Source: an optimization exercise on an open RTL-to-GDS flow (aim: small area and a short achievable clock period). Production flows keep margins and buffers that such runs may drop. At most, simulation tests tie the RTL to the original design; equivalence was not proved. Not every run is shown, and edits may drop behaviour that the tests do not exercise. For runs 2 to 17, only the layout was checked, not whether the RTL still works.

Run 1, clock wires, drivers and flops:
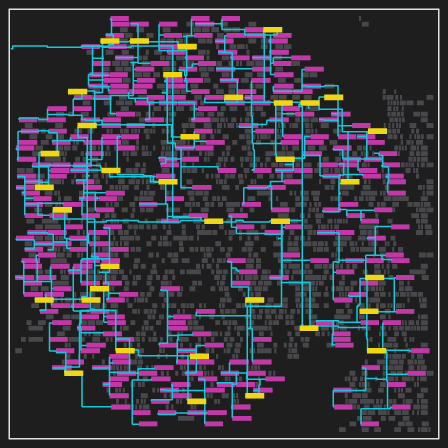
Run 1, top view of the die:
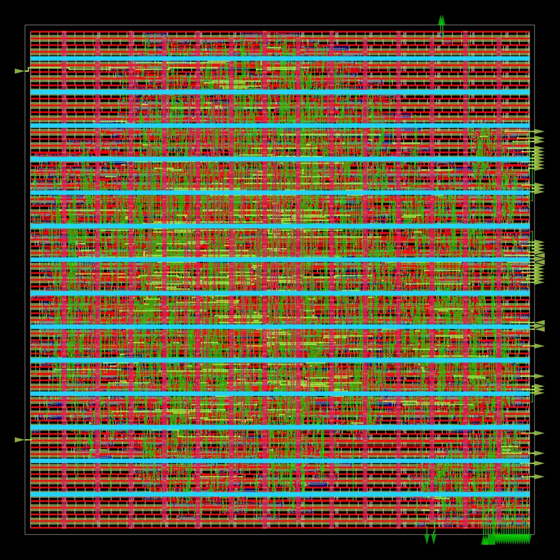
Run 1, register map, names as in the netlist:
Other sequential cells in the stronger gray, the rest of the logic in the fainter gray.
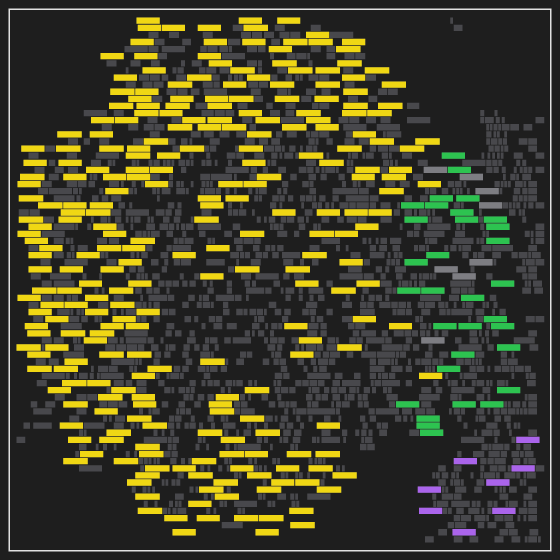
Run 1, cells colored by class:
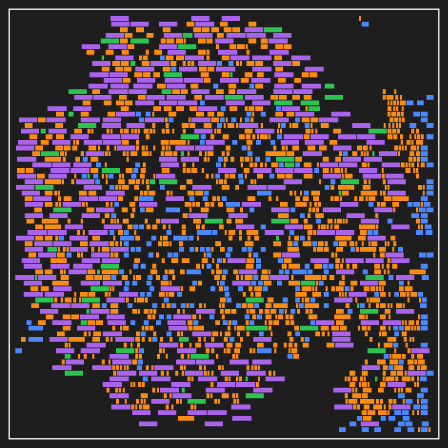
==> config.mk <==
export PLATFORM = sky130hd
export DESIGN_NAME = Microprocessor
export DESIGN_NICKNAME = Microprocessor
export VERILOG_FILES = /design/flow/design.v
export SDC_FILE = /design/flow/constraint.sdc
export NUM_CORES = 4
export LEC_CHECK = 0
export CAP_MARGIN = 20
export CORE_MARGIN = 2
export CORE_UTILIZATION = 40
export SLEW_MARGIN = 20
==> design.v <==
`timescale 1ns / 1ps
module ALU(
		input [7:0] operand1,
		input [7:0] operand2,
		output [7:0] result
	);
	assign result = operand1 + operand2;
endmodule
`timescale 1ns / 1ps
module Control(
		input [1:0] op,
		output reg_dst,
		output reg_write,
		output alu_src,
		output branch,
		output mem_read,
		output mem_write,
		output mem_to_reg,
		output alu_op
	);
	wire [7:0] out;
	assign {reg_dst, reg_write, alu_src, branch, mem_read, mem_write, mem_to_reg, alu_op} = out;
	assign out = op == 2'b00 ? 8'b11000001 :  
		op == 2'b01 ? 8'b01101010 :  
		op == 2'b10 ? 8'b00100100 :  
		8'b00010000;  
endmodule
`timescale 1ns / 1ps
module OpDecoder(
		input [1:0] op,
		output reg [6:0] seg
	);
	always @(op) begin
		case (op)
			2'd0: seg <= 7'b1110111;  
			2'd1: seg <= 7'b0111000;  
			2'd2: seg <= 7'b1101101;  
			2'd3: seg <= 7'b0001110;  
		endcase
	end
endmodule
`timescale 1ns / 1ps
module HexDecoder(
		input [3:0] bcd,
		output [6:0] seg
	);
	assign seg = bcd == 4'd0 ? 7'b0111111 :
		bcd == 4'd1 ? 7'b0000110 :
		bcd == 4'd2 ? 7'b1011011 :
		bcd == 4'd3 ? 7'b1001111 :
		bcd == 4'd4 ? 7'b1100110 :
		bcd == 4'd5 ? 7'b1101101 :
		bcd == 4'd6 ? 7'b1111101 :
		bcd == 4'd7 ? 7'b0000111 :
		bcd == 4'd8 ? 7'b1111111 :
		bcd == 4'd9 ? 7'b1101111 :
		bcd == 4'd10 ? 7'b1110111 :
		bcd == 4'd11 ? 7'b1111100 :
		bcd == 4'd12 ? 7'b0111001 :
		bcd == 4'd13 ? 7'b1011110 :
		bcd == 4'd14 ? 7'b1111001 :
		7'b1110001;
endmodule
`timescale 1ns / 1ps
module Registers(
		input clk,
		input reset,
		input [1:0] read_reg1,
		input [1:0] read_reg2,
		input write,
		input [1:0] write_reg,
		input [7:0] write_data,
		output [7:0] read_data1,
		output [7:0] read_data2
	);
	reg [7:0] registers[3:0];
	integer i;
	assign read_data1 = registers[read_reg1];
	assign read_data2 = registers[read_reg2];
	always @(posedge reset or posedge clk) begin
		if (reset) begin
			for (i = 0; i < 4; i = i + 1)
				registers[i] <= 0;
		end else begin
			if (write)
				registers[write_reg] <= write_data;
		end
	end
endmodule
`timescale 1ns / 1ps
module DataMemory(
		input clk,
		input reset,
		input [7:0] address,
		input write,
		input [7:0] data_inputs,
		output [7:0] data_outputs
	);
	reg [7:0] registers[31:0];
	integer i;
	assign data_outputs = registers[address[4:0]];
	always @(posedge reset or posedge clk) begin
		if (reset) begin
			for (i = 0; i < 16; i = i + 1) begin
				registers[i] <= i;
			end
			for (i = 0; i < 16; i = i + 1) begin
				registers[i + 16] <= -i;
			end
		end else begin
			if (write)
				registers[address[4:0]] <= data_inputs;
		end
	end
endmodule
`timescale 1ns / 1ps
module Microprocessor(
		input clk,
		input reset,
		input [7:0] instruction,
		output reg [7:0] pc,
		output [6:0] display_low,
		output [6:0] display_high,
		output [6:0] display_op,
		output [6:0] display_rs,
		output [6:0] display_rt,
		output [6:0] display_rd,
		output [4:0] display_pc
	);
	wire [1:0] op = instruction[7:6];
	wire [1:0] rs = instruction[5:4];
	wire [1:0] rt = instruction[3:2];
	wire [1:0] rd = instruction[1:0];
	wire [7:0] imm = {
			instruction[1],
			instruction[1],
			instruction[1],
			instruction[1],
			instruction[1],
			instruction[1],
			instruction[1],
			instruction[0]
		};
	wire reg_dst;
	wire reg_write;
	wire alu_src;
	wire branch;
	wire mem_read;
	wire mem_write;
	wire mem_to_reg;
	wire alu_op;
	wire [7:0] reg_data1;
	wire [7:0] reg_data2;
	wire [7:0] alu_result;
	wire [7:0] alu_operand2 =
		alu_src == 0
		? reg_data2
		: imm;
	wire [7:0] memory_output;
	wire [1:0] reg_write_reg =
		reg_dst == 0
		? rt
		: rd;
	wire [7:0] reg_write_data =
		mem_to_reg == 0
		? alu_result
		: memory_output;
	reg [7:0] display_write_data;
	assign display_pc = pc;
	Control control(
			.op(op),
			.reg_dst(reg_dst),
			.reg_write(reg_write),
			.alu_src(alu_src),
			.branch(branch),
			.mem_read(mem_read),
			.mem_write(mem_write),
			.mem_to_reg(mem_to_reg),
			.alu_op(alu_op)
		);
	Registers registers(
			.clk(clk),
			.reset(reset),
			.read_reg1(rs),
			.read_reg2(rt),
			.write(reg_write),
			.write_reg(reg_write_reg),
			.write_data(reg_write_data),
			.read_data1(reg_data1),
			.read_data2(reg_data2)
		);
	HexDecoder ssdecoder_high(
			.bcd(display_write_data[3:0]),
			.seg(display_low)
		);
	HexDecoder ssdecoder_low(
			.bcd(display_write_data[7:4]),
			.seg(display_high)
		);
	OpDecoder ssdecoder_op(
			.op(op),
			.seg(display_op)
		);
	HexDecoder ssdecoder_rs(
			.bcd(rs),
			.seg(display_rs)
		);
	HexDecoder ssdecoder_rt(
			.bcd(rt),
			.seg(display_rt)
		);
	HexDecoder ssdecoder_rd(
			.bcd(rd),
			.seg(display_rd)
		);
	ALU alu(
			.operand1(reg_data1),
			.operand2(alu_operand2),
			.result(alu_result)
		);
	DataMemory memory(
			.clk(clk),
			.reset(reset),
			.address(alu_result),
			.write(mem_write),
			.data_inputs(reg_data2),
			.data_outputs(memory_output)
		);
	always @(posedge reset or posedge clk) begin
		if (reset)
			pc <= 0;
		else
			pc <=
				branch == 0
				? pc + 1
				: pc + 1 + imm;
	end
	always @(posedge reset or posedge clk) begin
		if (reset)
			display_write_data <= 0;
		else
			display_write_data <= reg_write_data;
	end
endmodule
==> run.sh <==
#!/bin/bash
# synth_recipe.tcl (not shown) runs the flow's synth.tcl, then flattens the netlist and writes it again
# the make line also repeats each setting of config.mk as NAME=value (left out here)
make -C /OpenROAD-flow-scripts/flow DESIGN_CONFIG=/design/flow/config.mk WORK_HOME=/design/flow/orfs CLKGATE_MAP_FILE= SYNTH_SCRIPT=/design/flow/synth_recipe.tcl finish
==> constraint.sdc <==
create_clock -name core_clock -period 5.5 [get_ports {clk}]
set_input_delay 1.1000 -clock core_clock [delete_from_list [all_inputs] [get_ports {clk}]]
set_output_delay 1.1000 -clock core_clock [all_outputs]
set_load 0.01 [all_outputs]
==> results.py, run 1 <==
metrics = {
    "placed_design": {
        "place_inst": 2253,
        "routabilityCongestion": 0.987,
        "portBuffers": 61,
    },
    "synthesis": {
        "syn_area_um2": 16400,
        "yosys-mux-area-fraction_pct": 17.7,
        "synth_ff_type": "dfrtp_1",
        "syn_avg_cell_area_um2": 10.4,
        "synth_top_family_by_area": "multiplexers",
        "synth.most_common_cell": "nand2_1",
        "syn_inst": 1578,
        "netlist.area_leader.share_pct": 27.4,
        "synth_commonest_cells": "202 x nand2_1, 183 x mux2_2, 180 x dfrtp_1",
        "synth_edf_count": 0,
    },
    "critical_path": {
        "max_stage_delay_ns": 0.59,
        "worstPathArrival_ns": 5.77,
        "r2r-start": "registers.registers[3][0]$_DFFE_PP0P_",
        "path_common_cell": "buf_4",
        "cp-end-kind": "register",
        "setup.worst_path.start_class": "primary input",
        "reg2reg_depth": 18,
    },
    "routing": {
        "avgViaCountPerCell": 5.82,
        "dr_wl_met3_um": 3070,
        "vias": 13500,
        "drt-pass1-iter-count": 5,
    },
    "timing": {
        "fin_crit_sh_pct": 97.0,
        "setup_viol": 0,
        "fin_crit_ns": 5.34,
        "fmax_mhz": 187,
        "drv_slew": 0,
        "tightestPinTransition_ns": 1.14,
    },
    "finish": {
        "layout_commonest_cell": "buf_4",
        "largest_registers": "memory.registers (256), registers.registers (32)",
        "n_antenna_cell": 0,
        "clkbuf_count": 51,
        "regMostFlops": "memory.registers",
        "n_all_inverters": 29,
    },
    "clock_tree": {
        "cts_resized": 0,
    },
    "global_routing": {
        "grt_max_degree": 168,
        "grt_util_met3_pct": 3.23,
    },
    "outcome": {
        "status": "no timing/DRC/antenna violations",
    },
}
-- 'clock wires, drivers and flops' (at the start) --
[cyan] clock wires | length: 4,370 um
[yellow] cells driving clock nets | count: 36
[magenta] flip-flops | count: 304
flops lie: all over the die
routed clock nets: 37
Skew-Pair Late Insertion Delay: 0.57 ns
clock skew: 0.0313 ns

-- 'top view of the die' (at the start) --
std cell rows: 74
die footprint: 42,700 um2
Final Non-Filler Cells: 2,318
Finished Cell Area: 20,100 um2

-- 'register map, names as in the netlist' (at the start) --
[yellow] memory.registers | flops: 256
[purple] pc | flops: 8 | where: bottom right
[green] registers.registers | flops: 32 | where: right middle
Core Util, Final: 49.4%
fraction of area in registers: 38.6%

-- 'cells colored by class' (at the start) --
[purple] flops | cells: 304
[blue] other buffers and delay cells | cells: 286
[green] clock drivers and dummy loads | cells: 65
[orange] all other logic | cells: 1,131
Placeable Area: 40,700 um2

==> inputs of run 2 (changes only) <==
==> design.v (replaced) <==
`timescale 1ns / 1ps
`timescale 1ns / 1ps
`timescale 1ns / 1ps
module OpDecoder(
		input [1:0] op,
		output reg [6:0] seg
	);
	always @(op) begin
		case (op)
			2'd0: seg <= 7'b1110111;  
			2'd1: seg <= 7'b0111000;  
			2'd2: seg <= 7'b1101101;  
			2'd3: seg <= 7'b0001110;  
		endcase
	end
endmodule
`timescale 1ns / 1ps
module HexDecoder(
		input [3:0] bcd,
		output [6:0] seg
	);
	assign seg = bcd == 4'd0 ? 7'b0111111 :
		bcd == 4'd1 ? 7'b0000110 :
		bcd == 4'd2 ? 7'b1011011 :
		bcd == 4'd3 ? 7'b1001111 :
		bcd == 4'd4 ? 7'b1100110 :
		bcd == 4'd5 ? 7'b1101101 :
		bcd == 4'd6 ? 7'b1111101 :
		bcd == 4'd7 ? 7'b0000111 :
		bcd == 4'd8 ? 7'b1111111 :
		bcd == 4'd9 ? 7'b1101111 :
		bcd == 4'd10 ? 7'b1110111 :
		bcd == 4'd11 ? 7'b1111100 :
		bcd == 4'd12 ? 7'b0111001 :
		bcd == 4'd13 ? 7'b1011110 :
		bcd == 4'd14 ? 7'b1111001 :
		7'b1110001;
endmodule
`timescale 1ns / 1ps
`timescale 1ns / 1ps
`timescale 1ns / 1ps
module Microprocessor(
		input clk,
		input reset,
		input [7:0] instruction,
		output reg [7:0] pc,
		output [6:0] display_low,
		output [6:0] display_high,
		output [6:0] display_op,
		output [6:0] display_rs,
		output [6:0] display_rt,
		output [6:0] display_rd,
		output [4:0] display_pc
	);
	wire [1:0] op = instruction[7:6];
	wire [1:0] rs = instruction[5:4];
	wire [1:0] rt = instruction[3:2];
	wire [1:0] rd = instruction[1:0];
	wire [7:0] imm = {{7{instruction[1]}}, instruction[0]};
	wire is_add   = op == 2'b00;
	wire is_load  = op == 2'b01;
	wire is_store = op == 2'b10;
	wire is_jump  = op == 2'b11;
	reg [7:0] R [0:3];
	reg [7:0] M [0:31];
	reg [7:0] disp;
	integer i;
	wire [7:0] a = R[rs];
	wire [7:0] b = R[rt];
	wire [7:0] sum = a + b;
	wire [7:0] ea = a + imm;
	wire [4:0] addr = ea[4:0];
	reg [31:0] valid;
	wire [7:0] init = addr[4] ? -{4'd0, addr[3:0]} : {4'd0, addr[3:0]};
	wire [7:0] mdata = valid[addr] ? M[addr] : init;
	wire [7:0] result = is_load ? mdata : is_store ? ea : sum;
	always @(posedge reset or posedge clk) begin
		if (reset) begin
			for (i = 0; i < 4; i = i + 1)
				R[i] <= 8'd0;
		end else if (is_add) begin
			R[rd] <= sum;
		end else if (is_load) begin
			R[rt] <= mdata;
		end
	end
	always @(posedge clk) begin
		if (is_store)
			M[addr] <= b;
	end
	always @(posedge reset or posedge clk) begin
		if (reset)
			valid <= 32'd0;
		else if (is_store)
			valid[addr] <= 1'b1;
	end
	always @(posedge reset or posedge clk) begin
		if (reset) begin
			pc <= 8'd0;
			disp <= 8'd0;
		end else begin
			pc <= pc + 8'd1 + (is_jump ? imm : 8'd0);
			disp <= result;
		end
	end
	assign display_pc = pc[4:0];
	HexDecoder d_low(.bcd(disp[3:0]), .seg(display_low));
	HexDecoder d_high(.bcd(disp[7:4]), .seg(display_high));
	HexDecoder d_rs(.bcd({2'b00, rs}), .seg(display_rs));
	HexDecoder d_rt(.bcd({2'b00, rt}), .seg(display_rt));
	HexDecoder d_rd(.bcd({2'b00, rd}), .seg(display_rd));
	OpDecoder d_op(.op(op), .seg(display_op));
endmodule
--- a/config.mk
+++ b/config.mk
@@ -7,2 +7,3 @@
 export LEC_CHECK = 0
+export ABC_CLOCK_PERIOD_IN_PS = 3000
 export CAP_MARGIN = 20
@@ -10,2 +11,3 @@
 export CORE_UTILIZATION = 40
+export SETUP_SLACK_MARGIN = 2.5
 export SLEW_MARGIN = 20
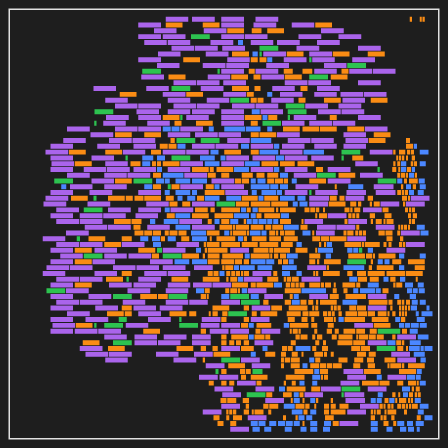
Run 2: cells colored by class
[orange] all other logic | cells: 616
[green] clock drivers and dummy loads | cells: 60
[blue] other buffers and delay cells | cells: 238
[purple] flops | cells: 336
Placeable Area: 38,600 um2
Finished Cell Area: 20,800 um2

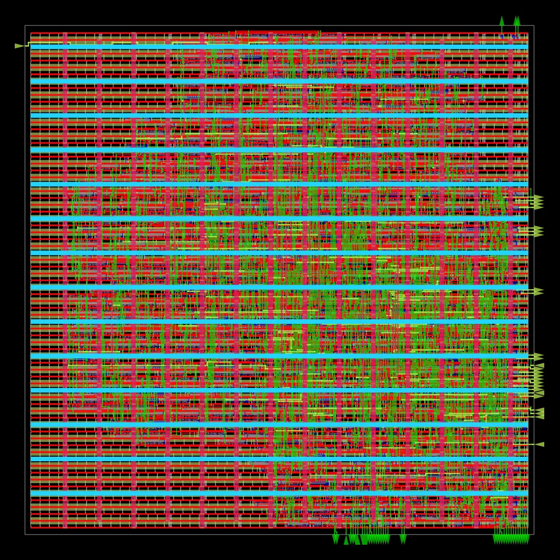
Run 2: top view of the die
Total Wirelength: 41,400 um
std cell rows: 72
Final Non-Filler Cells: 1,768

==> run 2 against run 1 <==
  * Synthesized area decreased by 5.0%
  * First-iteration DRC count decreased by 22%
  * Clock-buffer cell count decreased by 2
  * Final cell count decreased by 24%
  * Register-to-register slack improved by 0.66 ns
  * Hold slack got worse by 0.022 ns
  * Largest cell class is now registers
  * Highest routed layer unchanged
==> results.py, run 2 <==
metrics = {
    "outcome": {
        "status": "no timing/DRC/antenna violations",
    },
    "timing": {
        "fin_crit_ns": 4.03,
        "drv_slew": 0,
        "fmax_mhz": 248,
        "tightestPinTransition_ns": 0.986,
        "setup_viol": 0,
    },
    "finish": {
        "n_all_inverters": 29,
        "fin_util_pct": 53.9,
        "largest_registers": "M (256), R (32), valid (32)",
        "sh_seq_area_pct": 46.6,
        "clkbuf_count": 49,
        "regMostFlops": "M",
    },
    "synthesis": {
        "syn_avg_cell_area_um2": 15.3,
        "synth_edf_count": 256,
        "netlist.area_leader.share_pct": 49.2,
        "synth.most_common_cell": "edfxtp_1",
        "synth_commonest_cells": "256 x edfxtp_1, 87 x mux4_2, 80 x dfrtp_1",
        "syn_area_um2": 15600,
        "synth_top_family_by_area": "multiplexers",
        "syn_inst": 1021,
    },
    "floorplan": {
        "fp.dieArea_um2": 40600,
    },
    "global_routing": {
        "grt_max_degree": 52,
    },
    "placed_design": {
        "routabilityCongestion": 0.865,
        "portBuffers": 61,
        "place_inst": 1585,
    },
    "critical_path": {
        "reg2reg_depth": 14,
        "cp-end-kind": "register",
        "setup.worst_path.start_class": "primary input",
        "max_stage_delay_ns": 0.54,
    },
    "routing": {
        "vias": 9902,
        "avgViaCountPerCell": 5.60,
        "drt-pass1-iter-count": 5,
    },
    "clock_tree": {
        "worst_skew_pair.late_latency_ns": 0.52,
    },
}
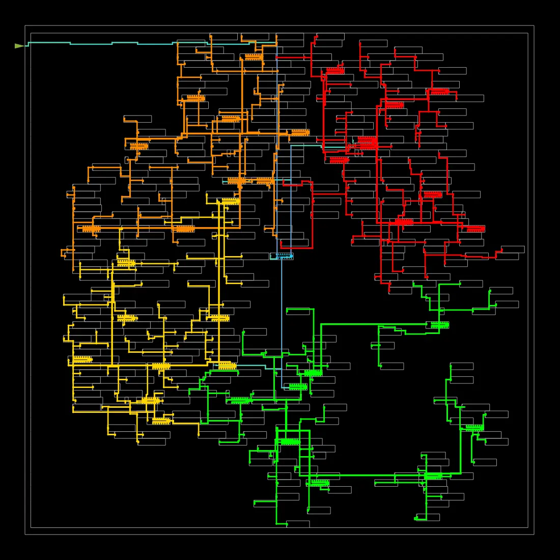
Run 2: clock tree branches
CTS sink cnt: 336
root buffer cell: clkbuf_16
Seq Cell Count: 336

==> inputs of run 3 (changes only) <==
--- a/config.mk
+++ b/config.mk
@@ -7,3 +7,2 @@
 export LEC_CHECK = 0
-export ABC_CLOCK_PERIOD_IN_PS = 3000
 export CAP_MARGIN = 20
@@ -11,3 +10,2 @@
 export CORE_UTILIZATION = 40
-export SETUP_SLACK_MARGIN = 2.5
 export SLEW_MARGIN = 20
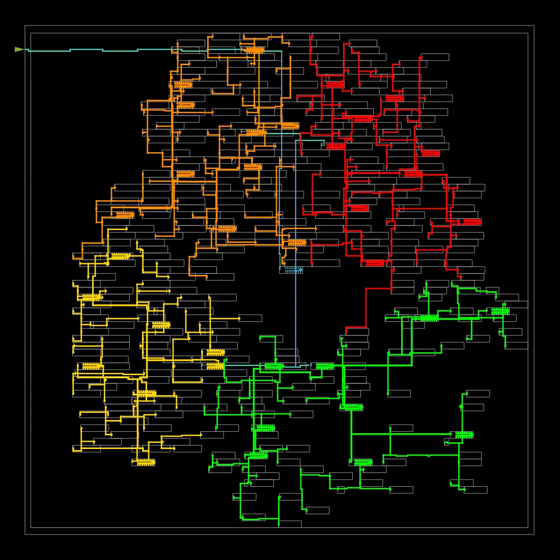
Run 3: clock tree branches
TritonCTS Buffers: 37
H-tree depth reported by CTS: 2

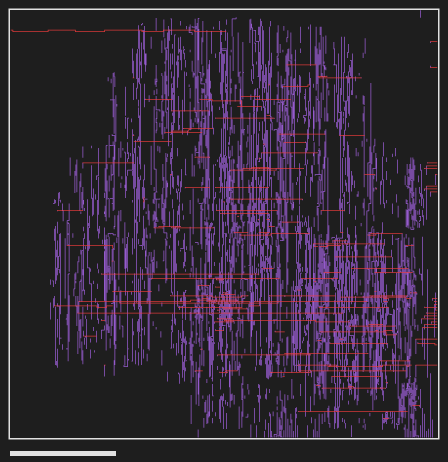
Run 3: routed metal, one color a layer
Scale bar: 50 um. Only two layers are drawn.
[purple] met2 | wire length: 17,400 um
[red] met3 | wire length: 2,350 um
Total Wirelength: 37,500 um
via count: 9,187
Total GRT Usage: 18.9%
DR WL/cell: 22.6 um

==> run 3 against run 2 <==
  * Final cell count down 6.1%
  * Global-route usage down 1.3 points
  * Routed wire length down 9.4%
  * Via count down 7.2%
  * First-iteration DRC count down 3.5%
  * Utilization down 6.5 points
  * Clock skew up 0.0031 ns
  * Highest routed layer unchanged
==> results.py, run 3 <==
metrics = {
    "critical_path": {
        "reg2reg_depth": 10,
        "worstPathArrival_ns": 5.22,
        "r2r-start": "R[3][0]$_DFFE_PP0P_",
        "setup.worst_path.start_class": "primary input",
    },
    "finish": {
        "layout_commonest_cell": "edfxtp_1",
        "regMostFlops": "M",
        "final_cells": 1660,
        "n_all_inverters": 29,
    },
    "floorplan": {
        "rows": 72,
    },
    "timing": {
        "skew_ns": 0.0206,
        "drv_slew": 0,
        "tightestPinTransition_ns": 0.889,
        "fin_crit_ns": 4.85,
        "setup_viol": 0,
        "fin_crit_sh_pct": 88.3,
    },
    "synthesis": {
        "syn_area_um2": 15600,
        "synth_ff_type": "edfxtp_1",
        "yosys-mux-area-fraction_pct": 16.4,
        "synth_edf_count": 256,
        "synth_commonest_cells": "256 x edfxtp_1, 87 x mux4_2, 80 x dfrtp_1",
    },
    "clock_tree": {
        "cts_root_buf": "clkbuf_16",
        "cts_resized": 0,
        "worst_skew_pair.late_latency_ns": 0.52,
        "cts_sinks": 336,
    },
    "global_routing": {
        "grt_max_degree": 46,
        "grt_util_met3_pct": 4.00,
    },
    "outcome": {
        "status": "no timing/DRC/antenna violations",
    },
    "placed_design": {
        "place_inst": 1594,
    },
    "routing": {
        "drt-pass1-iter-count": 5,
    },
}
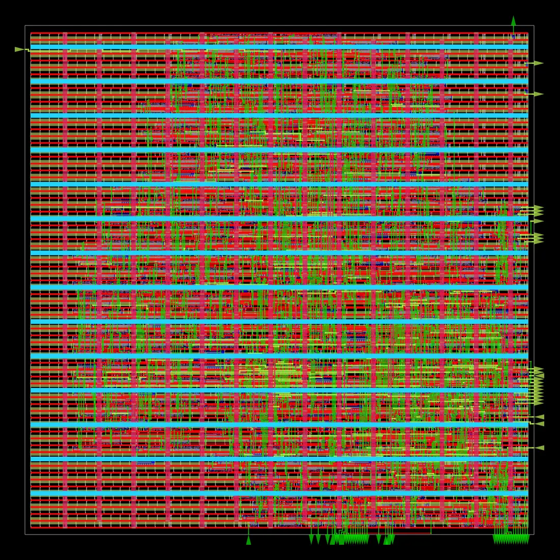
Run 3: top view of the die
Core Util, Final: 47.4%
die footprint: 40,600 um2
Die H: 202 um

==> inputs of run 4 (changes only) <==
--- a/config.mk
+++ b/config.mk
@@ -10,2 +10,4 @@
 export CORE_UTILIZATION = 40
+export SETUP_SLACK_MARGIN = 2.0
 export SLEW_MARGIN = 20
+export TNS_END_PERCENT = 0
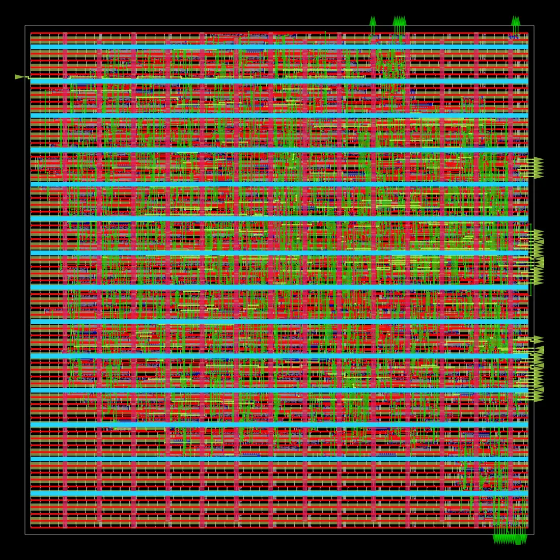
Run 4: top view of the die
die span in x: 202 um
Finished Cell Area: 18,800 um2
I/O pins: 65
Core Util, Final: 48.6%

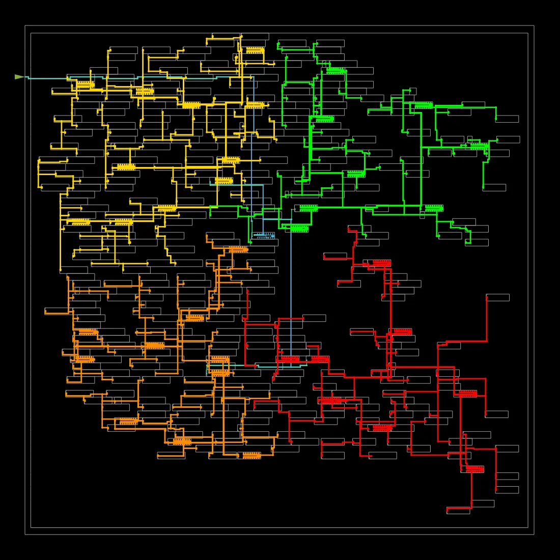
Run 4: clock tree branches
TritonCTS Buffers: 38

==> run 4 against run 3 <==
  * Critical endpoint is now R[3][5]$_DFFE_PP0P_
  * Largest cell class unchanged
  * Synthesized cell count stayed put
  * Critical path type unchanged
  * Die area stayed put
  * Clock skew is 0.0053 ns lower
  * Synthesized area stayed put
  * Clock-buffer cell count is 4 higher
==> results.py, run 4 <==
metrics = {
    "synthesis": {
        "synth_top_family_by_area": "multiplexers",
        "synth_commonest_cells": "256 x edfxtp_1, 87 x mux4_2, 80 x dfrtp_1",
        "syn_inst": 1021,
        "netlist.area_leader.share_pct": 49.2,
        "synth.most_common_cell": "edfxtp_1",
        "synth_edf_count": 256,
    },
    "outcome": {
        "status": "no timing/DRC/antenna violations",
    },
    "clock_tree": {
        "cts_root_buf": "clkbuf_16",
        "cts_resized": 46,
        "cts_sinks": 336,
    },
    "timing": {
        "fin_crit_sh_pct": 70.8,
        "tightestPinTransition_ns": 1.16,
        "fmax_mhz": 257,
    },
    "finish": {
        "regMostFlops": "M",
        "sh_seq_area_pct": 51.7,
        "largest_registers": "M (256), R (32), valid (32)",
        "n_all_inverters": 29,
        "final_cells": 1681,
    },
    "routing": {
        "dr_wl_met3_um": 2120,
        "drt_wl_total_um": 38600,
    },
    "placed_design": {
        "routabilityCongestion": 0.857,
        "place_inst": 1595,
        "portBuffers": 61,
    },
    "critical_path": {
        "max_stage_delay_ns": 0.54,
    },
    "global_routing": {
        "grt_util_met3_pct": 3.09,
    },
}
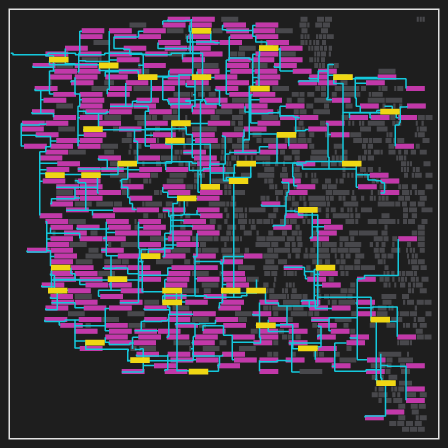
Run 4: clock wires, drivers and flops
[magenta] flip-flops | count: 336
[yellow] cells driving clock nets | count: 38
[cyan] clock wires | length: 4,220 um
flops lie: all over the die
routed clock nets: 39
Skew-Pair Late Insertion Delay: 0.53 ns
clock skew: 0.0152 ns

==> inputs of run 5 (changes only) <==
--- a/config.mk
+++ b/config.mk
@@ -12,2 +12,2 @@
 export SLEW_MARGIN = 20
-export TNS_END_PERCENT = 0
+export TNS_END_PERCENT = 10
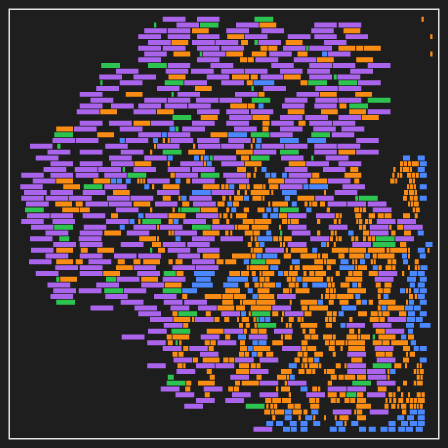
Run 5: cells colored by class
[green] clock drivers and dummy loads | cells: 67
[orange] all other logic | cells: 615
[blue] other buffers and delay cells | cells: 170
[purple] flops | cells: 336
fraction of area in registers: 50.1%
Finished Cell Area: 19,300 um2
Core Util, Final: 50.1%

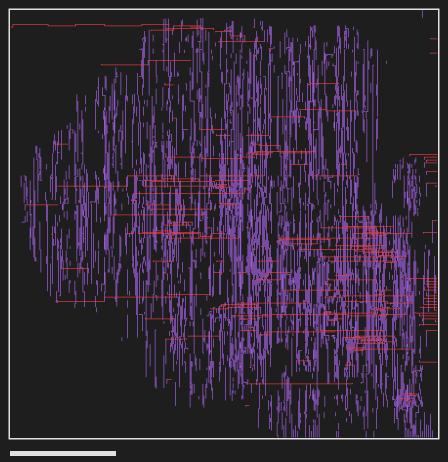
Run 5: routed metal, one color a layer
Scale bar: 50 um. Only two layers are drawn.
[purple] met2 | wire length: 18,600 um
[red] met3 | wire length: 2,380 um
DR WL/cell: 23.1 um
Total Wirelength: 39,500 um

==> run 5 against run 4 <==
  * Still clean
  * Non-clock buffer count increased by 29
  * Sequential share of layout area decreased by 1.5 points
  * Synthesized cell count unchanged
  * Critical path type unchanged
==> results.py, run 5 <==
metrics = {
    "timing": {
        "setup_viol": 0,
        "drv_slew": 0,
        "tightestPinTransition_ns": 0.963,
        "skew_ns": 0.0190,
        "fin_crit_sh_pct": 72.7,
        "fin_crit_ns": 4.00,
    },
    "placed_design": {
        "portBuffers": 61,
        "place_inst": 1599,
    },
    "critical_path": {
        "max_stage_delay_ns": 0.53,
        "reg2reg_depth": 11,
        "setup.worst_path.start_class": "primary input",
        "worstPathArrival_ns": 4.38,
    },
    "global_routing": {
        "grt_util_met3_pct": 2.82,
        "grt_pass1_vias": 9570,
        "grt_usage_pct": 19.0,
    },
    "floorplan": {
        "die_w_um": 202,
        "die_y_um": 202,
        "fp.dieArea_um2": 40600,
        "rows": 72,
    },
    "synthesis": {
        "synth_top_family_by_area": "multiplexers",
        "yosys-mux-area-fraction_pct": 16.4,
        "netlist.area_leader.share_pct": 49.2,
        "syn_area_um2": 15600,
        "synth_ff_type": "edfxtp_1",
        "synth.most_common_cell": "edfxtp_1",
        "synth_commonest_cells": "256 x edfxtp_1, 87 x mux4_2, 80 x dfrtp_1",
        "syn_inst": 1021,
        "syn_avg_cell_area_um2": 15.3,
    },
    "clock_tree": {
        "cts_root_buf": "clkbuf_16",
        "numCtsBuffers": 37,
        "cts_resized": 55,
        "worst_skew_pair.late_latency_ns": 0.53,
        "cts_sinks": 336,
    },
    "routing": {
        "avgViaCountPerCell": 5.59,
        "drt-pass1-iter-count": 6,
        "dr_wl_met3_um": 2380,
    },
    "finish": {
        "n_antenna_cell": 0,
        "nFlopsAndLatches": 336,
        "multi_input_area_share_pct": 30.7,
        "largest_registers": "M (256), R (32), valid (32)",
        "layout_commonest_cell": "edfxtp_1",
    },
    "outcome": {
        "status": "no timing/DRC/antenna violations",
    },
}
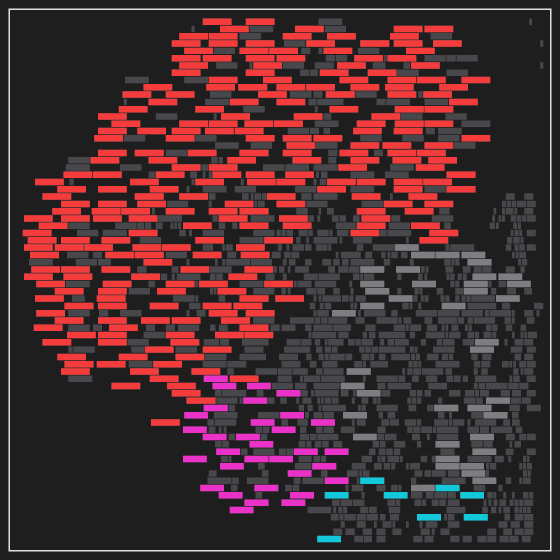
Run 5: register map, names as in the netlist
Other sequential cells in the stronger gray, the rest of the logic in the fainter gray.
[red] M | flops: 256
[magenta] valid | flops: 32 | where: bottom middle
[cyan] pc | flops: 8 | where: bottom right
not colored: 40
sequential cell area: 9690 um2

==> inputs of run 6 (changes only) <==
--- a/config.mk
+++ b/config.mk
@@ -10,4 +10,5 @@
 export CORE_UTILIZATION = 40
+export CTS_BUF_LIST = sky130_fd_sc_hd__clkbuf_4 sky130_fd_sc_hd__clkbuf_8
 export SETUP_SLACK_MARGIN = 2.0
 export SLEW_MARGIN = 20
-export TNS_END_PERCENT = 10
+export TNS_END_PERCENT = 0
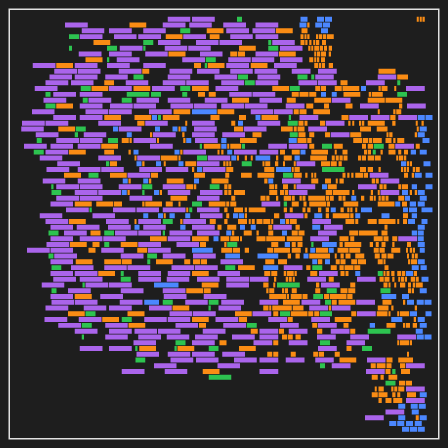
Run 6: cells colored by class
[purple] flops | cells: 336
[orange] all other logic | cells: 616
[green] clock drivers and dummy loads | cells: 103
[blue] other buffers and delay cells | cells: 143
Core Util, Final: 48.6%
Finished Cell Area: 18,700 um2
fraction of area in registers: 51.7%

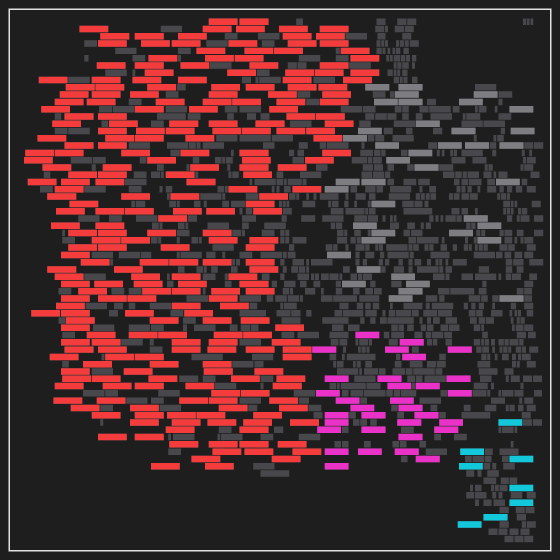
Run 6: register map, names as in the netlist
Other sequential cells in the stronger gray, the rest of the logic in the fainter gray.
[red] M | flops: 256
[cyan] pc | flops: 8 | where: bottom right
[magenta] valid | flops: 32 | where: bottom right

==> run 6 against run 5 <==
  * Routed wire length decreased by 1.2%
  * Flip-flop and latch count unchanged
  * Global-route usage increased by 0.47 points
  * Non-clock buffer count decreased by 27
  * Critical endpoint is now R[2][1]$_DFFE_PP0P_
  * Highest routed layer unchanged
==> results.py, run 6 <==
metrics = {
    "floorplan": {
        "rows": 72,
        "die_y_um": 202,
        "core_um2": 38600,
        "num_io_pins": 65,
        "die_w_um": 202,
        "fp.dieArea_um2": 40600,
    },
    "synthesis": {
        "synth_top_family_by_area": "multiplexers",
        "netlist.area_leader.share_pct": 49.2,
        "yosys-mux-area-fraction_pct": 16.4,
        "synth_commonest_cells": "256 x edfxtp_1, 87 x mux4_2, 80 x dfrtp_1",
        "syn_inst": 1021,
    },
    "timing": {
        "fin_crit_ns": 3.88,
        "drv_slew": 0,
    },
    "placed_design": {
        "portBuffers": 61,
        "routabilityCongestion": 0.857,
        "place_inst": 1595,
    },
    "global_routing": {
        "grt_pass1_vias": 9674,
        "grt_usage_pct": 19.5,
        "grt_max_degree": 48,
    },
    "finish": {
        "nFlopsAndLatches": 336,
        "multi_input_area_share_pct": 30.4,
        "n_antenna_cell": 0,
        "regMostFlops": "M",
        "n_all_inverters": 29,
        "clkbuf_count": 65,
        "layout_commonest_cell": "edfxtp_1",
        "regArea_um2": 9690,
    },
    "routing": {
        "drt-pass1-iter-count": 5,
        "dr_wl_met3_um": 2230,
        "detail_route.wl_per_cell_um": 22.7,
        "drt_wl_total_um": 39000,
    },
    "outcome": {
        "status": "no timing/DRC/antenna violations",
    },
    "clock_tree": {
        "cts_sinks": 336,
        "cts_max_level": 2,
        "cts_resized": 52,
        "numCtsBuffers": 55,
        "cts_root_buf": "clkbuf_8",
    },
    "critical_path": {
        "setup.worst_path.start_class": "primary input",
        "reg2reg_depth": 12,
        "path_common_cell": "mux4_2",
        "r2r-start": "R[3][0]$_DFFE_PP0P_",
        "cp-end-kind": "register",
    },
}
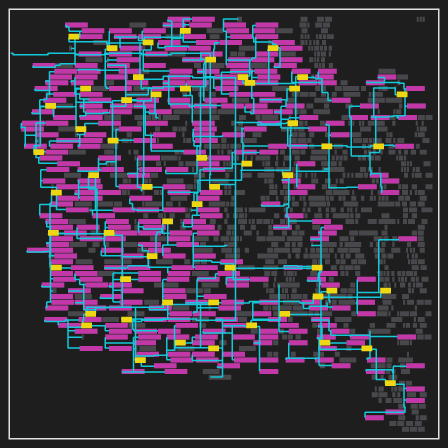
Run 6: clock wires, drivers and flops
[magenta] flip-flops | count: 336
[yellow] cells driving clock nets | count: 55
[cyan] clock wires | length: 4,550 um
flops lie: all over the die
Skew-Pair Late Insertion Delay: 0.64 ns
clock skew: 0.0310 ns

==> inputs of run 7 (changes only) <==
--- a/config.mk
+++ b/config.mk
@@ -9,4 +9,3 @@
 export CORE_MARGIN = 2
-export CORE_UTILIZATION = 40
-export CTS_BUF_LIST = sky130_fd_sc_hd__clkbuf_4 sky130_fd_sc_hd__clkbuf_8
+export CORE_UTILIZATION = 60
 export SETUP_SLACK_MARGIN = 2.0
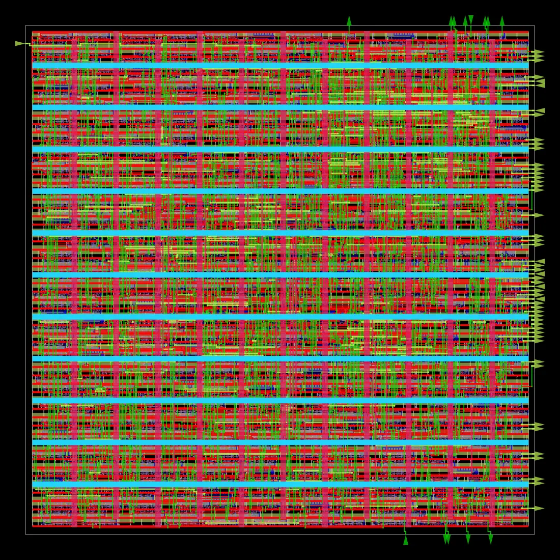
Run 7: top view of the die
Total Wirelength: 36,000 um
Die H: 165 um

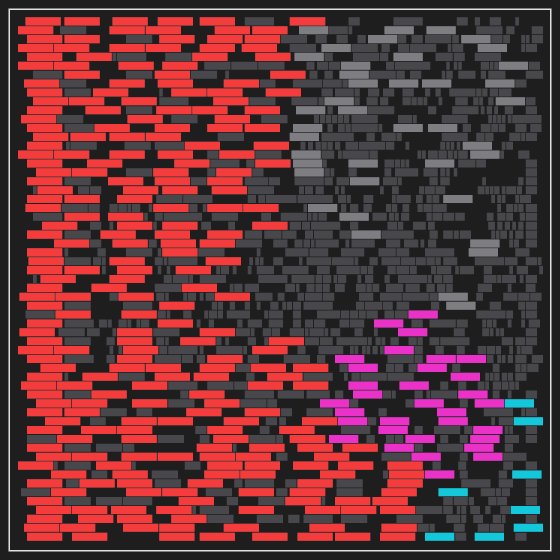
Run 7: register map, names as in the netlist
Other sequential cells in the stronger gray, the rest of the logic in the fainter gray.
[cyan] pc | flops: 8 | where: bottom right
[red] M | flops: 256
[magenta] valid | flops: 32 | where: bottom right
not colored: 40
fraction of area in registers: 52.1%

==> run 7 against run 6 <==
  * Synthesized cell count stayed put
  * Routed wire length is 7.8% lower
  * Register-to-register slack got worse by 0.02 ns
  * Hold slack got worse by 0.0017 ns
  * Clock skew fell by 0.014 ns
  * Still clean
  * Synthesized area is the same
  * Largest cell class unchanged
  * Final cell count fell by 13%
  * First-iteration DRC count down 6.3%
  * Flip-flop and latch count is the same
==> results.py, run 7 <==
metrics = {
    "timing": {
        "tightestPinTransition_ns": 0.943,
        "drv_slew": 0,
        "skew_ns": 0.0173,
        "setup_viol": 0,
    },
    "floorplan": {
        "rows": 59,
        "core_um2": 25800,
        "num_io_pins": 65,
        "die_w_um": 165,
    },
    "synthesis": {
        "yosys-mux-area-fraction_pct": 16.4,
        "synth_top_family_by_area": "multiplexers",
        "netlist.area_leader.share_pct": 49.2,
        "syn_inst": 1021,
        "synth_ff_type": "edfxtp_1",
        "synth.most_common_cell": "edfxtp_1",
        "syn_avg_cell_area_um2": 15.3,
        "syn_area_um2": 15600,
        "synth_edf_count": 256,
        "synth_commonest_cells": "256 x edfxtp_1, 87 x mux4_2, 80 x dfrtp_1",
    },
    "clock_tree": {
        "worst_skew_pair.late_latency_ns": 0.53,
        "cts_sinks": 336,
        "cts_max_level": 2,
        "cts_resized": 56,
    },
    "global_routing": {
        "grt_max_degree": 55,
        "grt_pass1_vias": 9117,
        "grt_util_met3_pct": 3.97,
    },
    "placed_design": {
        "place_inst": 1415,
        "routabilityCongestion": 0.883,
    },
    "critical_path": {
        "cp-end-kind": "register",
        "path_common_cell": "mux4_2",
        "worstPathArrival_ns": 4.40,
        "reg2reg_depth": 11,
    },
    "finish": {
        "regMostFlops": "M",
        "regArea_um2": 9690,
        "layout_commonest_cell": "edfxtp_1",
        "nFlopsAndLatches": 336,
        "fin_util_pct": 72.0,
        "n_all_inverters": 29,
        "finalInstanceArea_um2": 18600,
        "n_antenna_cell": 0,
    },
    "routing": {
        "vias": 9359,
        "dr_wl_met3_um": 2590,
        "avgViaCountPerCell": 6.25,
        "detail_route.wl_per_cell_um": 24.0,
    },
    "outcome": {
        "status": "no timing/DRC/antenna violations",
    },
}
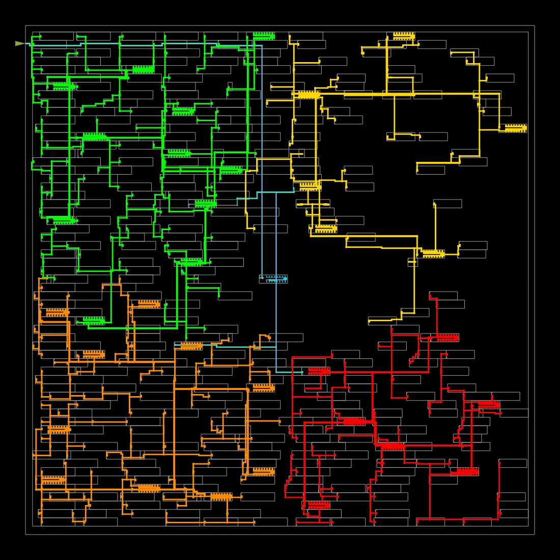
Run 7: clock tree branches
TritonCTS Buffers: 35

==> inputs of run 8 (changes only) <==
--- a/config.mk
+++ b/config.mk
@@ -9,3 +9,5 @@
 export CORE_MARGIN = 2
-export CORE_UTILIZATION = 60
+export CORE_UTILIZATION = 40
+export CTS_CLUSTER_DIAMETER = 80
+export CTS_CLUSTER_SIZE = 40
 export SETUP_SLACK_MARGIN = 2.0
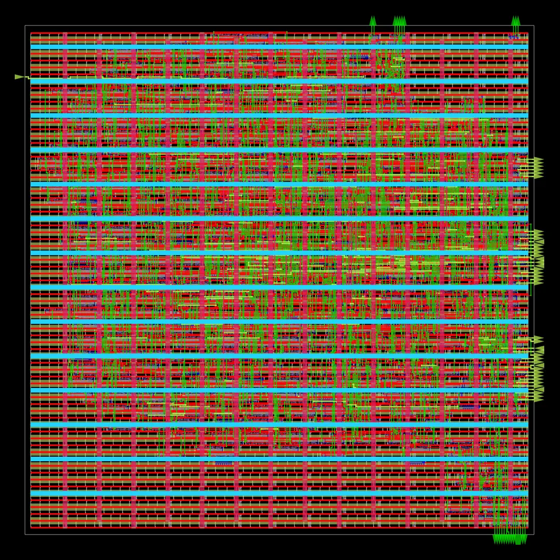
Run 8: top view of the die
Total Wirelength: 37,700 um
Final Non-Filler Cells: 1,646
Finished Cell Area: 18,200 um2
Die H: 202 um
Core Util, Final: 47.1%

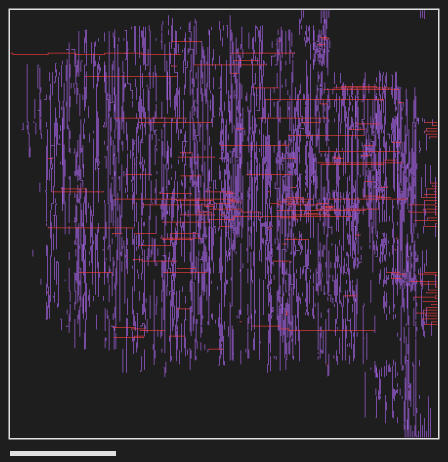
Run 8: routed metal, one color a layer
Scale bar: 50 um. Only two layers are drawn.
[purple] met2 | wire length: 18,100 um
[red] met3 | wire length: 1,930 um
DR WL/cell: 22.9 um
via count: 9,286
Total GRT Usage: 18.7%

==> run 8 against run 7 <==
  * Global-route usage decreased by 8.4 points
  * Synthesized area unchanged
  * Final area decreased by 2.3%
  * Non-clock buffer count decreased by 9
  * Register-to-register slack about the same
  * Clock skew increased by 0.026 ns
  * Die area increased by 49%
  * Utilization decreased by 25 points
  * Critical path depth unchanged
  * Final cell count increased by 9.9%
  * Highest routed layer unchanged
==> results.py, run 8 <==
metrics = {
    "timing": {
        "skew_ns": 0.0432,
        "setup_viol": 0,
        "fin_crit_ns": 3.98,
    },
    "global_routing": {
        "grt_pass1_vias": 9383,
        "grt_max_degree": 48,
        "grt_util_met3_pct": 2.41,
    },
    "floorplan": {
        "die_w_um": 202,
        "rows": 72,
        "fp.dieArea_um2": 40600,
        "core_um2": 38600,
    },
    "synthesis": {
        "syn_area_um2": 15600,
        "syn_avg_cell_area_um2": 15.3,
        "synth.most_common_cell": "edfxtp_1",
    },
    "clock_tree": {
        "worst_skew_pair.late_latency_ns": 0.55,
        "cts_resized": 56,
        "cts_root_buf": "clkbuf_16",
    },
    "critical_path": {
        "worstPathArrival_ns": 4.40,
        "max_stage_delay_ns": 0.54,
        "setup.worst_path.start_class": "primary input",
        "path_common_cell": "mux4_2",
    },
    "finish": {
        "regMostFlops": "M",
        "regArea_um2": 9690,
        "n_antenna_cell": 0,
        "multi_input_area_share_pct": 31.2,
    },
    "placed_design": {
        "routabilityCongestion": 0.857,
        "portBuffers": 61,
    },
    "routing": {
        "dr_wl_met3_um": 1930,
        "drt-pass1-iter-count": 5,
    },
    "outcome": {
        "status": "no timing/DRC/antenna violations",
    },
}
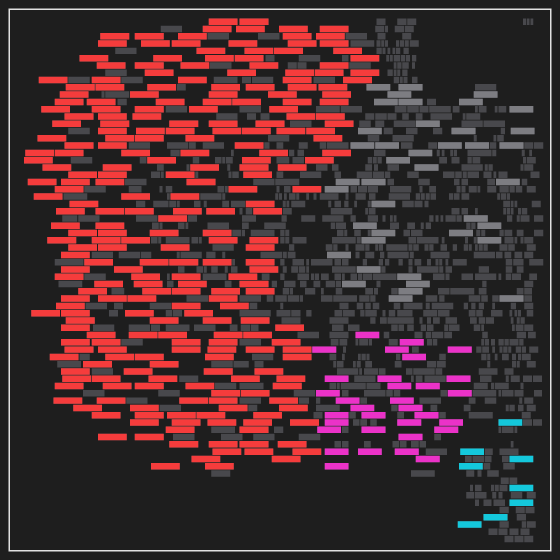
Run 8: register map, names as in the netlist
Other sequential cells in the stronger gray, the rest of the logic in the fainter gray.
[red] M | flops: 256
[cyan] pc | flops: 8 | where: bottom right
[magenta] valid | flops: 32 | where: bottom right
not colored: 40
fraction of area in registers: 53.3%

==> inputs of run 9 (changes only) <==
--- a/config.mk
+++ b/config.mk
@@ -10,5 +10,3 @@
 export CORE_UTILIZATION = 40
-export CTS_CLUSTER_DIAMETER = 80
-export CTS_CLUSTER_SIZE = 40
-export SETUP_SLACK_MARGIN = 2.0
+export SETUP_SLACK_MARGIN = 1.5
 export SLEW_MARGIN = 20
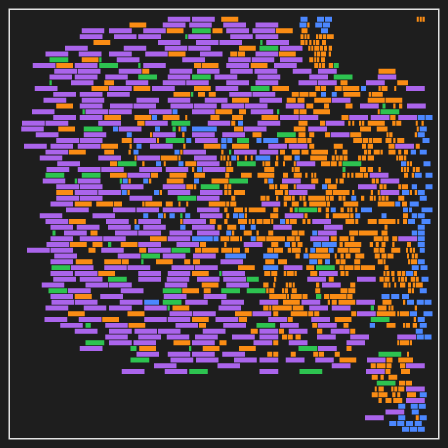
Run 9: cells colored by class
[orange] all other logic | cells: 616
[purple] flops | cells: 336
[blue] other buffers and delay cells | cells: 138
[green] clock drivers and dummy loads | cells: 70
fraction of area in registers: 51.7%
Core Util, Final: 48.6%
Finished Cell Area: 18,700 um2

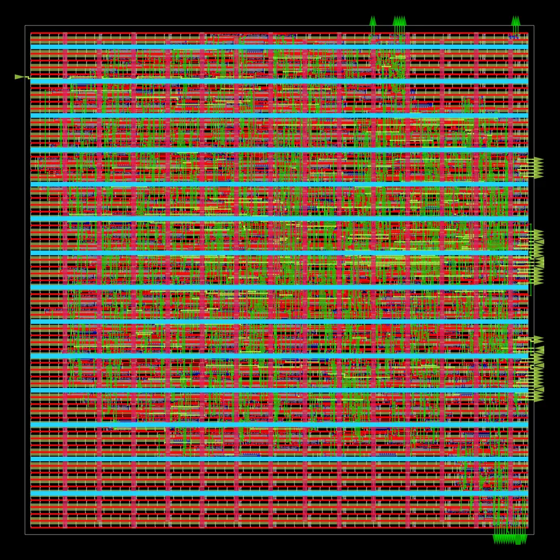
Run 9: top view of the die
Total Wirelength: 38,600 um
Final Non-Filler Cells: 1,678

==> run 9 against run 8 <==
  * Still clean on timing, DRC and antenna
  * Flip-flop and latch count stayed put
  * Utilization up 1.5 points
  * Routed wire length is 2.4% higher
  * Setup slack about the same
  * Clock skew shrank 0.028 ns
  * Critical path depth stayed put
  * Via count up 1.5%
  * Die area unchanged
  * Synthesized area stayed put
  * Critical endpoint is now R[0][7]$_DFFE_PP0P_
  * Largest cell class unchanged
  * Highest routed layer unchanged
==> results.py, run 9 <==
metrics = {
    "critical_path": {
        "cp-end-kind": "register",
        "reg2reg_depth": 11,
        "setup.worst_path.start_class": "primary input",
        "r2r-start": "R[3][0]$_DFFE_PP0P_",
        "worstPathArrival_ns": 4.35,
    },
    "floorplan": {
        "core_um2": 38600,
        "num_io_pins": 65,
        "die_w_um": 202,
        "fp.dieArea_um2": 40600,
        "rows": 72,
    },
    "timing": {
        "fmax_mhz": 251,
        "tightestPinTransition_ns": 1.15,
        "drv_slew": 0,
        "fin_crit_sh_pct": 72.4,
    },
    "clock_tree": {
        "cts_max_level": 2,
        "worst_skew_pair.late_latency_ns": 0.53,
    },
    "placed_design": {
        "place_inst": 1595,
    },
    "finish": {
        "multi_input_area_share_pct": 30.5,
        "n_antenna_cell": 0,
        "clkbuf_count": 49,
        "regMostFlops": "M",
        "n_all_inverters": 29,
        "regArea_um2": 9690,
    },
    "routing": {
        "detail_route.wl_per_cell_um": 23.0,
        "vias": 9421,
        "dr_wl_met3_um": 2340,
    },
    "synthesis": {
        "synth_ff_type": "edfxtp_1",
        "syn_area_um2": 15600,
        "syn_avg_cell_area_um2": 15.3,
        "synth.most_common_cell": "edfxtp_1",
        "netlist.area_leader.share_pct": 49.2,
    },
    "global_routing": {
        "grt_max_degree": 48,
        "grt_util_met3_pct": 3.08,
        "grt_usage_pct": 19.2,
    },
    "outcome": {
        "status": "no timing/DRC/antenna violations",
    },
}
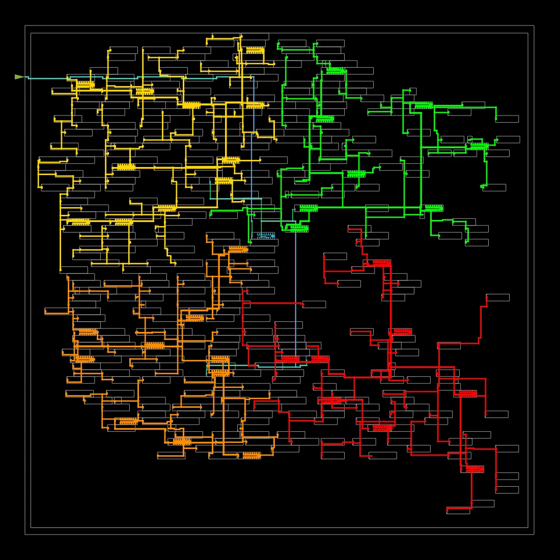
Run 9: clock tree branches
TritonCTS Buffers: 38

==> inputs of run 10 (changes only) <==
==> flow/run.sh (new file) <==
#!/bin/bash
# Standard layout, with the port buffers made of buf_1 cells instead of the
# cell buffer_ports picks by itself.
set -euo pipefail
export BUFFER_PORTS_ARGS="-buffer_cell sky130_fd_sc_hd__buf_1"
bash standard.sh > standard_make.log 2>&1
==> standard.sh (new file) <==
#!/bin/bash
# synth_recipe.tcl (not shown) runs the flow's synth.tcl, then flattens the netlist and writes it again
# the make line also repeats each setting of config.mk as NAME=value (left out here)
make -C /OpenROAD-flow-scripts/flow DESIGN_CONFIG=/design/flow/config.mk WORK_HOME=/design/flow/orfs CLKGATE_MAP_FILE= SYNTH_SCRIPT=/design/flow/synth_recipe.tcl "${@:-finish}"
--- a/config.mk
+++ b/config.mk
@@ -10,3 +10,3 @@
 export CORE_UTILIZATION = 40
-export SETUP_SLACK_MARGIN = 1.5
+export SETUP_SLACK_MARGIN = 2.0
 export SLEW_MARGIN = 20
removed: run.sh
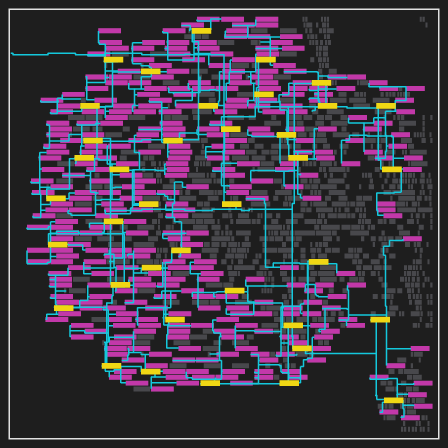
Run 10: clock wires, drivers and flops
[cyan] clock wires | length: 4,330 um
[magenta] flip-flops | count: 336
[yellow] cells driving clock nets | count: 38
flops lie: all over the die
routed clock nets: 39
clock skew: 0.0171 ns
Skew-Pair Late Insertion Delay: 0.56 ns

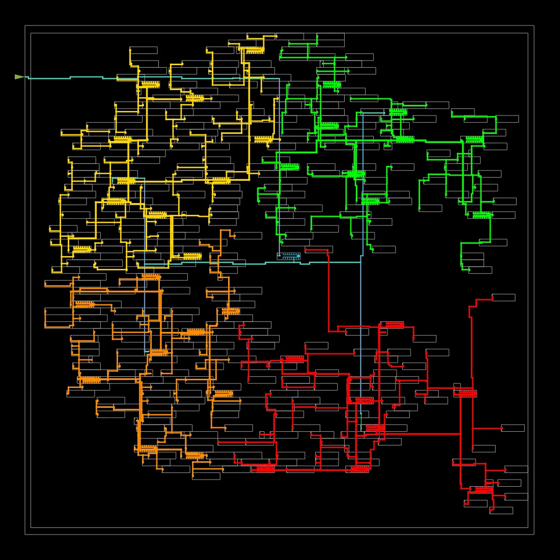
Run 10: clock tree branches

==> run 10 against run 9 <==
  * Synthesized area stayed put
  * Routed wire length is 3.4% higher
  * Final cell count is 0.12% lower
  * Critical path type unchanged
  * Critical endpoint is now R[3][0]$_DFFE_PP0P_
==> results.py, run 10 <==
metrics = {
    "finish": {
        "multi_input_area_share_pct": 32.0,
        "layout_commonest_cell": "edfxtp_1",
        "n_antenna_cell": 0,
        "largest_registers": "M (256), R (32), valid (32)",
        "regArea_um2": 9690,
        "clkbuf_count": 44,
    },
    "synthesis": {
        "syn_inst": 1021,
        "synth_commonest_cells": "256 x edfxtp_1, 87 x mux4_2, 80 x dfrtp_1",
        "yosys-mux-area-fraction_pct": 16.4,
        "synth_top_family_by_area": "multiplexers",
    },
    "routing": {
        "avgViaCountPerCell": 5.72,
        "drt-pass1-iter-count": 5,
        "detail_route.wl_per_cell_um": 23.8,
        "vias": 9589,
    },
    "critical_path": {
        "max_stage_delay_ns": 0.53,
        "cp-end-kind": "register",
        "reg2reg_depth": 11,
        "r2r-start": "R[3][0]$_DFFE_PP0P_",
        "worstPathArrival_ns": 4.35,
    },
    "floorplan": {
        "rows": 72,
        "core_um2": 38600,
        "num_io_pins": 65,
        "fp.dieArea_um2": 40600,
    },
    "clock_tree": {
        "cts_root_buf": "clkbuf_16",
        "cts_max_level": 2,
        "numCtsBuffers": 38,
        "cts_sinks": 336,
    },
    "outcome": {
        "status": "no timing/DRC/antenna violations",
    },
    "placed_design": {
        "place_inst": 1585,
    },
    "timing": {
        "tightestPinTransition_ns": 0.920,
        "setup_viol": 0,
    },
}
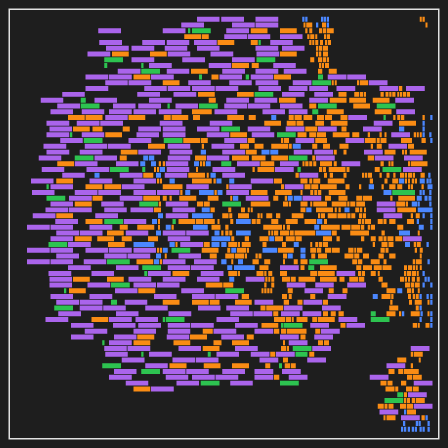
Run 10: cells colored by class
[purple] flops | cells: 336
[blue] other buffers and delay cells | cells: 133
[orange] all other logic | cells: 619
[green] clock drivers and dummy loads | cells: 70
fraction of area in registers: 52.2%
Core Util, Final: 48.1%
Finished Cell Area: 18,600 um2

==> inputs of run 11 (changes only) <==
==> flow/run.sh (replaced) <==
#!/bin/bash
# Standard layout, with the port buffers made of buf_2 cells instead of the
# cell buffer_ports picks by itself.
set -euo pipefail
export BUFFER_PORTS_ARGS="-buffer_cell sky130_fd_sc_hd__buf_2"
bash standard.sh > standard_make.log 2>&1
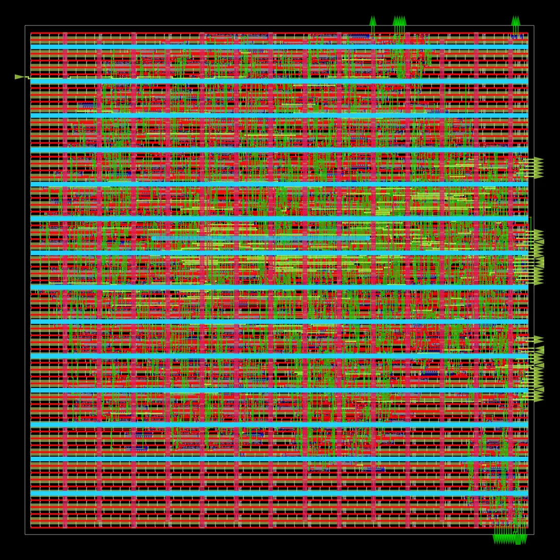
Run 11: top view of the die
Finished Cell Area: 18,400 um2
Core Util, Final: 47.8%
Total Wirelength: 39,800 um
Final Non-Filler Cells: 1,670

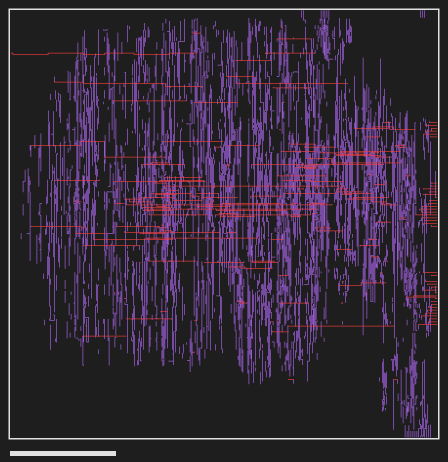
Run 11: routed metal, one color a layer
Scale bar: 50 um. Only two layers are drawn.
[red] met3 | wire length: 2,470 um
[purple] met2 | wire length: 18,800 um
Total GRT Usage: 19.5%
DR WL/cell: 23.8 um
via count: 9,363

==> run 11 against run 10 <==
  * Still clean on timing, DRC and antenna
  * Non-clock buffer count is 5 lower
  * Final area shrank 0.62%
  * Largest cell class unchanged
==> results.py, run 11 <==
metrics = {
    "outcome": {
        "status": "no timing/DRC/antenna violations",
    },
    "finish": {
        "nFlopsAndLatches": 336,
        "multi_input_area_share_pct": 31.3,
        "clkbuf_count": 49,
        "n_antenna_cell": 0,
        "n_all_inverters": 29,
    },
    "timing": {
        "fin_crit_ns": 4.02,
        "setup_viol": 0,
        "tightestPinTransition_ns": 0.823,
        "fmax_mhz": 249,
        "skew_ns": 0.0250,
        "fin_crit_sh_pct": 73.1,
        "drv_slew": 0,
    },
    "synthesis": {
        "synth.most_common_cell": "edfxtp_1",
        "synth_top_family_by_area": "multiplexers",
        "syn_area_um2": 15600,
        "netlist.area_leader.share_pct": 49.2,
        "synth_edf_count": 256,
        "yosys-mux-area-fraction_pct": 16.4,
        "synth_commonest_cells": "256 x edfxtp_1, 87 x mux4_2, 80 x dfrtp_1",
    },
    "clock_tree": {
        "cts_max_level": 2,
        "cts_sinks": 336,
        "cts_resized": 30,
        "worst_skew_pair.late_latency_ns": 0.56,
    },
    "critical_path": {
        "cp-end-kind": "register",
        "reg2reg_depth": 12,
        "max_stage_delay_ns": 0.56,
        "worstPathArrival_ns": 4.40,
    },
    "global_routing": {
        "grt_util_met3_pct": 3.01,
        "grt_pass1_vias": 9591,
    },
    "routing": {
        "drt-pass1-iter-count": 7,
        "dr_wl_met3_um": 2470,
    },
    "floorplan": {
        "num_io_pins": 65,
        "die_w_um": 202,
        "core_um2": 38600,
        "fp.dieArea_um2": 40600,
    },
    "placed_design": {
        "portBuffers": 61,
    },
}
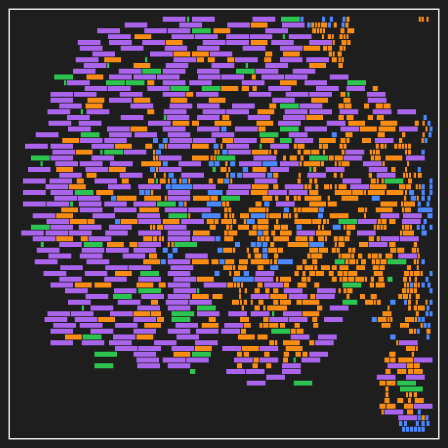
Run 11: cells colored by class
[purple] flops | cells: 336
[blue] other buffers and delay cells | cells: 128
[green] clock drivers and dummy loads | cells: 69
[orange] all other logic | cells: 619
fraction of area in registers: 52.5%

==> inputs of run 12 (changes only) <==
--- a/design.v
+++ b/design.v
@@ -70,3 +70,16 @@
 	wire [7:0] sum = a + b;
-	wire [7:0] ea = a + imm;
+	wire [1:0] ic = instruction[1:0];
+	reg [7:0] flip;
+	integer k;
+	always @(*) begin
+		for (k = 0; k < 8; k = k + 1) begin
+			case (ic)
+				2'd0: flip[k] = 1'b0;
+				2'd1: flip[k] = &(a | ~((8'd1 << k) - 8'd1));
+				2'd2: flip[k] = (k == 0) ? 1'b0 : ~|(a & ((8'd1 << k) - 8'd2));
+				default: flip[k] = ~|(a & ((8'd1 << k) - 8'd1));
+			endcase
+		end
+	end
+	wire [7:0] ea = a ^ flip;
 	wire [4:0] addr = ea[4:0];
@@ -101,3 +114,3 @@
 		end else begin
-			pc <= pc + 8'd1 + (is_jump ? imm : 8'd0);
+			pc <= pc + (is_jump ? imm + 8'd1 : 8'd1);
 			disp <= result;
==> run.sh (new file) <==
#!/bin/bash
# synth_recipe.tcl (not shown) runs the flow's synth.tcl, then flattens the netlist and writes it again
# the make line also repeats each setting of config.mk as NAME=value (left out here)
make -C /OpenROAD-flow-scripts/flow DESIGN_CONFIG=/design/flow/config.mk WORK_HOME=/design/flow/orfs CLKGATE_MAP_FILE= SYNTH_SCRIPT=/design/flow/synth_recipe.tcl finish
--- a/config.mk
+++ b/config.mk
@@ -10,3 +10,3 @@
 export CORE_UTILIZATION = 40
-export SETUP_SLACK_MARGIN = 2.0
+export SETUP_SLACK_MARGIN = 3.0
 export SLEW_MARGIN = 20
removed: flow/run.sh
removed: standard.sh
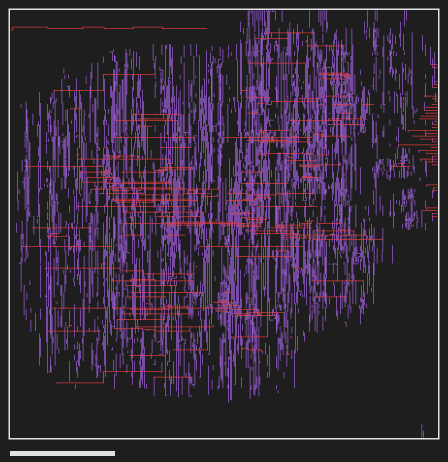
Run 12: routed metal, one color a layer
Scale bar: 50 um. Only two layers are drawn.
[purple] met2 | wire length: 20.1 mm
[red] met3 | wire length: 3,010 um
DR WL/cell: 22.7 um
Total GRT Usage: 21.0%
Total Wirelength: 42,700 um
via count: 10,700

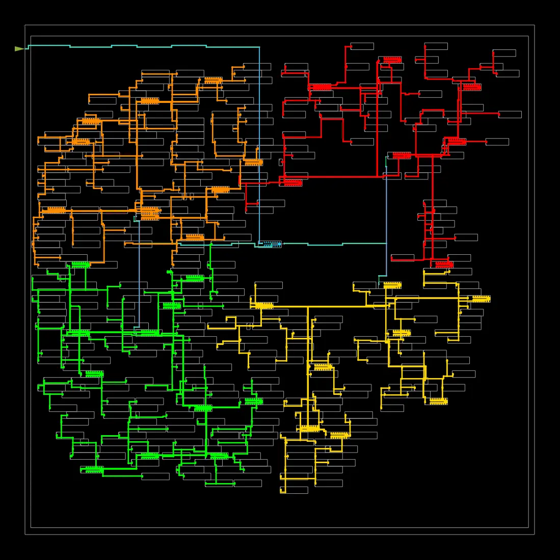
Run 12: clock tree branches
TritonCTS Buffers: 37

==> run 12 against run 11 <==
  * Utilization rose by 2.9 points
  * Via count is 14% higher
  * Final area rose by 6.9%
  * Critical path type unchanged
  * Highest routed layer is now met4
  * Still clean on timing, DRC and antenna
  * Die area is 1.4% higher
  * Hold slack better by 0.013 ns
==> results.py, run 12 <==
metrics = {
    "critical_path": {
        "r2r-start": "R[3][0]$_DFFE_PP0P_",
        "reg2reg_depth": 13,
        "worstPathArrival_ns": 4.48,
    },
    "timing": {
        "fin_crit_sh_pct": 73.5,
        "fin_crit_ns": 4.04,
        "tightestPinTransition_ns": 0.804,
        "skew_ns": 0.0118,
        "fmax_mhz": 247,
    },
    "global_routing": {
        "grt_pass1_vias": 10500,
        "grt_max_degree": 42,
        "grt_util_met3_pct": 3.60,
    },
    "finish": {
        "multi_input_area_share_pct": 30.9,
        "largest_registers": "M (256), R (32), valid (32)",
        "fin_util_pct": 50.8,
        "clkbuf_count": 50,
        "nFlopsAndLatches": 336,
        "n_antenna_cell": 0,
    },
    "synthesis": {
        "synth.most_common_cell": "edfxtp_1",
        "netlist.area_leader.share_pct": 48.5,
        "syn_avg_cell_area_um2": 13.5,
        "yosys-mux-area-fraction_pct": 11.8,
    },
    "clock_tree": {
        "cts_sinks": 336,
        "worst_skew_pair.late_latency_ns": 0.54,
        "cts_max_level": 2,
    },
    "floorplan": {
        "die_y_um": 203,
    },
    "placed_design": {
        "portBuffers": 62,
        "place_inst": 1753,
    },
    "outcome": {
        "status": "no timing/DRC/antenna violations",
    },
    "routing": {
        "drt-pass1-iter-count": 5,
    },
}
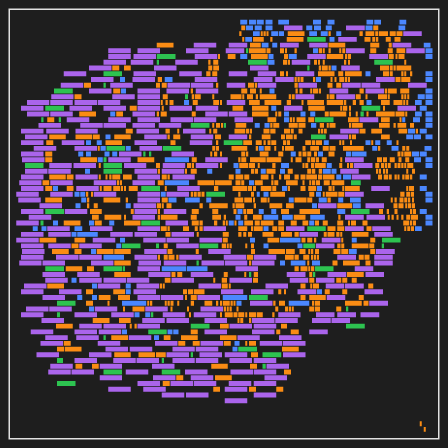
Run 12: cells colored by class
[orange] all other logic | cells: 759
[blue] other buffers and delay cells | cells: 199
[green] clock drivers and dummy loads | cells: 68
[purple] flops | cells: 336
fraction of area in registers: 49.1%
Finished Cell Area: 19,700 um2

==> inputs of run 13 (changes only) <==
--- a/config.mk
+++ b/config.mk
@@ -10,3 +10,3 @@
 export CORE_UTILIZATION = 40
-export SETUP_SLACK_MARGIN = 3.0
+export SETUP_SLACK_MARGIN = 2.0
 export SLEW_MARGIN = 20
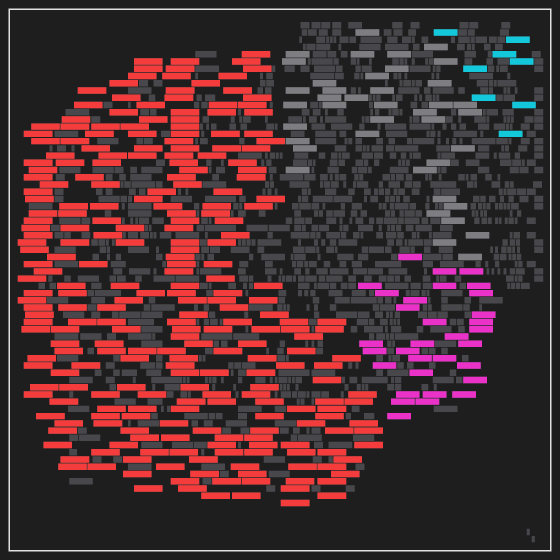
Run 13: register map, names as in the netlist
Other sequential cells in the stronger gray, the rest of the logic in the fainter gray.
[red] M | flops: 256
[magenta] valid | flops: 32
[cyan] pc | flops: 8 | where: top right
not colored: 40
Core Util, Final: 50.8%

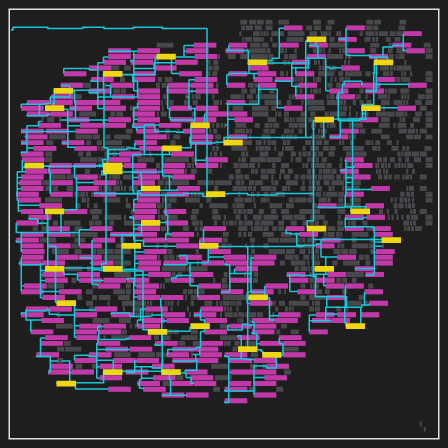
Run 13: clock wires, drivers and flops
[magenta] flip-flops | count: 336
[yellow] cells driving clock nets | count: 37
[cyan] clock wires | length: 4,100 um
routed clock nets: 38
clock skew: 0.0118 ns
Skew-Pair Late Insertion Delay: 0.54 ns

==> run 13 against run 12 <==
  * Global-route usage stayed put
  * Sequential share of layout area stayed put
  * Die area stayed put
  * Setup slack did not move
  * Synthesized cell count unchanged
  * Fmax stayed put
  * Hold slack unchanged
==> results.py, run 13 <==
metrics = {
    "outcome": {
        "status": "no timing/DRC/antenna violations",
    },
    "synthesis": {
        "yosys-mux-area-fraction_pct": 11.8,
        "syn_avg_cell_area_um2": 13.5,
        "netlist.area_leader.share_pct": 48.5,
        "synth_top_family_by_area": "multiplexers",
        "synth.most_common_cell": "edfxtp_1",
        "syn_area_um2": 15800,
        "synth_edf_count": 256,
        "synth_ff_type": "edfxtp_1",
        "syn_inst": 1173,
    },
    "timing": {
        "fin_crit_ns": 4.04,
        "drv_slew": 0,
        "fmax_mhz": 247,
    },
    "finish": {
        "clkbuf_count": 50,
        "regArea_um2": 9690,
        "multi_input_area_share_pct": 30.9,
        "largest_registers": "M (256), R (32), valid (32)",
        "layout_commonest_cell": "edfxtp_1",
        "regMostFlops": "M",
    },
    "placed_design": {
        "portBuffers": 62,
        "routabilityCongestion": 0.886,
        "place_inst": 1753,
    },
    "routing": {
        "drt_wl_total_um": 42700,
        "drt-pass1-iter-count": 5,
        "vias": 10700,
        "avgViaCountPerCell": 5.69,
    },
    "clock_tree": {
        "cts_resized": 86,
        "cts_sinks": 336,
        "numCtsBuffers": 37,
    },
    "floorplan": {
        "num_io_pins": 65,
        "core_um2": 38800,
    },
    "critical_path": {
        "setup.worst_path.start_class": "primary input",
        "cp-end-kind": "register",
        "worstPathArrival_ns": 4.48,
        "max_stage_delay_ns": 0.59,
    },
    "global_routing": {
        "grt_pass1_vias": 10500,
        "grt_usage_pct": 21.0,
        "grt_max_degree": 42,
    },
}
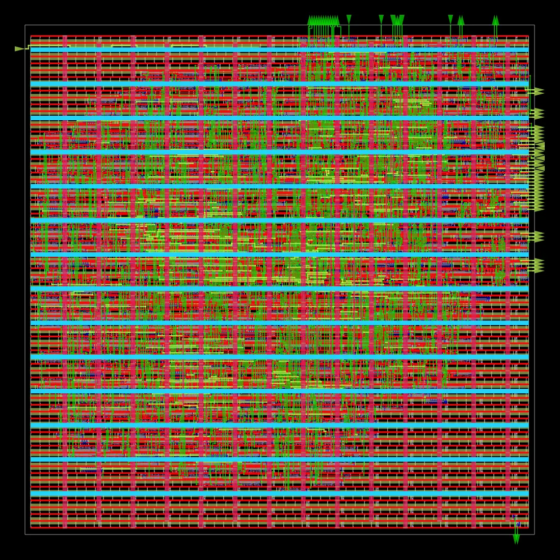
Run 13: top view of the die
die span in x: 203 um
Die H: 203 um
Final Non-Filler Cells: 1,880
die footprint: 41,200 um2

## Run 14: files that changed since run 13, shown whole
==> design.v <==
`timescale 1ns / 1ps
module AddrCand(
		input [4:0] r,
		output [4:0] c0,
		output [4:0] c1,
		output [4:0] c2,
		output [4:0] c3
	);
	assign c0 = r;
	assign c1 = {r[4] ^ (&r[3:0]), r[3] ^ (&r[2:0]), r[2] ^ (&r[1:0]), r[1] ^ r[0], ~r[0]};
	assign c3 = {r[4] ^ ~(|r[3:0]), r[3] ^ ~(|r[2:0]), r[2] ^ ~(|r[1:0]), r[1] ^ ~r[0], ~r[0]};
	assign c2 = {r[4] ^ ~(|r[3:1]), r[3] ^ ~(|r[2:1]), r[2] ^ ~r[1], ~r[1], r[0]};
endmodule
module AddrSel(
		input [15:0] sel,
		input [79:0] cand,
		output [4:0] addr
	);
	genvar j, k;
	generate
		for (j = 0; j < 5; j = j + 1) begin : g_bit
			wire [15:0] col;
			for (k = 0; k < 16; k = k + 1) begin : g_col
				assign col[k] = cand[k * 5 + j];
			end
			assign addr[j] = |(sel & col);
		end
	endgenerate
endmodule
module AddrDecode(
		input [1:0] rs,
		input [1:0] ic,
		output [15:0] sel
	);
	genvar s, c;
	generate
		for (s = 0; s < 4; s = s + 1) begin : g_s
			for (c = 0; c < 4; c = c + 1) begin : g_c
				assign sel[s * 4 + c] = (rs == s) & (ic == c);
			end
		end
	endgenerate
endmodule
`timescale 1ns / 1ps
`timescale 1ns / 1ps
module OpDecoder(
		input [1:0] op,
		output reg [6:0] seg
	);
	always @(op) begin
		case (op)
			2'd0: seg <= 7'b1110111;  
			2'd1: seg <= 7'b0111000;  
			2'd2: seg <= 7'b1101101;  
			2'd3: seg <= 7'b0001110;  
		endcase
	end
endmodule
`timescale 1ns / 1ps
module HexDecoder(
		input [3:0] bcd,
		output [6:0] seg
	);
	assign seg = bcd == 4'd0 ? 7'b0111111 :
		bcd == 4'd1 ? 7'b0000110 :
		bcd == 4'd2 ? 7'b1011011 :
		bcd == 4'd3 ? 7'b1001111 :
		bcd == 4'd4 ? 7'b1100110 :
		bcd == 4'd5 ? 7'b1101101 :
		bcd == 4'd6 ? 7'b1111101 :
		bcd == 4'd7 ? 7'b0000111 :
		bcd == 4'd8 ? 7'b1111111 :
		bcd == 4'd9 ? 7'b1101111 :
		bcd == 4'd10 ? 7'b1110111 :
		bcd == 4'd11 ? 7'b1111100 :
		bcd == 4'd12 ? 7'b0111001 :
		bcd == 4'd13 ? 7'b1011110 :
		bcd == 4'd14 ? 7'b1111001 :
		7'b1110001;
endmodule
`timescale 1ns / 1ps
module RegRead(
		input [1:0] sel,
		input [7:0] r0,
		input [7:0] r1,
		input [7:0] r2,
		input [7:0] r3,
		output reg [7:0] data
	);
	always @(*) begin
		case (sel)
			2'd0: data = r0;
			2'd1: data = r1;
			2'd2: data = r2;
			default: data = r3;
		endcase
	end
endmodule
module NextVal(
		input ld,
		input [7:0] ldata,
		input sel_alt,
		input [7:0] alt,
		input [7:0] hold,
		output [7:0] next
	);
	assign next = ld ? ldata : sel_alt ? alt : hold;
endmodule
`timescale 1ns / 1ps
module MemDecode(
		input [4:0] addr,
		input [31:0] valid,
		input write,
		output [31:0] rsel,
		output [31:0] we
	);
	wire [3:0] lo = 4'b0001 << addr[1:0];
	wire [7:0] hi = 8'b00000001 << addr[4:2];
	genvar a;
	generate
		for (a = 0; a < 32; a = a + 1) begin : g_sel
			assign rsel[a] = lo[a % 4] & hi[a / 4] & valid[a];
			assign we[a] = lo[a % 4] & hi[a / 4] & write;
		end
	endgenerate
endmodule
module MemRead(
		input [31:0] rsel,
		input [255:0] mem,
		output [7:0] data,
		output hit
	);
	genvar a, j;
	generate
		for (j = 0; j < 8; j = j + 1) begin : g_bit
			wire [31:0] col;
			for (a = 0; a < 32; a = a + 1) begin : g_col
				assign col[a] = mem[a * 8 + j];
			end
			assign data[j] = |(rsel & col);
		end
	endgenerate
	assign hit = |rsel;
endmodule
module MemInit(
		input [4:0] addr,
		output reg [7:0] value
	);
	always @(*) begin
		case (addr)
			5'd0: value = 8'h00;
			5'd1: value = 8'h01;
			5'd2: value = 8'h02;
			5'd3: value = 8'h03;
			5'd4: value = 8'h04;
			5'd5: value = 8'h05;
			5'd6: value = 8'h06;
			5'd7: value = 8'h07;
			5'd8: value = 8'h08;
			5'd9: value = 8'h09;
			5'd10: value = 8'h0a;
			5'd11: value = 8'h0b;
			5'd12: value = 8'h0c;
			5'd13: value = 8'h0d;
			5'd14: value = 8'h0e;
			5'd15: value = 8'h0f;
			5'd16: value = 8'h00;
			5'd17: value = 8'hff;
			5'd18: value = 8'hfe;
			5'd19: value = 8'hfd;
			5'd20: value = 8'hfc;
			5'd21: value = 8'hfb;
			5'd22: value = 8'hfa;
			5'd23: value = 8'hf9;
			5'd24: value = 8'hf8;
			5'd25: value = 8'hf7;
			5'd26: value = 8'hf6;
			5'd27: value = 8'hf5;
			5'd28: value = 8'hf4;
			5'd29: value = 8'hf3;
			5'd30: value = 8'hf2;
			default: value = 8'hf1;
		endcase
	end
endmodule
module LoadMerge(
		input [7:0] raw,
		input hit,
		input [7:0] init,
		output [7:0] data
	);
	assign data = raw | (init & {8{~hit}});
endmodule
`timescale 1ns / 1ps
module Microprocessor(
		input clk,
		input reset,
		input [7:0] instruction,
		output reg [7:0] pc,
		output [6:0] display_low,
		output [6:0] display_high,
		output [6:0] display_op,
		output [6:0] display_rs,
		output [6:0] display_rt,
		output [6:0] display_rd,
		output [4:0] display_pc
	);
	wire [1:0] op = instruction[7:6];
	wire [1:0] rs = instruction[5:4];
	wire [1:0] rt = instruction[3:2];
	wire [1:0] rd = instruction[1:0];
	wire [1:0] ic = instruction[1:0];
	wire [7:0] imm = {{7{instruction[1]}}, instruction[0]};
	wire is_add   = op == 2'b00;
	wire is_load  = op == 2'b01;
	wire is_store = op == 2'b10;
	wire is_jump  = op == 2'b11;
	reg [7:0] R [0:3];
	reg [7:0] M [0:31];
	reg [31:0] valid;
	reg [7:0] disp;
	wire [7:0] a, b;
	RegRead read_a(.sel(rs), .r0(R[0]), .r1(R[1]), .r2(R[2]), .r3(R[3]), .data(a));
	RegRead read_b(.sel(rt), .r0(R[0]), .r1(R[1]), .r2(R[2]), .r3(R[3]), .data(b));
	wire [79:0] cand;
	genvar g;
	generate
		for (g = 0; g < 4; g = g + 1) begin : g_cand
			AddrCand addr_cand(.r(R[g][4:0]),
				.c0(cand[(g * 4 + 0) * 5 +: 5]), .c1(cand[(g * 4 + 1) * 5 +: 5]),
				.c2(cand[(g * 4 + 2) * 5 +: 5]), .c3(cand[(g * 4 + 3) * 5 +: 5]));
		end
	endgenerate
	wire [15:0] asel;
	AddrDecode addr_dec(.rs(rs), .ic(ic), .sel(asel));
	wire [4:0] addr;
	AddrSel addr_sel(.sel(asel), .cand(cand), .addr(addr));
	wire [255:0] mem_flat;
	generate
		for (g = 0; g < 32; g = g + 1) begin : g_flat
			assign mem_flat[g * 8 +: 8] = M[g];
		end
	endgenerate
	wire [31:0] rsel, we;
	MemDecode mem_dec(.addr(addr), .valid(valid), .write(is_store), .rsel(rsel), .we(we));
	wire [7:0] mraw;
	wire hit;
	MemRead mem_read(.rsel(rsel), .mem(mem_flat), .data(mraw), .hit(hit));
	wire [7:0] init, mdata;
	MemInit mem_init(.addr(addr), .value(init));
	LoadMerge load_merge(.raw(mraw), .hit(hit), .init(init), .data(mdata));
	wire [7:0] sum = a + b;
	reg [7:0] flip;
	integer k;
	always @(*) begin
		for (k = 0; k < 8; k = k + 1) begin
			case (ic)
				2'd0: flip[k] = 1'b0;
				2'd1: flip[k] = &(a | ~((8'd1 << k) - 8'd1));
				2'd2: flip[k] = (k == 0) ? 1'b0 : ~|(a & ((8'd1 << k) - 8'd2));
				default: flip[k] = ~|(a & ((8'd1 << k) - 8'd1));
			endcase
		end
	end
	wire [7:0] ea = a ^ flip;
	wire [7:0] rnext [0:3];
	wire [7:0] dnext;
	generate
		for (g = 0; g < 4; g = g + 1) begin : g_rnext
			NextVal next_r(.ld(is_load & (rt == g)), .ldata(mdata),
				.sel_alt(is_add & (rd == g)), .alt(sum), .hold(R[g]), .next(rnext[g]));
		end
	endgenerate
	NextVal next_d(.ld(is_load), .ldata(mdata), .sel_alt(is_store), .alt(ea), .hold(sum), .next(dnext));
	always @(posedge reset or posedge clk) begin
		if (reset) begin
			R[0] <= 8'd0;
			R[1] <= 8'd0;
			R[2] <= 8'd0;
			R[3] <= 8'd0;
		end else begin
			R[0] <= rnext[0];
			R[1] <= rnext[1];
			R[2] <= rnext[2];
			R[3] <= rnext[3];
		end
	end
	integer i;
	always @(posedge clk) begin
		for (i = 0; i < 32; i = i + 1)
			if (we[i])
				M[i] <= b;
	end
	always @(posedge reset or posedge clk) begin
		if (reset)
			valid <= 32'd0;
		else
			valid <= valid | we;
	end
	always @(posedge reset or posedge clk) begin
		if (reset) begin
			pc <= 8'd0;
			disp <= 8'd0;
		end else begin
			pc <= pc + (is_jump ? imm + 8'd1 : 8'd1);
			disp <= dnext;
		end
	end
	assign display_pc = pc[4:0];
	HexDecoder d_low(.bcd(disp[3:0]), .seg(display_low));
	HexDecoder d_high(.bcd(disp[7:4]), .seg(display_high));
	HexDecoder d_rs(.bcd({2'b00, rs}), .seg(display_rs));
	HexDecoder d_rt(.bcd({2'b00, rt}), .seg(display_rt));
	HexDecoder d_rd(.bcd({2'b00, rd}), .seg(display_rd));
	OpDecoder d_op(.op(op), .seg(display_op));
endmodule
==> config.mk <==
export PLATFORM = sky130hd
export DESIGN_NAME = Microprocessor
export DESIGN_NICKNAME = Microprocessor
export VERILOG_FILES = /design/flow/design.v
export SDC_FILE = /design/flow/constraint.sdc
export NUM_CORES = 4
export LEC_CHECK = 0
export CAP_MARGIN = 20
export CORE_MARGIN = 2
export CORE_UTILIZATION = 40
export SETUP_SLACK_MARGIN = 2.5
export SLEW_MARGIN = 20
export SYNTH_HIERARCHICAL = 1
export SYNTH_MINIMUM_KEEP_SIZE = 0
export TNS_END_PERCENT = 0
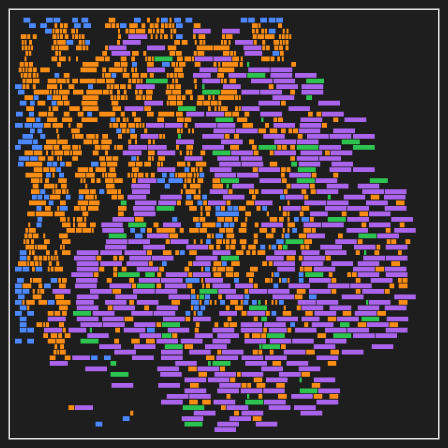
Run 14: cells colored by class
[purple] flops | cells: 336
[blue] other buffers and delay cells | cells: 167
[green] clock drivers and dummy loads | cells: 66
[orange] all other logic | cells: 897
Finished Cell Area: 20,300 um2
Placeable Area: 41,900 um2
fraction of area in registers: 47.8%
Core Util, Final: 48.4%
std cell rows: 75

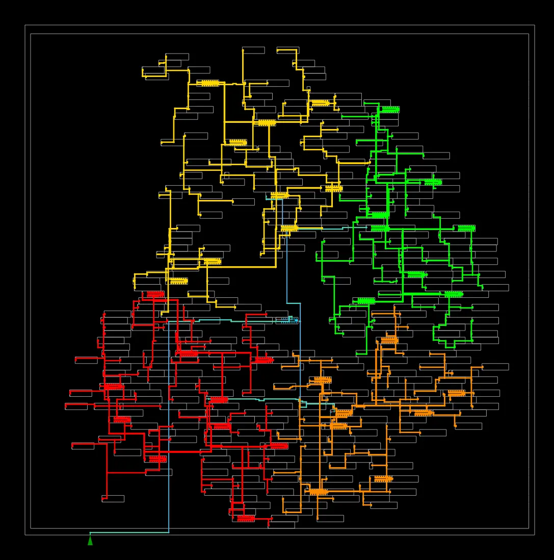
Run 14: clock tree branches
TritonCTS Buffers: 36

==> run 14 against run 13 <==
  * Highest routed layer unchanged
  * Critical path depth up 3
  * Routed wire length up 10%
  * Still clean
  * Final area up 2.9%
  * Critical endpoint is now R[3][1]$_DFF_PP0_
  * Clock-buffer cell count down 2
==> results.py, run 14 <==
metrics = {
    "floorplan": {
        "die_y_um": 210,
        "num_io_pins": 65,
    },
    "synthesis": {
        "synth.most_common_cell": "edfxtp_1",
        "yosys-mux-area-fraction_pct": 4.94,
        "netlist.area_leader.share_pct": 45.1,
        "synth_top_family_by_area": "simple AND/OR/NAND/NOR gates",
        "syn_avg_cell_area_um2": 12.7,
        "synth_commonest_cells": "256 x edfxtp_1, 124 x a22oi_1, 80 x dfrtp_1",
    },
    "timing": {
        "setup_viol": 0,
        "drv_slew": 0,
        "fin_crit_ns": 4.14,
        "tightestPinTransition_ns": 1.20,
    },
    "critical_path": {
        "worstPathArrival_ns": 4.52,
        "reg2reg_depth": 16,
        "setup.worst_path.start_class": "primary input",
        "path_common_cell": "buf_6",
        "r2r-start": "R[3][0]$_DFF_PP0_",
    },
    "global_routing": {
        "grt_util_met3_pct": 2.53,
        "grt_max_degree": 44,
        "grt_usage_pct": 21.2,
        "grt_pass1_vias": 11700,
    },
    "routing": {
        "dr_wl_met3_um": 2280,
        "drt-pass1-iter-count": 5,
        "avgViaCountPerCell": 5.81,
        "detail_route.wl_per_cell_um": 23.4,
    },
    "placed_design": {
        "portBuffers": 61,
        "place_inst": 1892,
        "routabilityCongestion": 0.912,
    },
    "finish": {
        "final_cells": 2005,
        "largest_registers": "M (256), R (32), valid (32)",
        "layout_commonest_cell": "edfxtp_1",
        "nFlopsAndLatches": 336,
        "multi_input_area_share_pct": 34.2,
    },
    "clock_tree": {
        "cts_root_buf": "clkbuf_16",
        "cts_sinks": 336,
        "cts_resized": 132,
        "worst_skew_pair.late_latency_ns": 0.53,
    },
    "outcome": {
        "status": "no timing/DRC/antenna violations",
    },
}
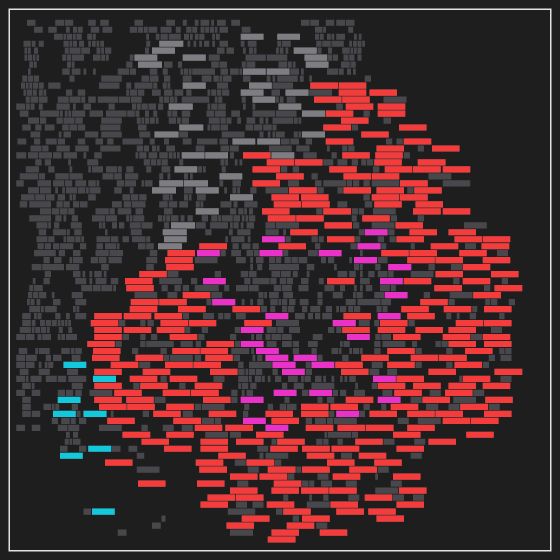
Run 14: register map, names as in the netlist
Other sequential cells in the stronger gray, the rest of the logic in the fainter gray.
[cyan] pc | flops: 8 | where: bottom left
[magenta] valid | flops: 32 | where: middle
[red] M | flops: 256
not colored: 40
sequential cell area: 9700 um2

==> inputs of run 15 (changes only) <==
--- a/config.mk
+++ b/config.mk
@@ -12,4 +12,2 @@
 export SLEW_MARGIN = 20
-export SYNTH_HIERARCHICAL = 1
-export SYNTH_MINIMUM_KEEP_SIZE = 0
 export TNS_END_PERCENT = 0
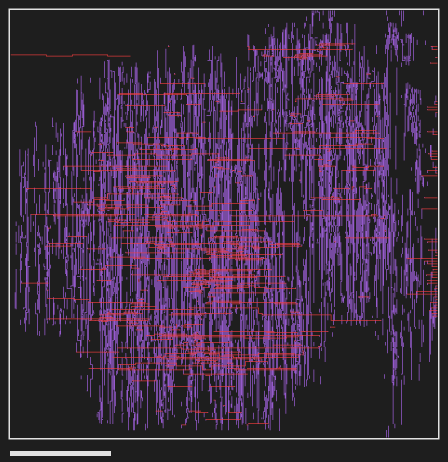
Run 15: routed metal, one color a layer
Scale bar: 50 um. Only two layers are drawn.
[purple] met2 | wire length: 28.3 mm
[red] met3 | wire length: 5,040 um
via count: 13,700
Total GRT Usage: 27.3%
Total Wirelength: 60,600 um
DR WL/cell: 26.4 um

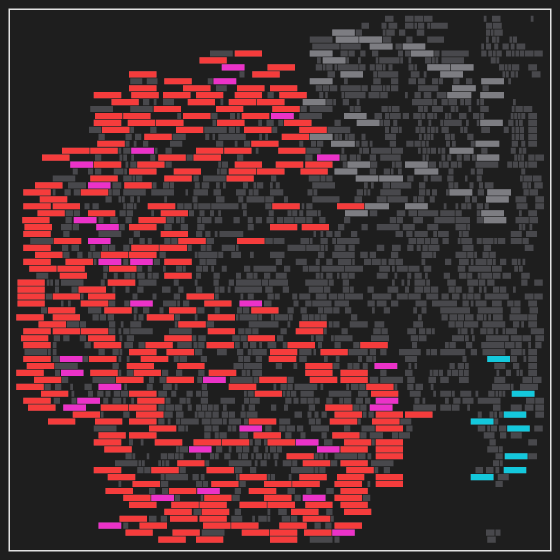
Run 15: register map, names as in the netlist
Other sequential cells in the stronger gray, the rest of the logic in the fainter gray.
[red] M | flops: 256
[cyan] pc | flops: 8 | where: bottom right
[magenta] valid | flops: 32
Core Util, Final: 51.7%
sequential cell area: 9700 um2
fraction of area in registers: 43.8%

==> run 15 against run 14 <==
  * Final cell count is 15% higher
  * Highest routed layer unchanged
  * Critical path depth is 2 higher
  * Global-route usage is 6.1 points higher
  * Via count is 17% higher
  * Still clean
  * Critical endpoint is now R[1][7]$_DFFE_PP0P_
==> results.py, run 15 <==
metrics = {
    "routing": {
        "drt-pass1-iter-count": 5,
    },
    "synthesis": {
        "syn_inst": 1489,
        "yosys-mux-area-fraction_pct": 4.40,
        "syn_avg_cell_area_um2": 11.6,
        "netlist.area_leader.share_pct": 44.6,
    },
    "critical_path": {
        "reg2reg_depth": 18,
        "setup.worst_path.start_class": "primary input",
        "max_stage_delay_ns": 0.46,
        "r2r-start": "R[2][1]$_DFFE_PP0P_",
        "cp-end-kind": "register",
    },
    "outcome": {
        "status": "no timing/DRC/antenna violations",
    },
    "timing": {
        "fmax_mhz": 236,
        "fin_crit_sh_pct": 76.9,
        "fin_crit_ns": 4.23,
        "skew_ns": 0.0370,
        "tightestPinTransition_ns": 0.947,
        "setup_viol": 0,
    },
    "finish": {
        "n_all_inverters": 53,
        "largest_registers": "M (256), R (32), valid (32)",
        "layout_commonest_cell": "edfxtp_1",
        "regMostFlops": "M",
        "n_antenna_cell": 0,
        "nFlopsAndLatches": 336,
    },
    "clock_tree": {
        "cts_resized": 117,
        "cts_root_buf": "clkbuf_16",
    },
    "floorplan": {
        "core_um2": 42800,
    },
    "placed_design": {
        "portBuffers": 62,
    },
    "global_routing": {
        "grt_max_degree": 44,
        "grt_util_met3_pct": 5.64,
    },
}
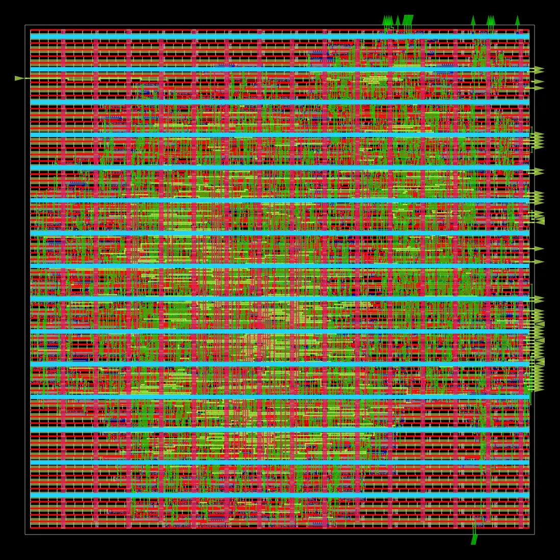
Run 15: top view of the die
die footprint: 44,700 um2
Finished Cell Area: 22,100 um2
die span in x: 212 um
Final Non-Filler Cells: 2,298

--- run 16 (changed files replaced; the others as in run 15) ---
removed: run.sh
==> design.v <==
`timescale 1ns / 1ps
module BankRows(
		input [4:0] x,
		output [2:0] row0,
		output [2:0] row1,
		output [2:0] row2,
		output [2:0] row3
	);
	assign row0 = x[4:2] + {2'b00, x[1:0] == 2'd3};
	assign row1 = x[4:2];
	assign row2 = x[4:2] - {2'b00, x[1:0] == 2'd0};
	assign row3 = x[4:2] - {2'b00, ~x[1]};
endmodule
module AddImm(
		input [7:0] a,
		input [1:0] ic,
		output [7:0] y
	);
	reg [7:0] flip;
	integer k;
	always @(*) begin
		for (k = 0; k < 8; k = k + 1) begin
			case (ic)
				2'd0: flip[k] = 1'b0;
				2'd1: flip[k] = &(a | ~((8'd1 << k) - 8'd1));
				2'd2: flip[k] = (k == 0) ? 1'b0 : ~|(a & ((8'd1 << k) - 8'd2));
				default: flip[k] = ~|(a & ((8'd1 << k) - 8'd1));
			endcase
		end
	end
	assign y = a ^ flip;
endmodule
module BankSel(
		input [1:0] x,
		input [1:0] ic,
		output [1:0] bank
	);
	assign bank = x + ic;
endmodule
`timescale 1ns / 1ps
`timescale 1ns / 1ps
module OpDecoder(
		input [1:0] op,
		output reg [6:0] seg
	);
	always @(op) begin
		case (op)
			2'd0: seg <= 7'b1110111;  
			2'd1: seg <= 7'b0111000;  
			2'd2: seg <= 7'b1101101;  
			2'd3: seg <= 7'b0001110;  
		endcase
	end
endmodule
`timescale 1ns / 1ps
module HexDecoder(
		input [3:0] bcd,
		output [6:0] seg
	);
	assign seg = bcd == 4'd0 ? 7'b0111111 :
		bcd == 4'd1 ? 7'b0000110 :
		bcd == 4'd2 ? 7'b1011011 :
		bcd == 4'd3 ? 7'b1001111 :
		bcd == 4'd4 ? 7'b1100110 :
		bcd == 4'd5 ? 7'b1101101 :
		bcd == 4'd6 ? 7'b1111101 :
		bcd == 4'd7 ? 7'b0000111 :
		bcd == 4'd8 ? 7'b1111111 :
		bcd == 4'd9 ? 7'b1101111 :
		bcd == 4'd10 ? 7'b1110111 :
		bcd == 4'd11 ? 7'b1111100 :
		bcd == 4'd12 ? 7'b0111001 :
		bcd == 4'd13 ? 7'b1011110 :
		bcd == 4'd14 ? 7'b1111001 :
		7'b1110001;
endmodule
module HexDecoder2(
		input [1:0] bcd,
		output reg [6:0] seg
	);
	always @(*) begin
		case (bcd)
			2'd0: seg = 7'b0111111;
			2'd1: seg = 7'b0000110;
			2'd2: seg = 7'b1011011;
			default: seg = 7'b1001111;
		endcase
	end
endmodule
`timescale 1ns / 1ps
module Mux4 #(parameter W = 8) (
		input [1:0] sel,
		input [W-1:0] d0,
		input [W-1:0] d1,
		input [W-1:0] d2,
		input [W-1:0] d3,
		output reg [W-1:0] y
	);
	always @(*) begin
		case (sel)
			2'd0: y = d0;
			2'd1: y = d1;
			2'd2: y = d2;
			default: y = d3;
		endcase
	end
endmodule
module Mux2 #(parameter W = 8) (
		input sel,
		input [W-1:0] d0,
		input [W-1:0] d1,
		output [W-1:0] y
	);
	assign y = sel ? d1 : d0;
endmodule
module NextVal(
		input ld,
		input [7:0] ldata,
		input sel_alt,
		input [7:0] alt,
		input [7:0] hold,
		output [7:0] next
	);
	assign next = ld ? ldata : sel_alt ? alt : hold;
endmodule
`timescale 1ns / 1ps
module BankRead(
		input [2:0] row,
		input [63:0] bytes,
		input [7:0] valid,
		output [7:0] data,
		output v
	);
	wire [8:0] w [0:7];
	genvar r;
	generate
		for (r = 0; r < 8; r = r + 1) begin : g_row
			assign w[r] = {valid[r], bytes[r * 8 +: 8]};
		end
	endgenerate
	wire [8:0] lo, hi;
	Mux4 #(9) mux_lo(.sel(row[1:0]), .d0(w[0]), .d1(w[1]), .d2(w[2]), .d3(w[3]), .y(lo));
	Mux4 #(9) mux_hi(.sel(row[1:0]), .d0(w[4]), .d1(w[5]), .d2(w[6]), .d3(w[7]), .y(hi));
	Mux2 #(9) mux_row(.sel(row[2]), .d0(lo), .d1(hi), .y({v, data}));
endmodule
module MemInit(
		input [4:0] addr,
		output [7:0] value
	);
	assign value = addr[4] ? 8'd0 - {4'd0, addr[3:0]} : {4'd0, addr[3:0]};
endmodule
module LoadMerge(
		input [7:0] data,
		input v,
		input [7:0] init,
		output [7:0] y
	);
	assign y = v ? data : init;
endmodule
module BankWriteDec(
		input [2:0] row,
		input write,
		output [7:0] we
	);
	assign we = {7'd0, write} << row;
endmodule
`timescale 1ns / 1ps
module Microprocessor(
		input clk,
		input reset,
		input [7:0] instruction,
		output reg [7:0] pc,
		output [6:0] display_low,
		output [6:0] display_high,
		output [6:0] display_op,
		output [6:0] display_rs,
		output [6:0] display_rt,
		output [6:0] display_rd,
		output [4:0] display_pc
	);
	wire [1:0] op = instruction[7:6];
	wire [1:0] rs = instruction[5:4];
	wire [1:0] rt = instruction[3:2];
	wire [1:0] rd = instruction[1:0];
	wire [1:0] ic = instruction[1:0];
	wire [7:0] imm = {{7{instruction[1]}}, instruction[0]};
	wire is_add   = op == 2'b00;
	wire is_load  = op == 2'b01;
	wire is_store = op == 2'b10;
	wire is_jump  = op == 2'b11;
	reg [7:0] R [0:3];
	reg [7:0] M [0:31];
	reg [31:0] valid;
	reg [7:0] disp;
	wire [7:0] a, b;
	Mux4 #(8) read_a(.sel(rs), .d0(R[0]), .d1(R[1]), .d2(R[2]), .d3(R[3]), .y(a));
	Mux4 #(8) read_b(.sel(rt), .d0(R[0]), .d1(R[1]), .d2(R[2]), .d3(R[3]), .y(b));
	wire [7:0] sum = a + b;
	wire [7:0] ea;
	AddImm add_imm(.a(a), .ic(ic), .y(ea));
	wire [2:0] rows [0:3][0:3];
	genvar g, h;
	generate
		for (g = 0; g < 4; g = g + 1) begin : g_rows
			BankRows bank_rows(.x(R[g][4:0]), .row0(rows[g][0]), .row1(rows[g][1]),
				.row2(rows[g][2]), .row3(rows[g][3]));
		end
	endgenerate
	wire [1:0] bank;
	BankSel bank_sel(.x(a[1:0]), .ic(ic), .bank(bank));
	wire [2:0] brow [0:3];
	wire [31:0] we;
	wire [7:0] bdata [0:3];
	wire [3:0] bvalid;
	generate
		for (h = 0; h < 4; h = h + 1) begin : g_bank
			wire [2:0] row;
			Mux4 #(3) row_sel(.sel(rs), .d0(rows[0][h]), .d1(rows[1][h]), .d2(rows[2][h]),
				.d3(rows[3][h]), .y(row));
			wire [63:0] bytes;
			wire [7:0] bval;
			for (g = 0; g < 8; g = g + 1) begin : g_byte
				assign bytes[g * 8 +: 8] = M[g * 4 + h];
				assign bval[g] = valid[g * 4 + h];
			end
			BankRead bank_read(.row(row), .bytes(bytes), .valid(bval), .data(bdata[h]), .v(bvalid[h]));
			assign brow[h] = row;
			wire [7:0] bwe;
			BankWriteDec bank_we(.row(row), .write(is_store & (bank == h)), .we(bwe));
			for (g = 0; g < 8; g = g + 1) begin : g_we
				assign we[g * 4 + h] = bwe[g];
			end
		end
	endgenerate
	wire [7:0] ldata;
	wire lvalid;
	Mux4 #(9) data_sel(.sel(bank), .d0({bvalid[0], bdata[0]}), .d1({bvalid[1], bdata[1]}),
		.d2({bvalid[2], bdata[2]}), .d3({bvalid[3], bdata[3]}), .y({lvalid, ldata}));
	wire [7:0] init, mdata;
	wire [2:0] lrow;
	Mux4 #(3) lrow_sel(.sel(bank), .d0(brow[0]), .d1(brow[1]), .d2(brow[2]), .d3(brow[3]), .y(lrow));
	MemInit mem_init(.addr({lrow, bank}), .value(init));
	LoadMerge load_merge(.data(ldata), .v(lvalid), .init(init), .y(mdata));
	wire [7:0] rnext [0:3];
	wire [7:0] dnext;
	generate
		for (g = 0; g < 4; g = g + 1) begin : g_rnext
			NextVal next_r(.ld(is_load & (rt == g)), .ldata(mdata),
				.sel_alt(is_add & (rd == g)), .alt(sum), .hold(R[g]), .next(rnext[g]));
		end
	endgenerate
	NextVal next_d(.ld(is_load), .ldata(mdata), .sel_alt(is_store), .alt(ea), .hold(sum), .next(dnext));
	always @(posedge reset or posedge clk) begin
		if (reset) begin
			R[0] <= 8'd0;
			R[1] <= 8'd0;
			R[2] <= 8'd0;
			R[3] <= 8'd0;
		end else begin
			R[0] <= rnext[0];
			R[1] <= rnext[1];
			R[2] <= rnext[2];
			R[3] <= rnext[3];
		end
	end
	integer i;
	always @(posedge clk) begin
		for (i = 0; i < 32; i = i + 1)
			if (we[i])
				M[i] <= b;
	end
	always @(posedge reset or posedge clk) begin
		if (reset)
			valid <= 32'd0;
		else
			valid <= valid | we;
	end
	always @(posedge reset or posedge clk) begin
		if (reset) begin
			pc <= 8'd0;
			disp <= 8'd0;
		end else begin
			pc <= pc + (is_jump ? imm + 8'd1 : 8'd1);
			disp <= dnext;
		end
	end
	assign display_pc = pc[4:0];
	HexDecoder d_low(.bcd(disp[3:0]), .seg(display_low));
	HexDecoder d_high(.bcd(disp[7:4]), .seg(display_high));
	HexDecoder2 d_rs(.bcd(rs), .seg(display_rs));
	HexDecoder2 d_rt(.bcd(rt), .seg(display_rt));
	HexDecoder2 d_rd(.bcd(rd), .seg(display_rd));
	OpDecoder d_op(.op(op), .seg(display_op));
endmodule
==> flow/run.sh <==
#!/bin/bash
# Standard layout, with the port buffers made of buf_1 cells instead of the
# cell buffer_ports picks by itself.
set -euo pipefail
export BUFFER_PORTS_ARGS="-buffer_cell sky130_fd_sc_hd__buf_1"
bash standard.sh > standard_make.log 2>&1
==> standard.sh <==
#!/bin/bash
# synth_recipe.tcl (not shown) runs the flow's synth.tcl, then flattens the netlist and writes it again
# the make line also repeats each setting of config.mk as NAME=value (left out here)
make -C /OpenROAD-flow-scripts/flow DESIGN_CONFIG=/design/flow/config.mk WORK_HOME=/design/flow/orfs CLKGATE_MAP_FILE= SYNTH_SCRIPT=/design/flow/synth_recipe.tcl "${@:-finish}"
==> config.mk <==
export PLATFORM = sky130hd
export DESIGN_NAME = Microprocessor
export DESIGN_NICKNAME = Microprocessor
export VERILOG_FILES = /design/flow/design.v
export SDC_FILE = /design/flow/constraint.sdc
export NUM_CORES = 4
export LEC_CHECK = 0
export CAP_MARGIN = 20
export CORE_MARGIN = 2
export CORE_UTILIZATION = 40
export CTS_CLUSTER_DIAMETER = 80
export CTS_CLUSTER_SIZE = 40
export SETUP_SLACK_MARGIN = 2.0
export SLEW_MARGIN = 20
export SYNTH_HIERARCHICAL = 1
export SYNTH_MINIMUM_KEEP_SIZE = 0
export TNS_END_PERCENT = 0
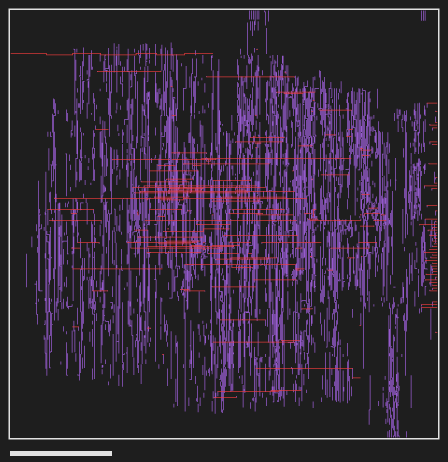
Run 16: routed metal, one color a layer
Scale bar: 50 um. Only two layers are drawn.
[red] met3 | wire length: 2,340 um
[purple] met2 | wire length: 19,900 um
Total Wirelength: 41,200 um
DR WL/cell: 24.3 um
via count: 9,487

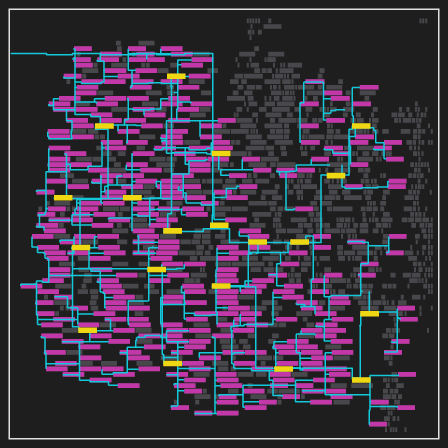
Run 16: clock wires, drivers and flops
[cyan] clock wires | length: 3,730 um
[magenta] flip-flops | count: 336
[yellow] cells driving clock nets | count: 19
flops lie: all over the die
routed clock nets: 20
Skew-Pair Late Insertion Delay: 0.55 ns
clock skew: 0.0437 ns

==> run 16 against run 15 <==
  * Still clean on timing, DRC and antenna
  * Critical path depth fell by 9
  * Register-to-register slack improved by 0.49 ns
  * Clock-buffer cell count fell by 32
  * Via count fell by 31%
  * Synthesized area fell by 0.73%
  * Largest cell class unchanged
  * Highest routed layer is now met5
==> results.py, run 16 <==
metrics = {
    "outcome": {
        "status": "no timing/DRC/antenna violations",
    },
    "finish": {
        "sh_seq_area_pct": 50.9,
        "n_all_inverters": 54,
        "clkbuf_count": 20,
        "n_antenna_cell": 1,
        "final_cells": 1695,
        "regArea_um2": 9710,
        "multi_input_area_share_pct": 35.9,
        "fin_util_pct": 45.4,
        "largest_registers": "M (256), R (32), valid (32)",
        "layout_commonest_cell": "edfxtp_1",
        "finalInstanceArea_um2": 19100,
        "nFlopsAndLatches": 336,
    },
    "critical_path": {
        "setup.worst_path.start_class": "register",
        "reg2reg_depth": 10,
        "path_common_cell": "mux4_2",
        "worstPathArrival_ns": 4.08,
        "cp-end-kind": "register",
    },
    "floorplan": {
        "rows": 75,
        "num_io_pins": 65,
        "die_w_um": 211,
        "fp.dieArea_um2": 44400,
    },
    "synthesis": {
        "synth_ff_type": "edfxtp_1",
        "synth_top_family_by_area": "multiplexers",
        "synth_commonest_cells": "256 x edfxtp_1, 97 x mux4_2, 80 x dfrtp_1",
        "yosys-mux-area-fraction_pct": 21.5,
        "syn_avg_cell_area_um2": 16.1,
        "synth.most_common_cell": "edfxtp_1",
        "syn_inst": 1059,
        "synth_edf_count": 256,
    },
    "routing": {
        "drt-pass1-iter-count": 5,
        "avgViaCountPerCell": 5.60,
        "dr_wl_met3_um": 2340,
    },
    "placed_design": {
        "portBuffers": 61,
        "routabilityCongestion": 0.797,
    },
    "timing": {
        "fin_crit_ns": 3.69,
        "drv_slew": 0,
        "fin_crit_sh_pct": 67.2,
        "fmax_mhz": 271,
        "setup_viol": 0,
    },
    "global_routing": {
        "met1_usage_pct": 26.1,
        "grt_max_degree": 45,
        "grt_pass1_vias": 9586,
        "grt_util_met3_pct": 3.03,
        "grt_usage_pct": 18.8,
    },
    "clock_tree": {
        "cts_resized": 60,
        "cts_root_buf": "clkbuf_16",
        "cts_sinks": 336,
    },
}
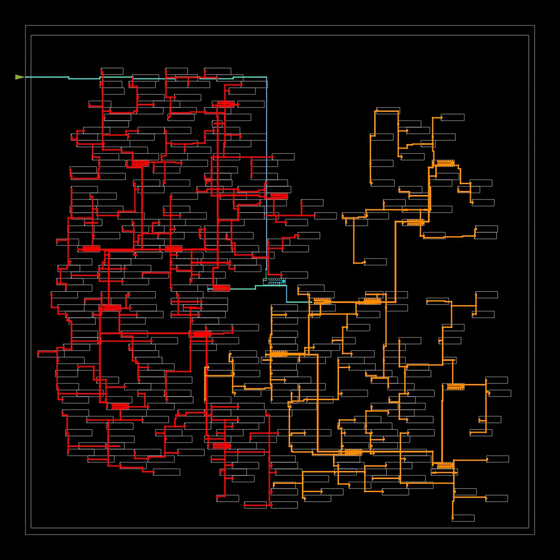
Run 16: clock tree branches
H-tree depth reported by CTS: 1
TritonCTS Buffers: 19

==> run 17: too many edits to list; what changed since run 16 <==
design.v: 294 -> 294 lines; modules unchanged: 7
  BankSel: edited, 7 -> 13 lines
  Sel4: new, 10 lines
  Dec2: new, 6 lines
  RowDec: new, 6 lines
  BankRead: edited, 19 -> 16 lines
  MemInit: edited, 6 -> 7 lines
  Microprocessor: edited, 127 -> 133 lines
  removed: Mux4, Mux2, BankWriteDec
==> module Dec2 as of run 17 <==
module Dec2(
		input [1:0] x,
		output [3:0] y
	);
	assign y = 4'b0001 << x;
endmodule
==> module BankSel as of run 17 <==
module BankSel(
		input [3:0] xh,
		input [3:0] ich,
		output [3:0] bank
	);
	genvar k;
	generate
		for (k = 0; k < 4; k = k + 1) begin : g_k
			assign bank[k] = (ich[0] & xh[k]) | (ich[1] & xh[(k + 3) % 4]) |
				(ich[2] & xh[(k + 2) % 4]) | (ich[3] & xh[(k + 1) % 4]);
		end
	endgenerate
endmodule
==> module RowDec as of run 17 <==
module RowDec(
		input [2:0] row,
		output [7:0] y
	);
	assign y = 8'b00000001 << row;
endmodule
==> module Sel4 as of run 17 <==
module Sel4 #(parameter W = 8) (
		input [3:0] sel,
		input [W-1:0] d0,
		input [W-1:0] d1,
		input [W-1:0] d2,
		input [W-1:0] d3,
		output [W-1:0] y
	);
	assign y = ({W{sel[0]}} & d0) | ({W{sel[1]}} & d1) | ({W{sel[2]}} & d2) | ({W{sel[3]}} & d3);
endmodule
==> module BankRead as of run 17 <==
module BankRead(
		input [7:0] rsel,
		input [63:0] bytes,
		input [7:0] valid,
		output [7:0] data,
		output v
	);
	reg [8:0] y;
	integer r;
	always @(*) begin
		y = 9'd0;
		for (r = 0; r < 8; r = r + 1)
			y = y | ({9{rsel[r]}} & {valid[r], bytes[r * 8 +: 8]});
	end
	assign {v, data} = y;
endmodule
==> module MemInit as of run 17 <==
module MemInit #(parameter BANK = 0) (
		input [2:0] row,
		output [7:0] value
	);
	wire [4:0] addr = {row, BANK[1:0]};
	assign value = addr[4] ? 8'd0 - {4'd0, addr[3:0]} : {4'd0, addr[3:0]};
endmodule
--- a/config.mk
+++ b/config.mk
@@ -9,6 +9,6 @@
 export CORE_MARGIN = 2
 export CORE_UTILIZATION = 40
-export CTS_CLUSTER_DIAMETER = 80
-export CTS_CLUSTER_SIZE = 40
+export CTS_CLUSTER_DIAMETER = 60
+export CTS_CLUSTER_SIZE = 30
 export SETUP_SLACK_MARGIN = 2.0
 export SLEW_MARGIN = 20
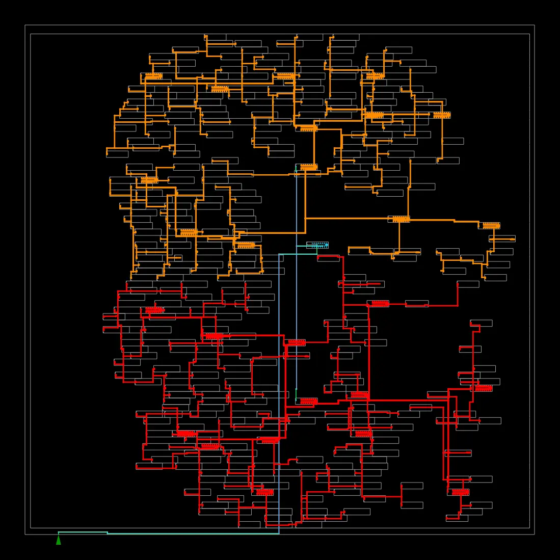
Run 17: clock tree branches
TritonCTS Buffers: 27

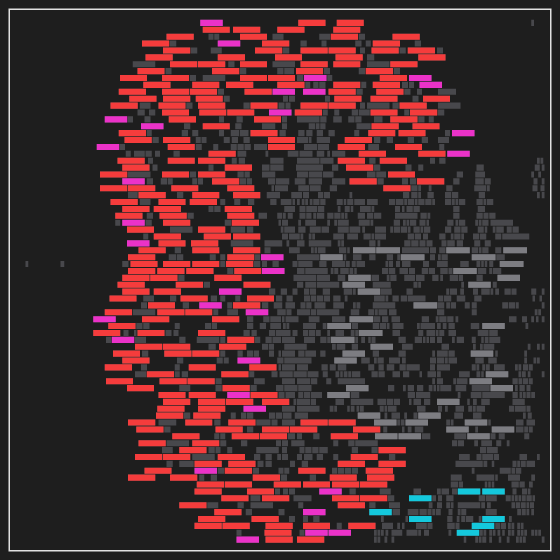
Run 17: register map, names as in the netlist
Other sequential cells in the stronger gray, the rest of the logic in the fainter gray.
[cyan] pc | flops: 8 | where: bottom right
[magenta] valid | flops: 32
[red] M | flops: 256
Core Util, Final: 44.9%
sequential cell area: 9700 um2
fraction of area in registers: 50.0%

==> run 17 against run 16 <==
  * First-iteration DRC count rose by 31%
  * Critical path type unchanged
  * Critical path depth rose by 6
  * Still clean
==> results.py, run 17 <==
metrics = {
    "outcome": {
        "status": "no timing/DRC/antenna violations",
    },
    "timing": {
        "setup_viol": 0,
        "fin_crit_sh_pct": 66.9,
        "drv_slew": 0,
        "tightestPinTransition_ns": 1.02,
        "fmax_mhz": 272,
        "fin_crit_ns": 3.68,
    },
    "critical_path": {
        "cp-end-kind": "register",
        "max_stage_delay_ns": 0.48,
        "path_common_cell": "a22oi_2",
        "worstPathArrival_ns": 4.10,
        "r2r-start": "R[2][0]$_DFF_PP0_",
        "setup.worst_path.start_class": "register",
    },
    "floorplan": {
        "die_w_um": 213,
        "num_io_pins": 65,
        "fp.dieArea_um2": 45400,
    },
    "synthesis": {
        "netlist.area_leader.share_pct": 43.9,
        "synth_edf_count": 256,
        "synth.most_common_cell": "edfxtp_1",
        "synth_top_family_by_area": "compound AO/OA/AOI/OAI gates",
        "yosys-mux-area-fraction_pct": 5.29,
    },
    "routing": {
        "detail_route.wl_per_cell_um": 21.7,
        "drt_wl_total_um": 44300,
    },
    "clock_tree": {
        "cts_sinks": 336,
        "cts_max_level": 1,
        "worst_skew_pair.late_latency_ns": 0.58,
    },
    "finish": {
        "n_antenna_cell": 0,
        "final_cells": 2041,
        "nFlopsAndLatches": 336,
    },
    "placed_design": {
        "place_inst": 1949,
        "portBuffers": 61,
    },
    "global_routing": {
        "grt_util_met3_pct": 2.27,
        "met1_usage_pct": 27.0,
        "grt_pass1_vias": 11300,
        "grt_max_degree": 50,
    },
}
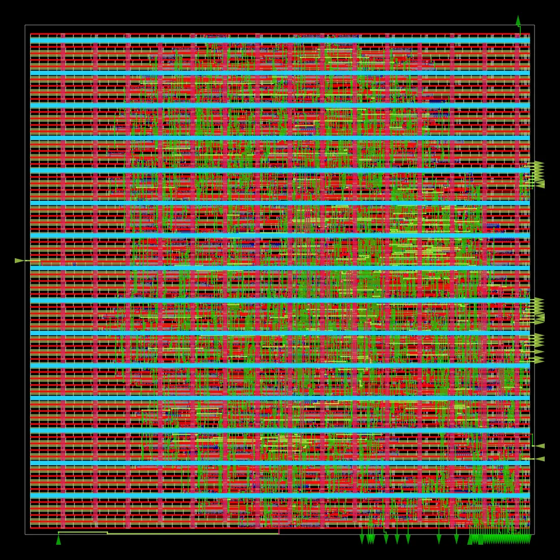
Run 17: top view of the die
Die H: 213 um
std cell rows: 76


==> gallery <==
Top view of the die.
panel A
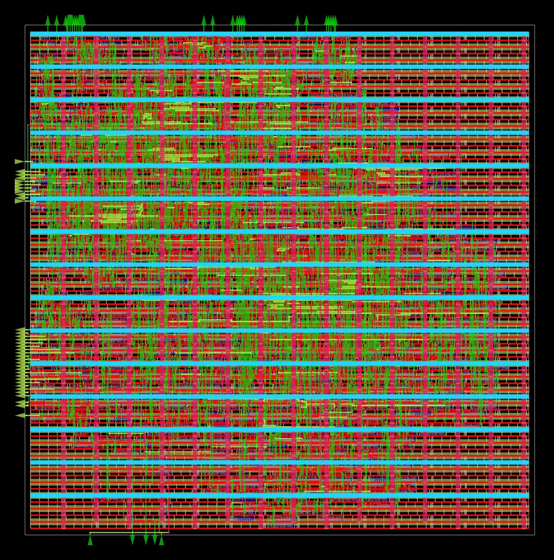
panel B
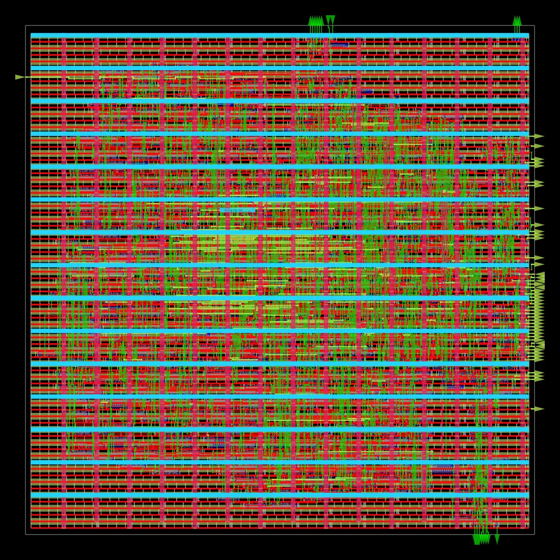
panel C
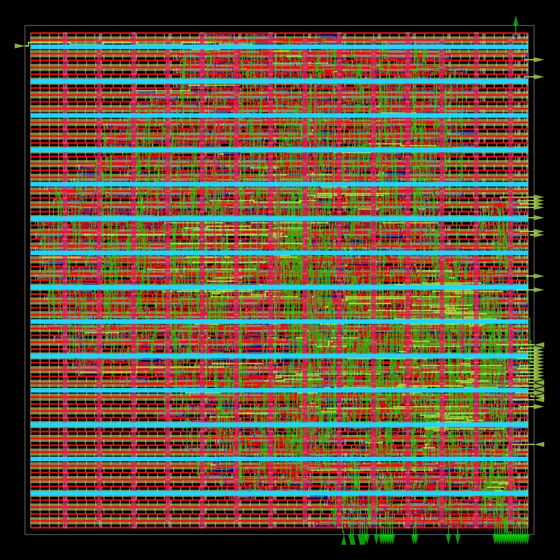
panel D
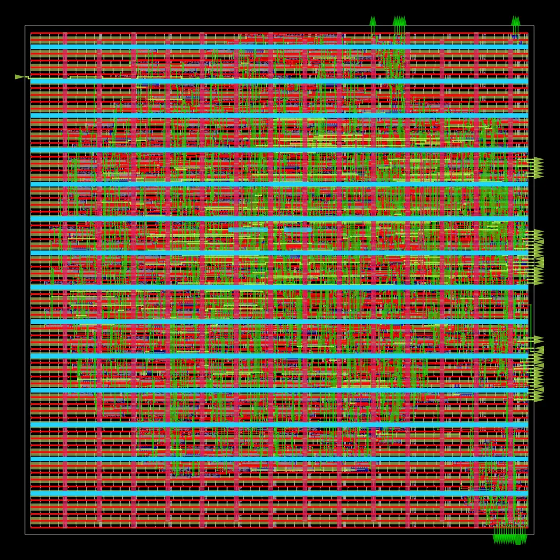
| picture | from |
|---|---|
| panel C | run 5 |
| panel D | run 10 |
| panel B | run 16 |
| panel A | run 14 |
Of these, most cells: panel A


==> gallery <==
Register map, names as in the netlist.
Other sequential cells in the stronger gray, the rest of the logic in the fainter gray.
picture 1
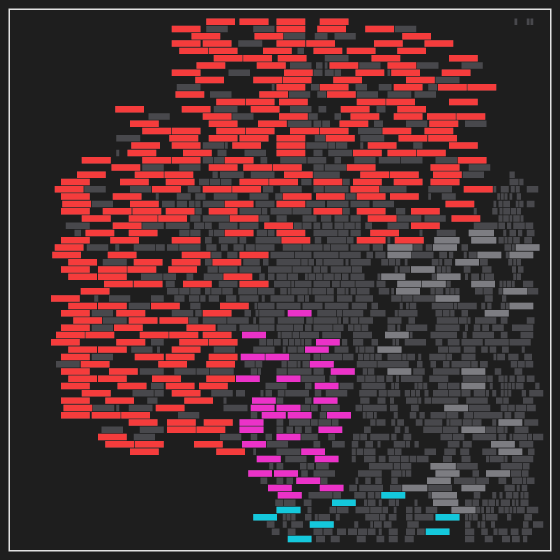
picture 2
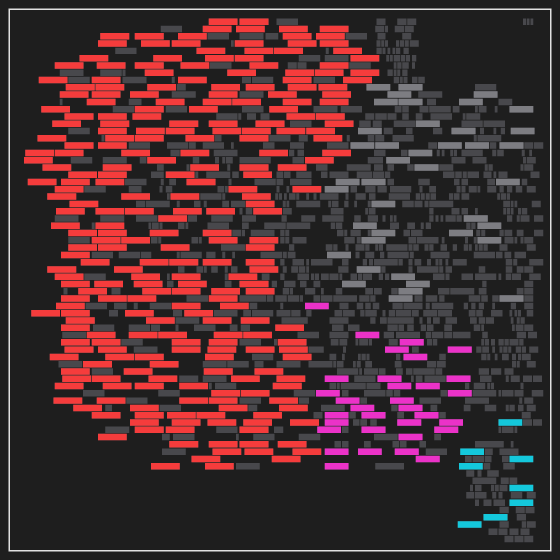
picture 3
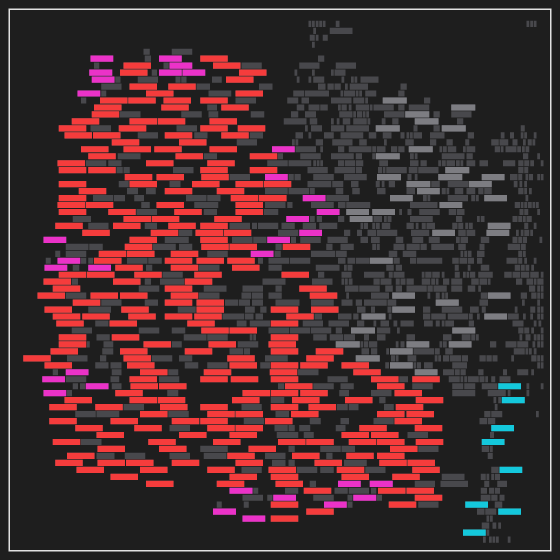
For run 2, see picture 1.
For run 16, see picture 3.
For run 9, see picture 2.

-- port drivers added, routing unchanged --
In the flow no input, the clock included, has a driving cell. The finished layouts below were timed again as built, in two steps. Step 1: set_driving_cell puts a clkbuf_16 on clk and a buf_2 on each other input, an assumption about the parent block. Step 2 adds t to the input delays and takes it off the output delays; t is the mean of the earliest and latest rising clock arrival at the registers after step 1. Input paths then give back, and output paths get back, about the clock's delay inside the block. a / b / c = ideal / step 1 / step 2; a / b = the first two.
| run | t (ns) | setup WS [ns] | worst setup path at the end | slew at the worst register clock pin (ns) |
|---|---|---|---|---|
| run 1 | 0.607 | 0.162 / 0.186 / -0.421 | input to register | 0.06 / 0.06 |
| run 2 | 0.570 | 1.472 / 1.470 / 0.900 | input to register | 0.06 / 0.06 |
| run 3 | 0.570 | 0.645 / 0.675 / 0.105 | input to register | 0.06 / 0.06 |
| run 4 | 0.571 | 1.604 / 1.601 / 1.030 | input to register | 0.06 / 0.06 |
| run 5 | 0.575 | 1.503 / 1.503 / 0.928 | input to register | 0.06 / 0.06 |
| run 6 | 0.667 | 1.623 / 1.626 / 0.959 | input to register | 0.07 / 0.07 |
| run 7 | 0.575 | 1.514 / 1.512 / 0.937 | input to register | 0.06 / 0.06 |
| run 8 | 0.580 | 1.517 / 1.512 / 0.933 | input to register | 0.12 / 0.12 |
| run 9 | 0.571 | 1.517 / 1.515 / 0.945 | input to register | 0.06 / 0.06 |
| run 10 | 0.602 | 1.576 / 1.565 / 0.963 | input to register | 0.06 / 0.06 |
| run 11 | 0.599 | 1.478 / 1.465 / 0.866 | input to register | 0.07 / 0.07 |
| run 12 | 0.585 | 1.457 / 1.457 / 0.872 | input to register | 0.06 / 0.06 |
| run 13 | 0.585 | 1.457 / 1.457 / 0.872 | input to register | 0.06 / 0.06 |
| run 14 | 0.574 | 1.360 / 1.370 / 0.796 | input to register | 0.07 / 0.07 |
| run 15 | 0.603 | 1.269 / 1.285 / 0.683 | input to register | 0.06 / 0.06 |
| run 16 | 0.587 | 1.807 / 1.807 / 1.289 | input to register | 0.12 / 0.12 |
| run 17 | 0.624 | 1.820 / 1.820 / 1.313 | input to register | 0.10 / 0.10 |
Met with ideal ports but missed after step 2: setup timing in run 1. For run 6, which loses most, drivers alone change the setup slack by +0.003 ns; drivers and shift together by -0.664 ns.
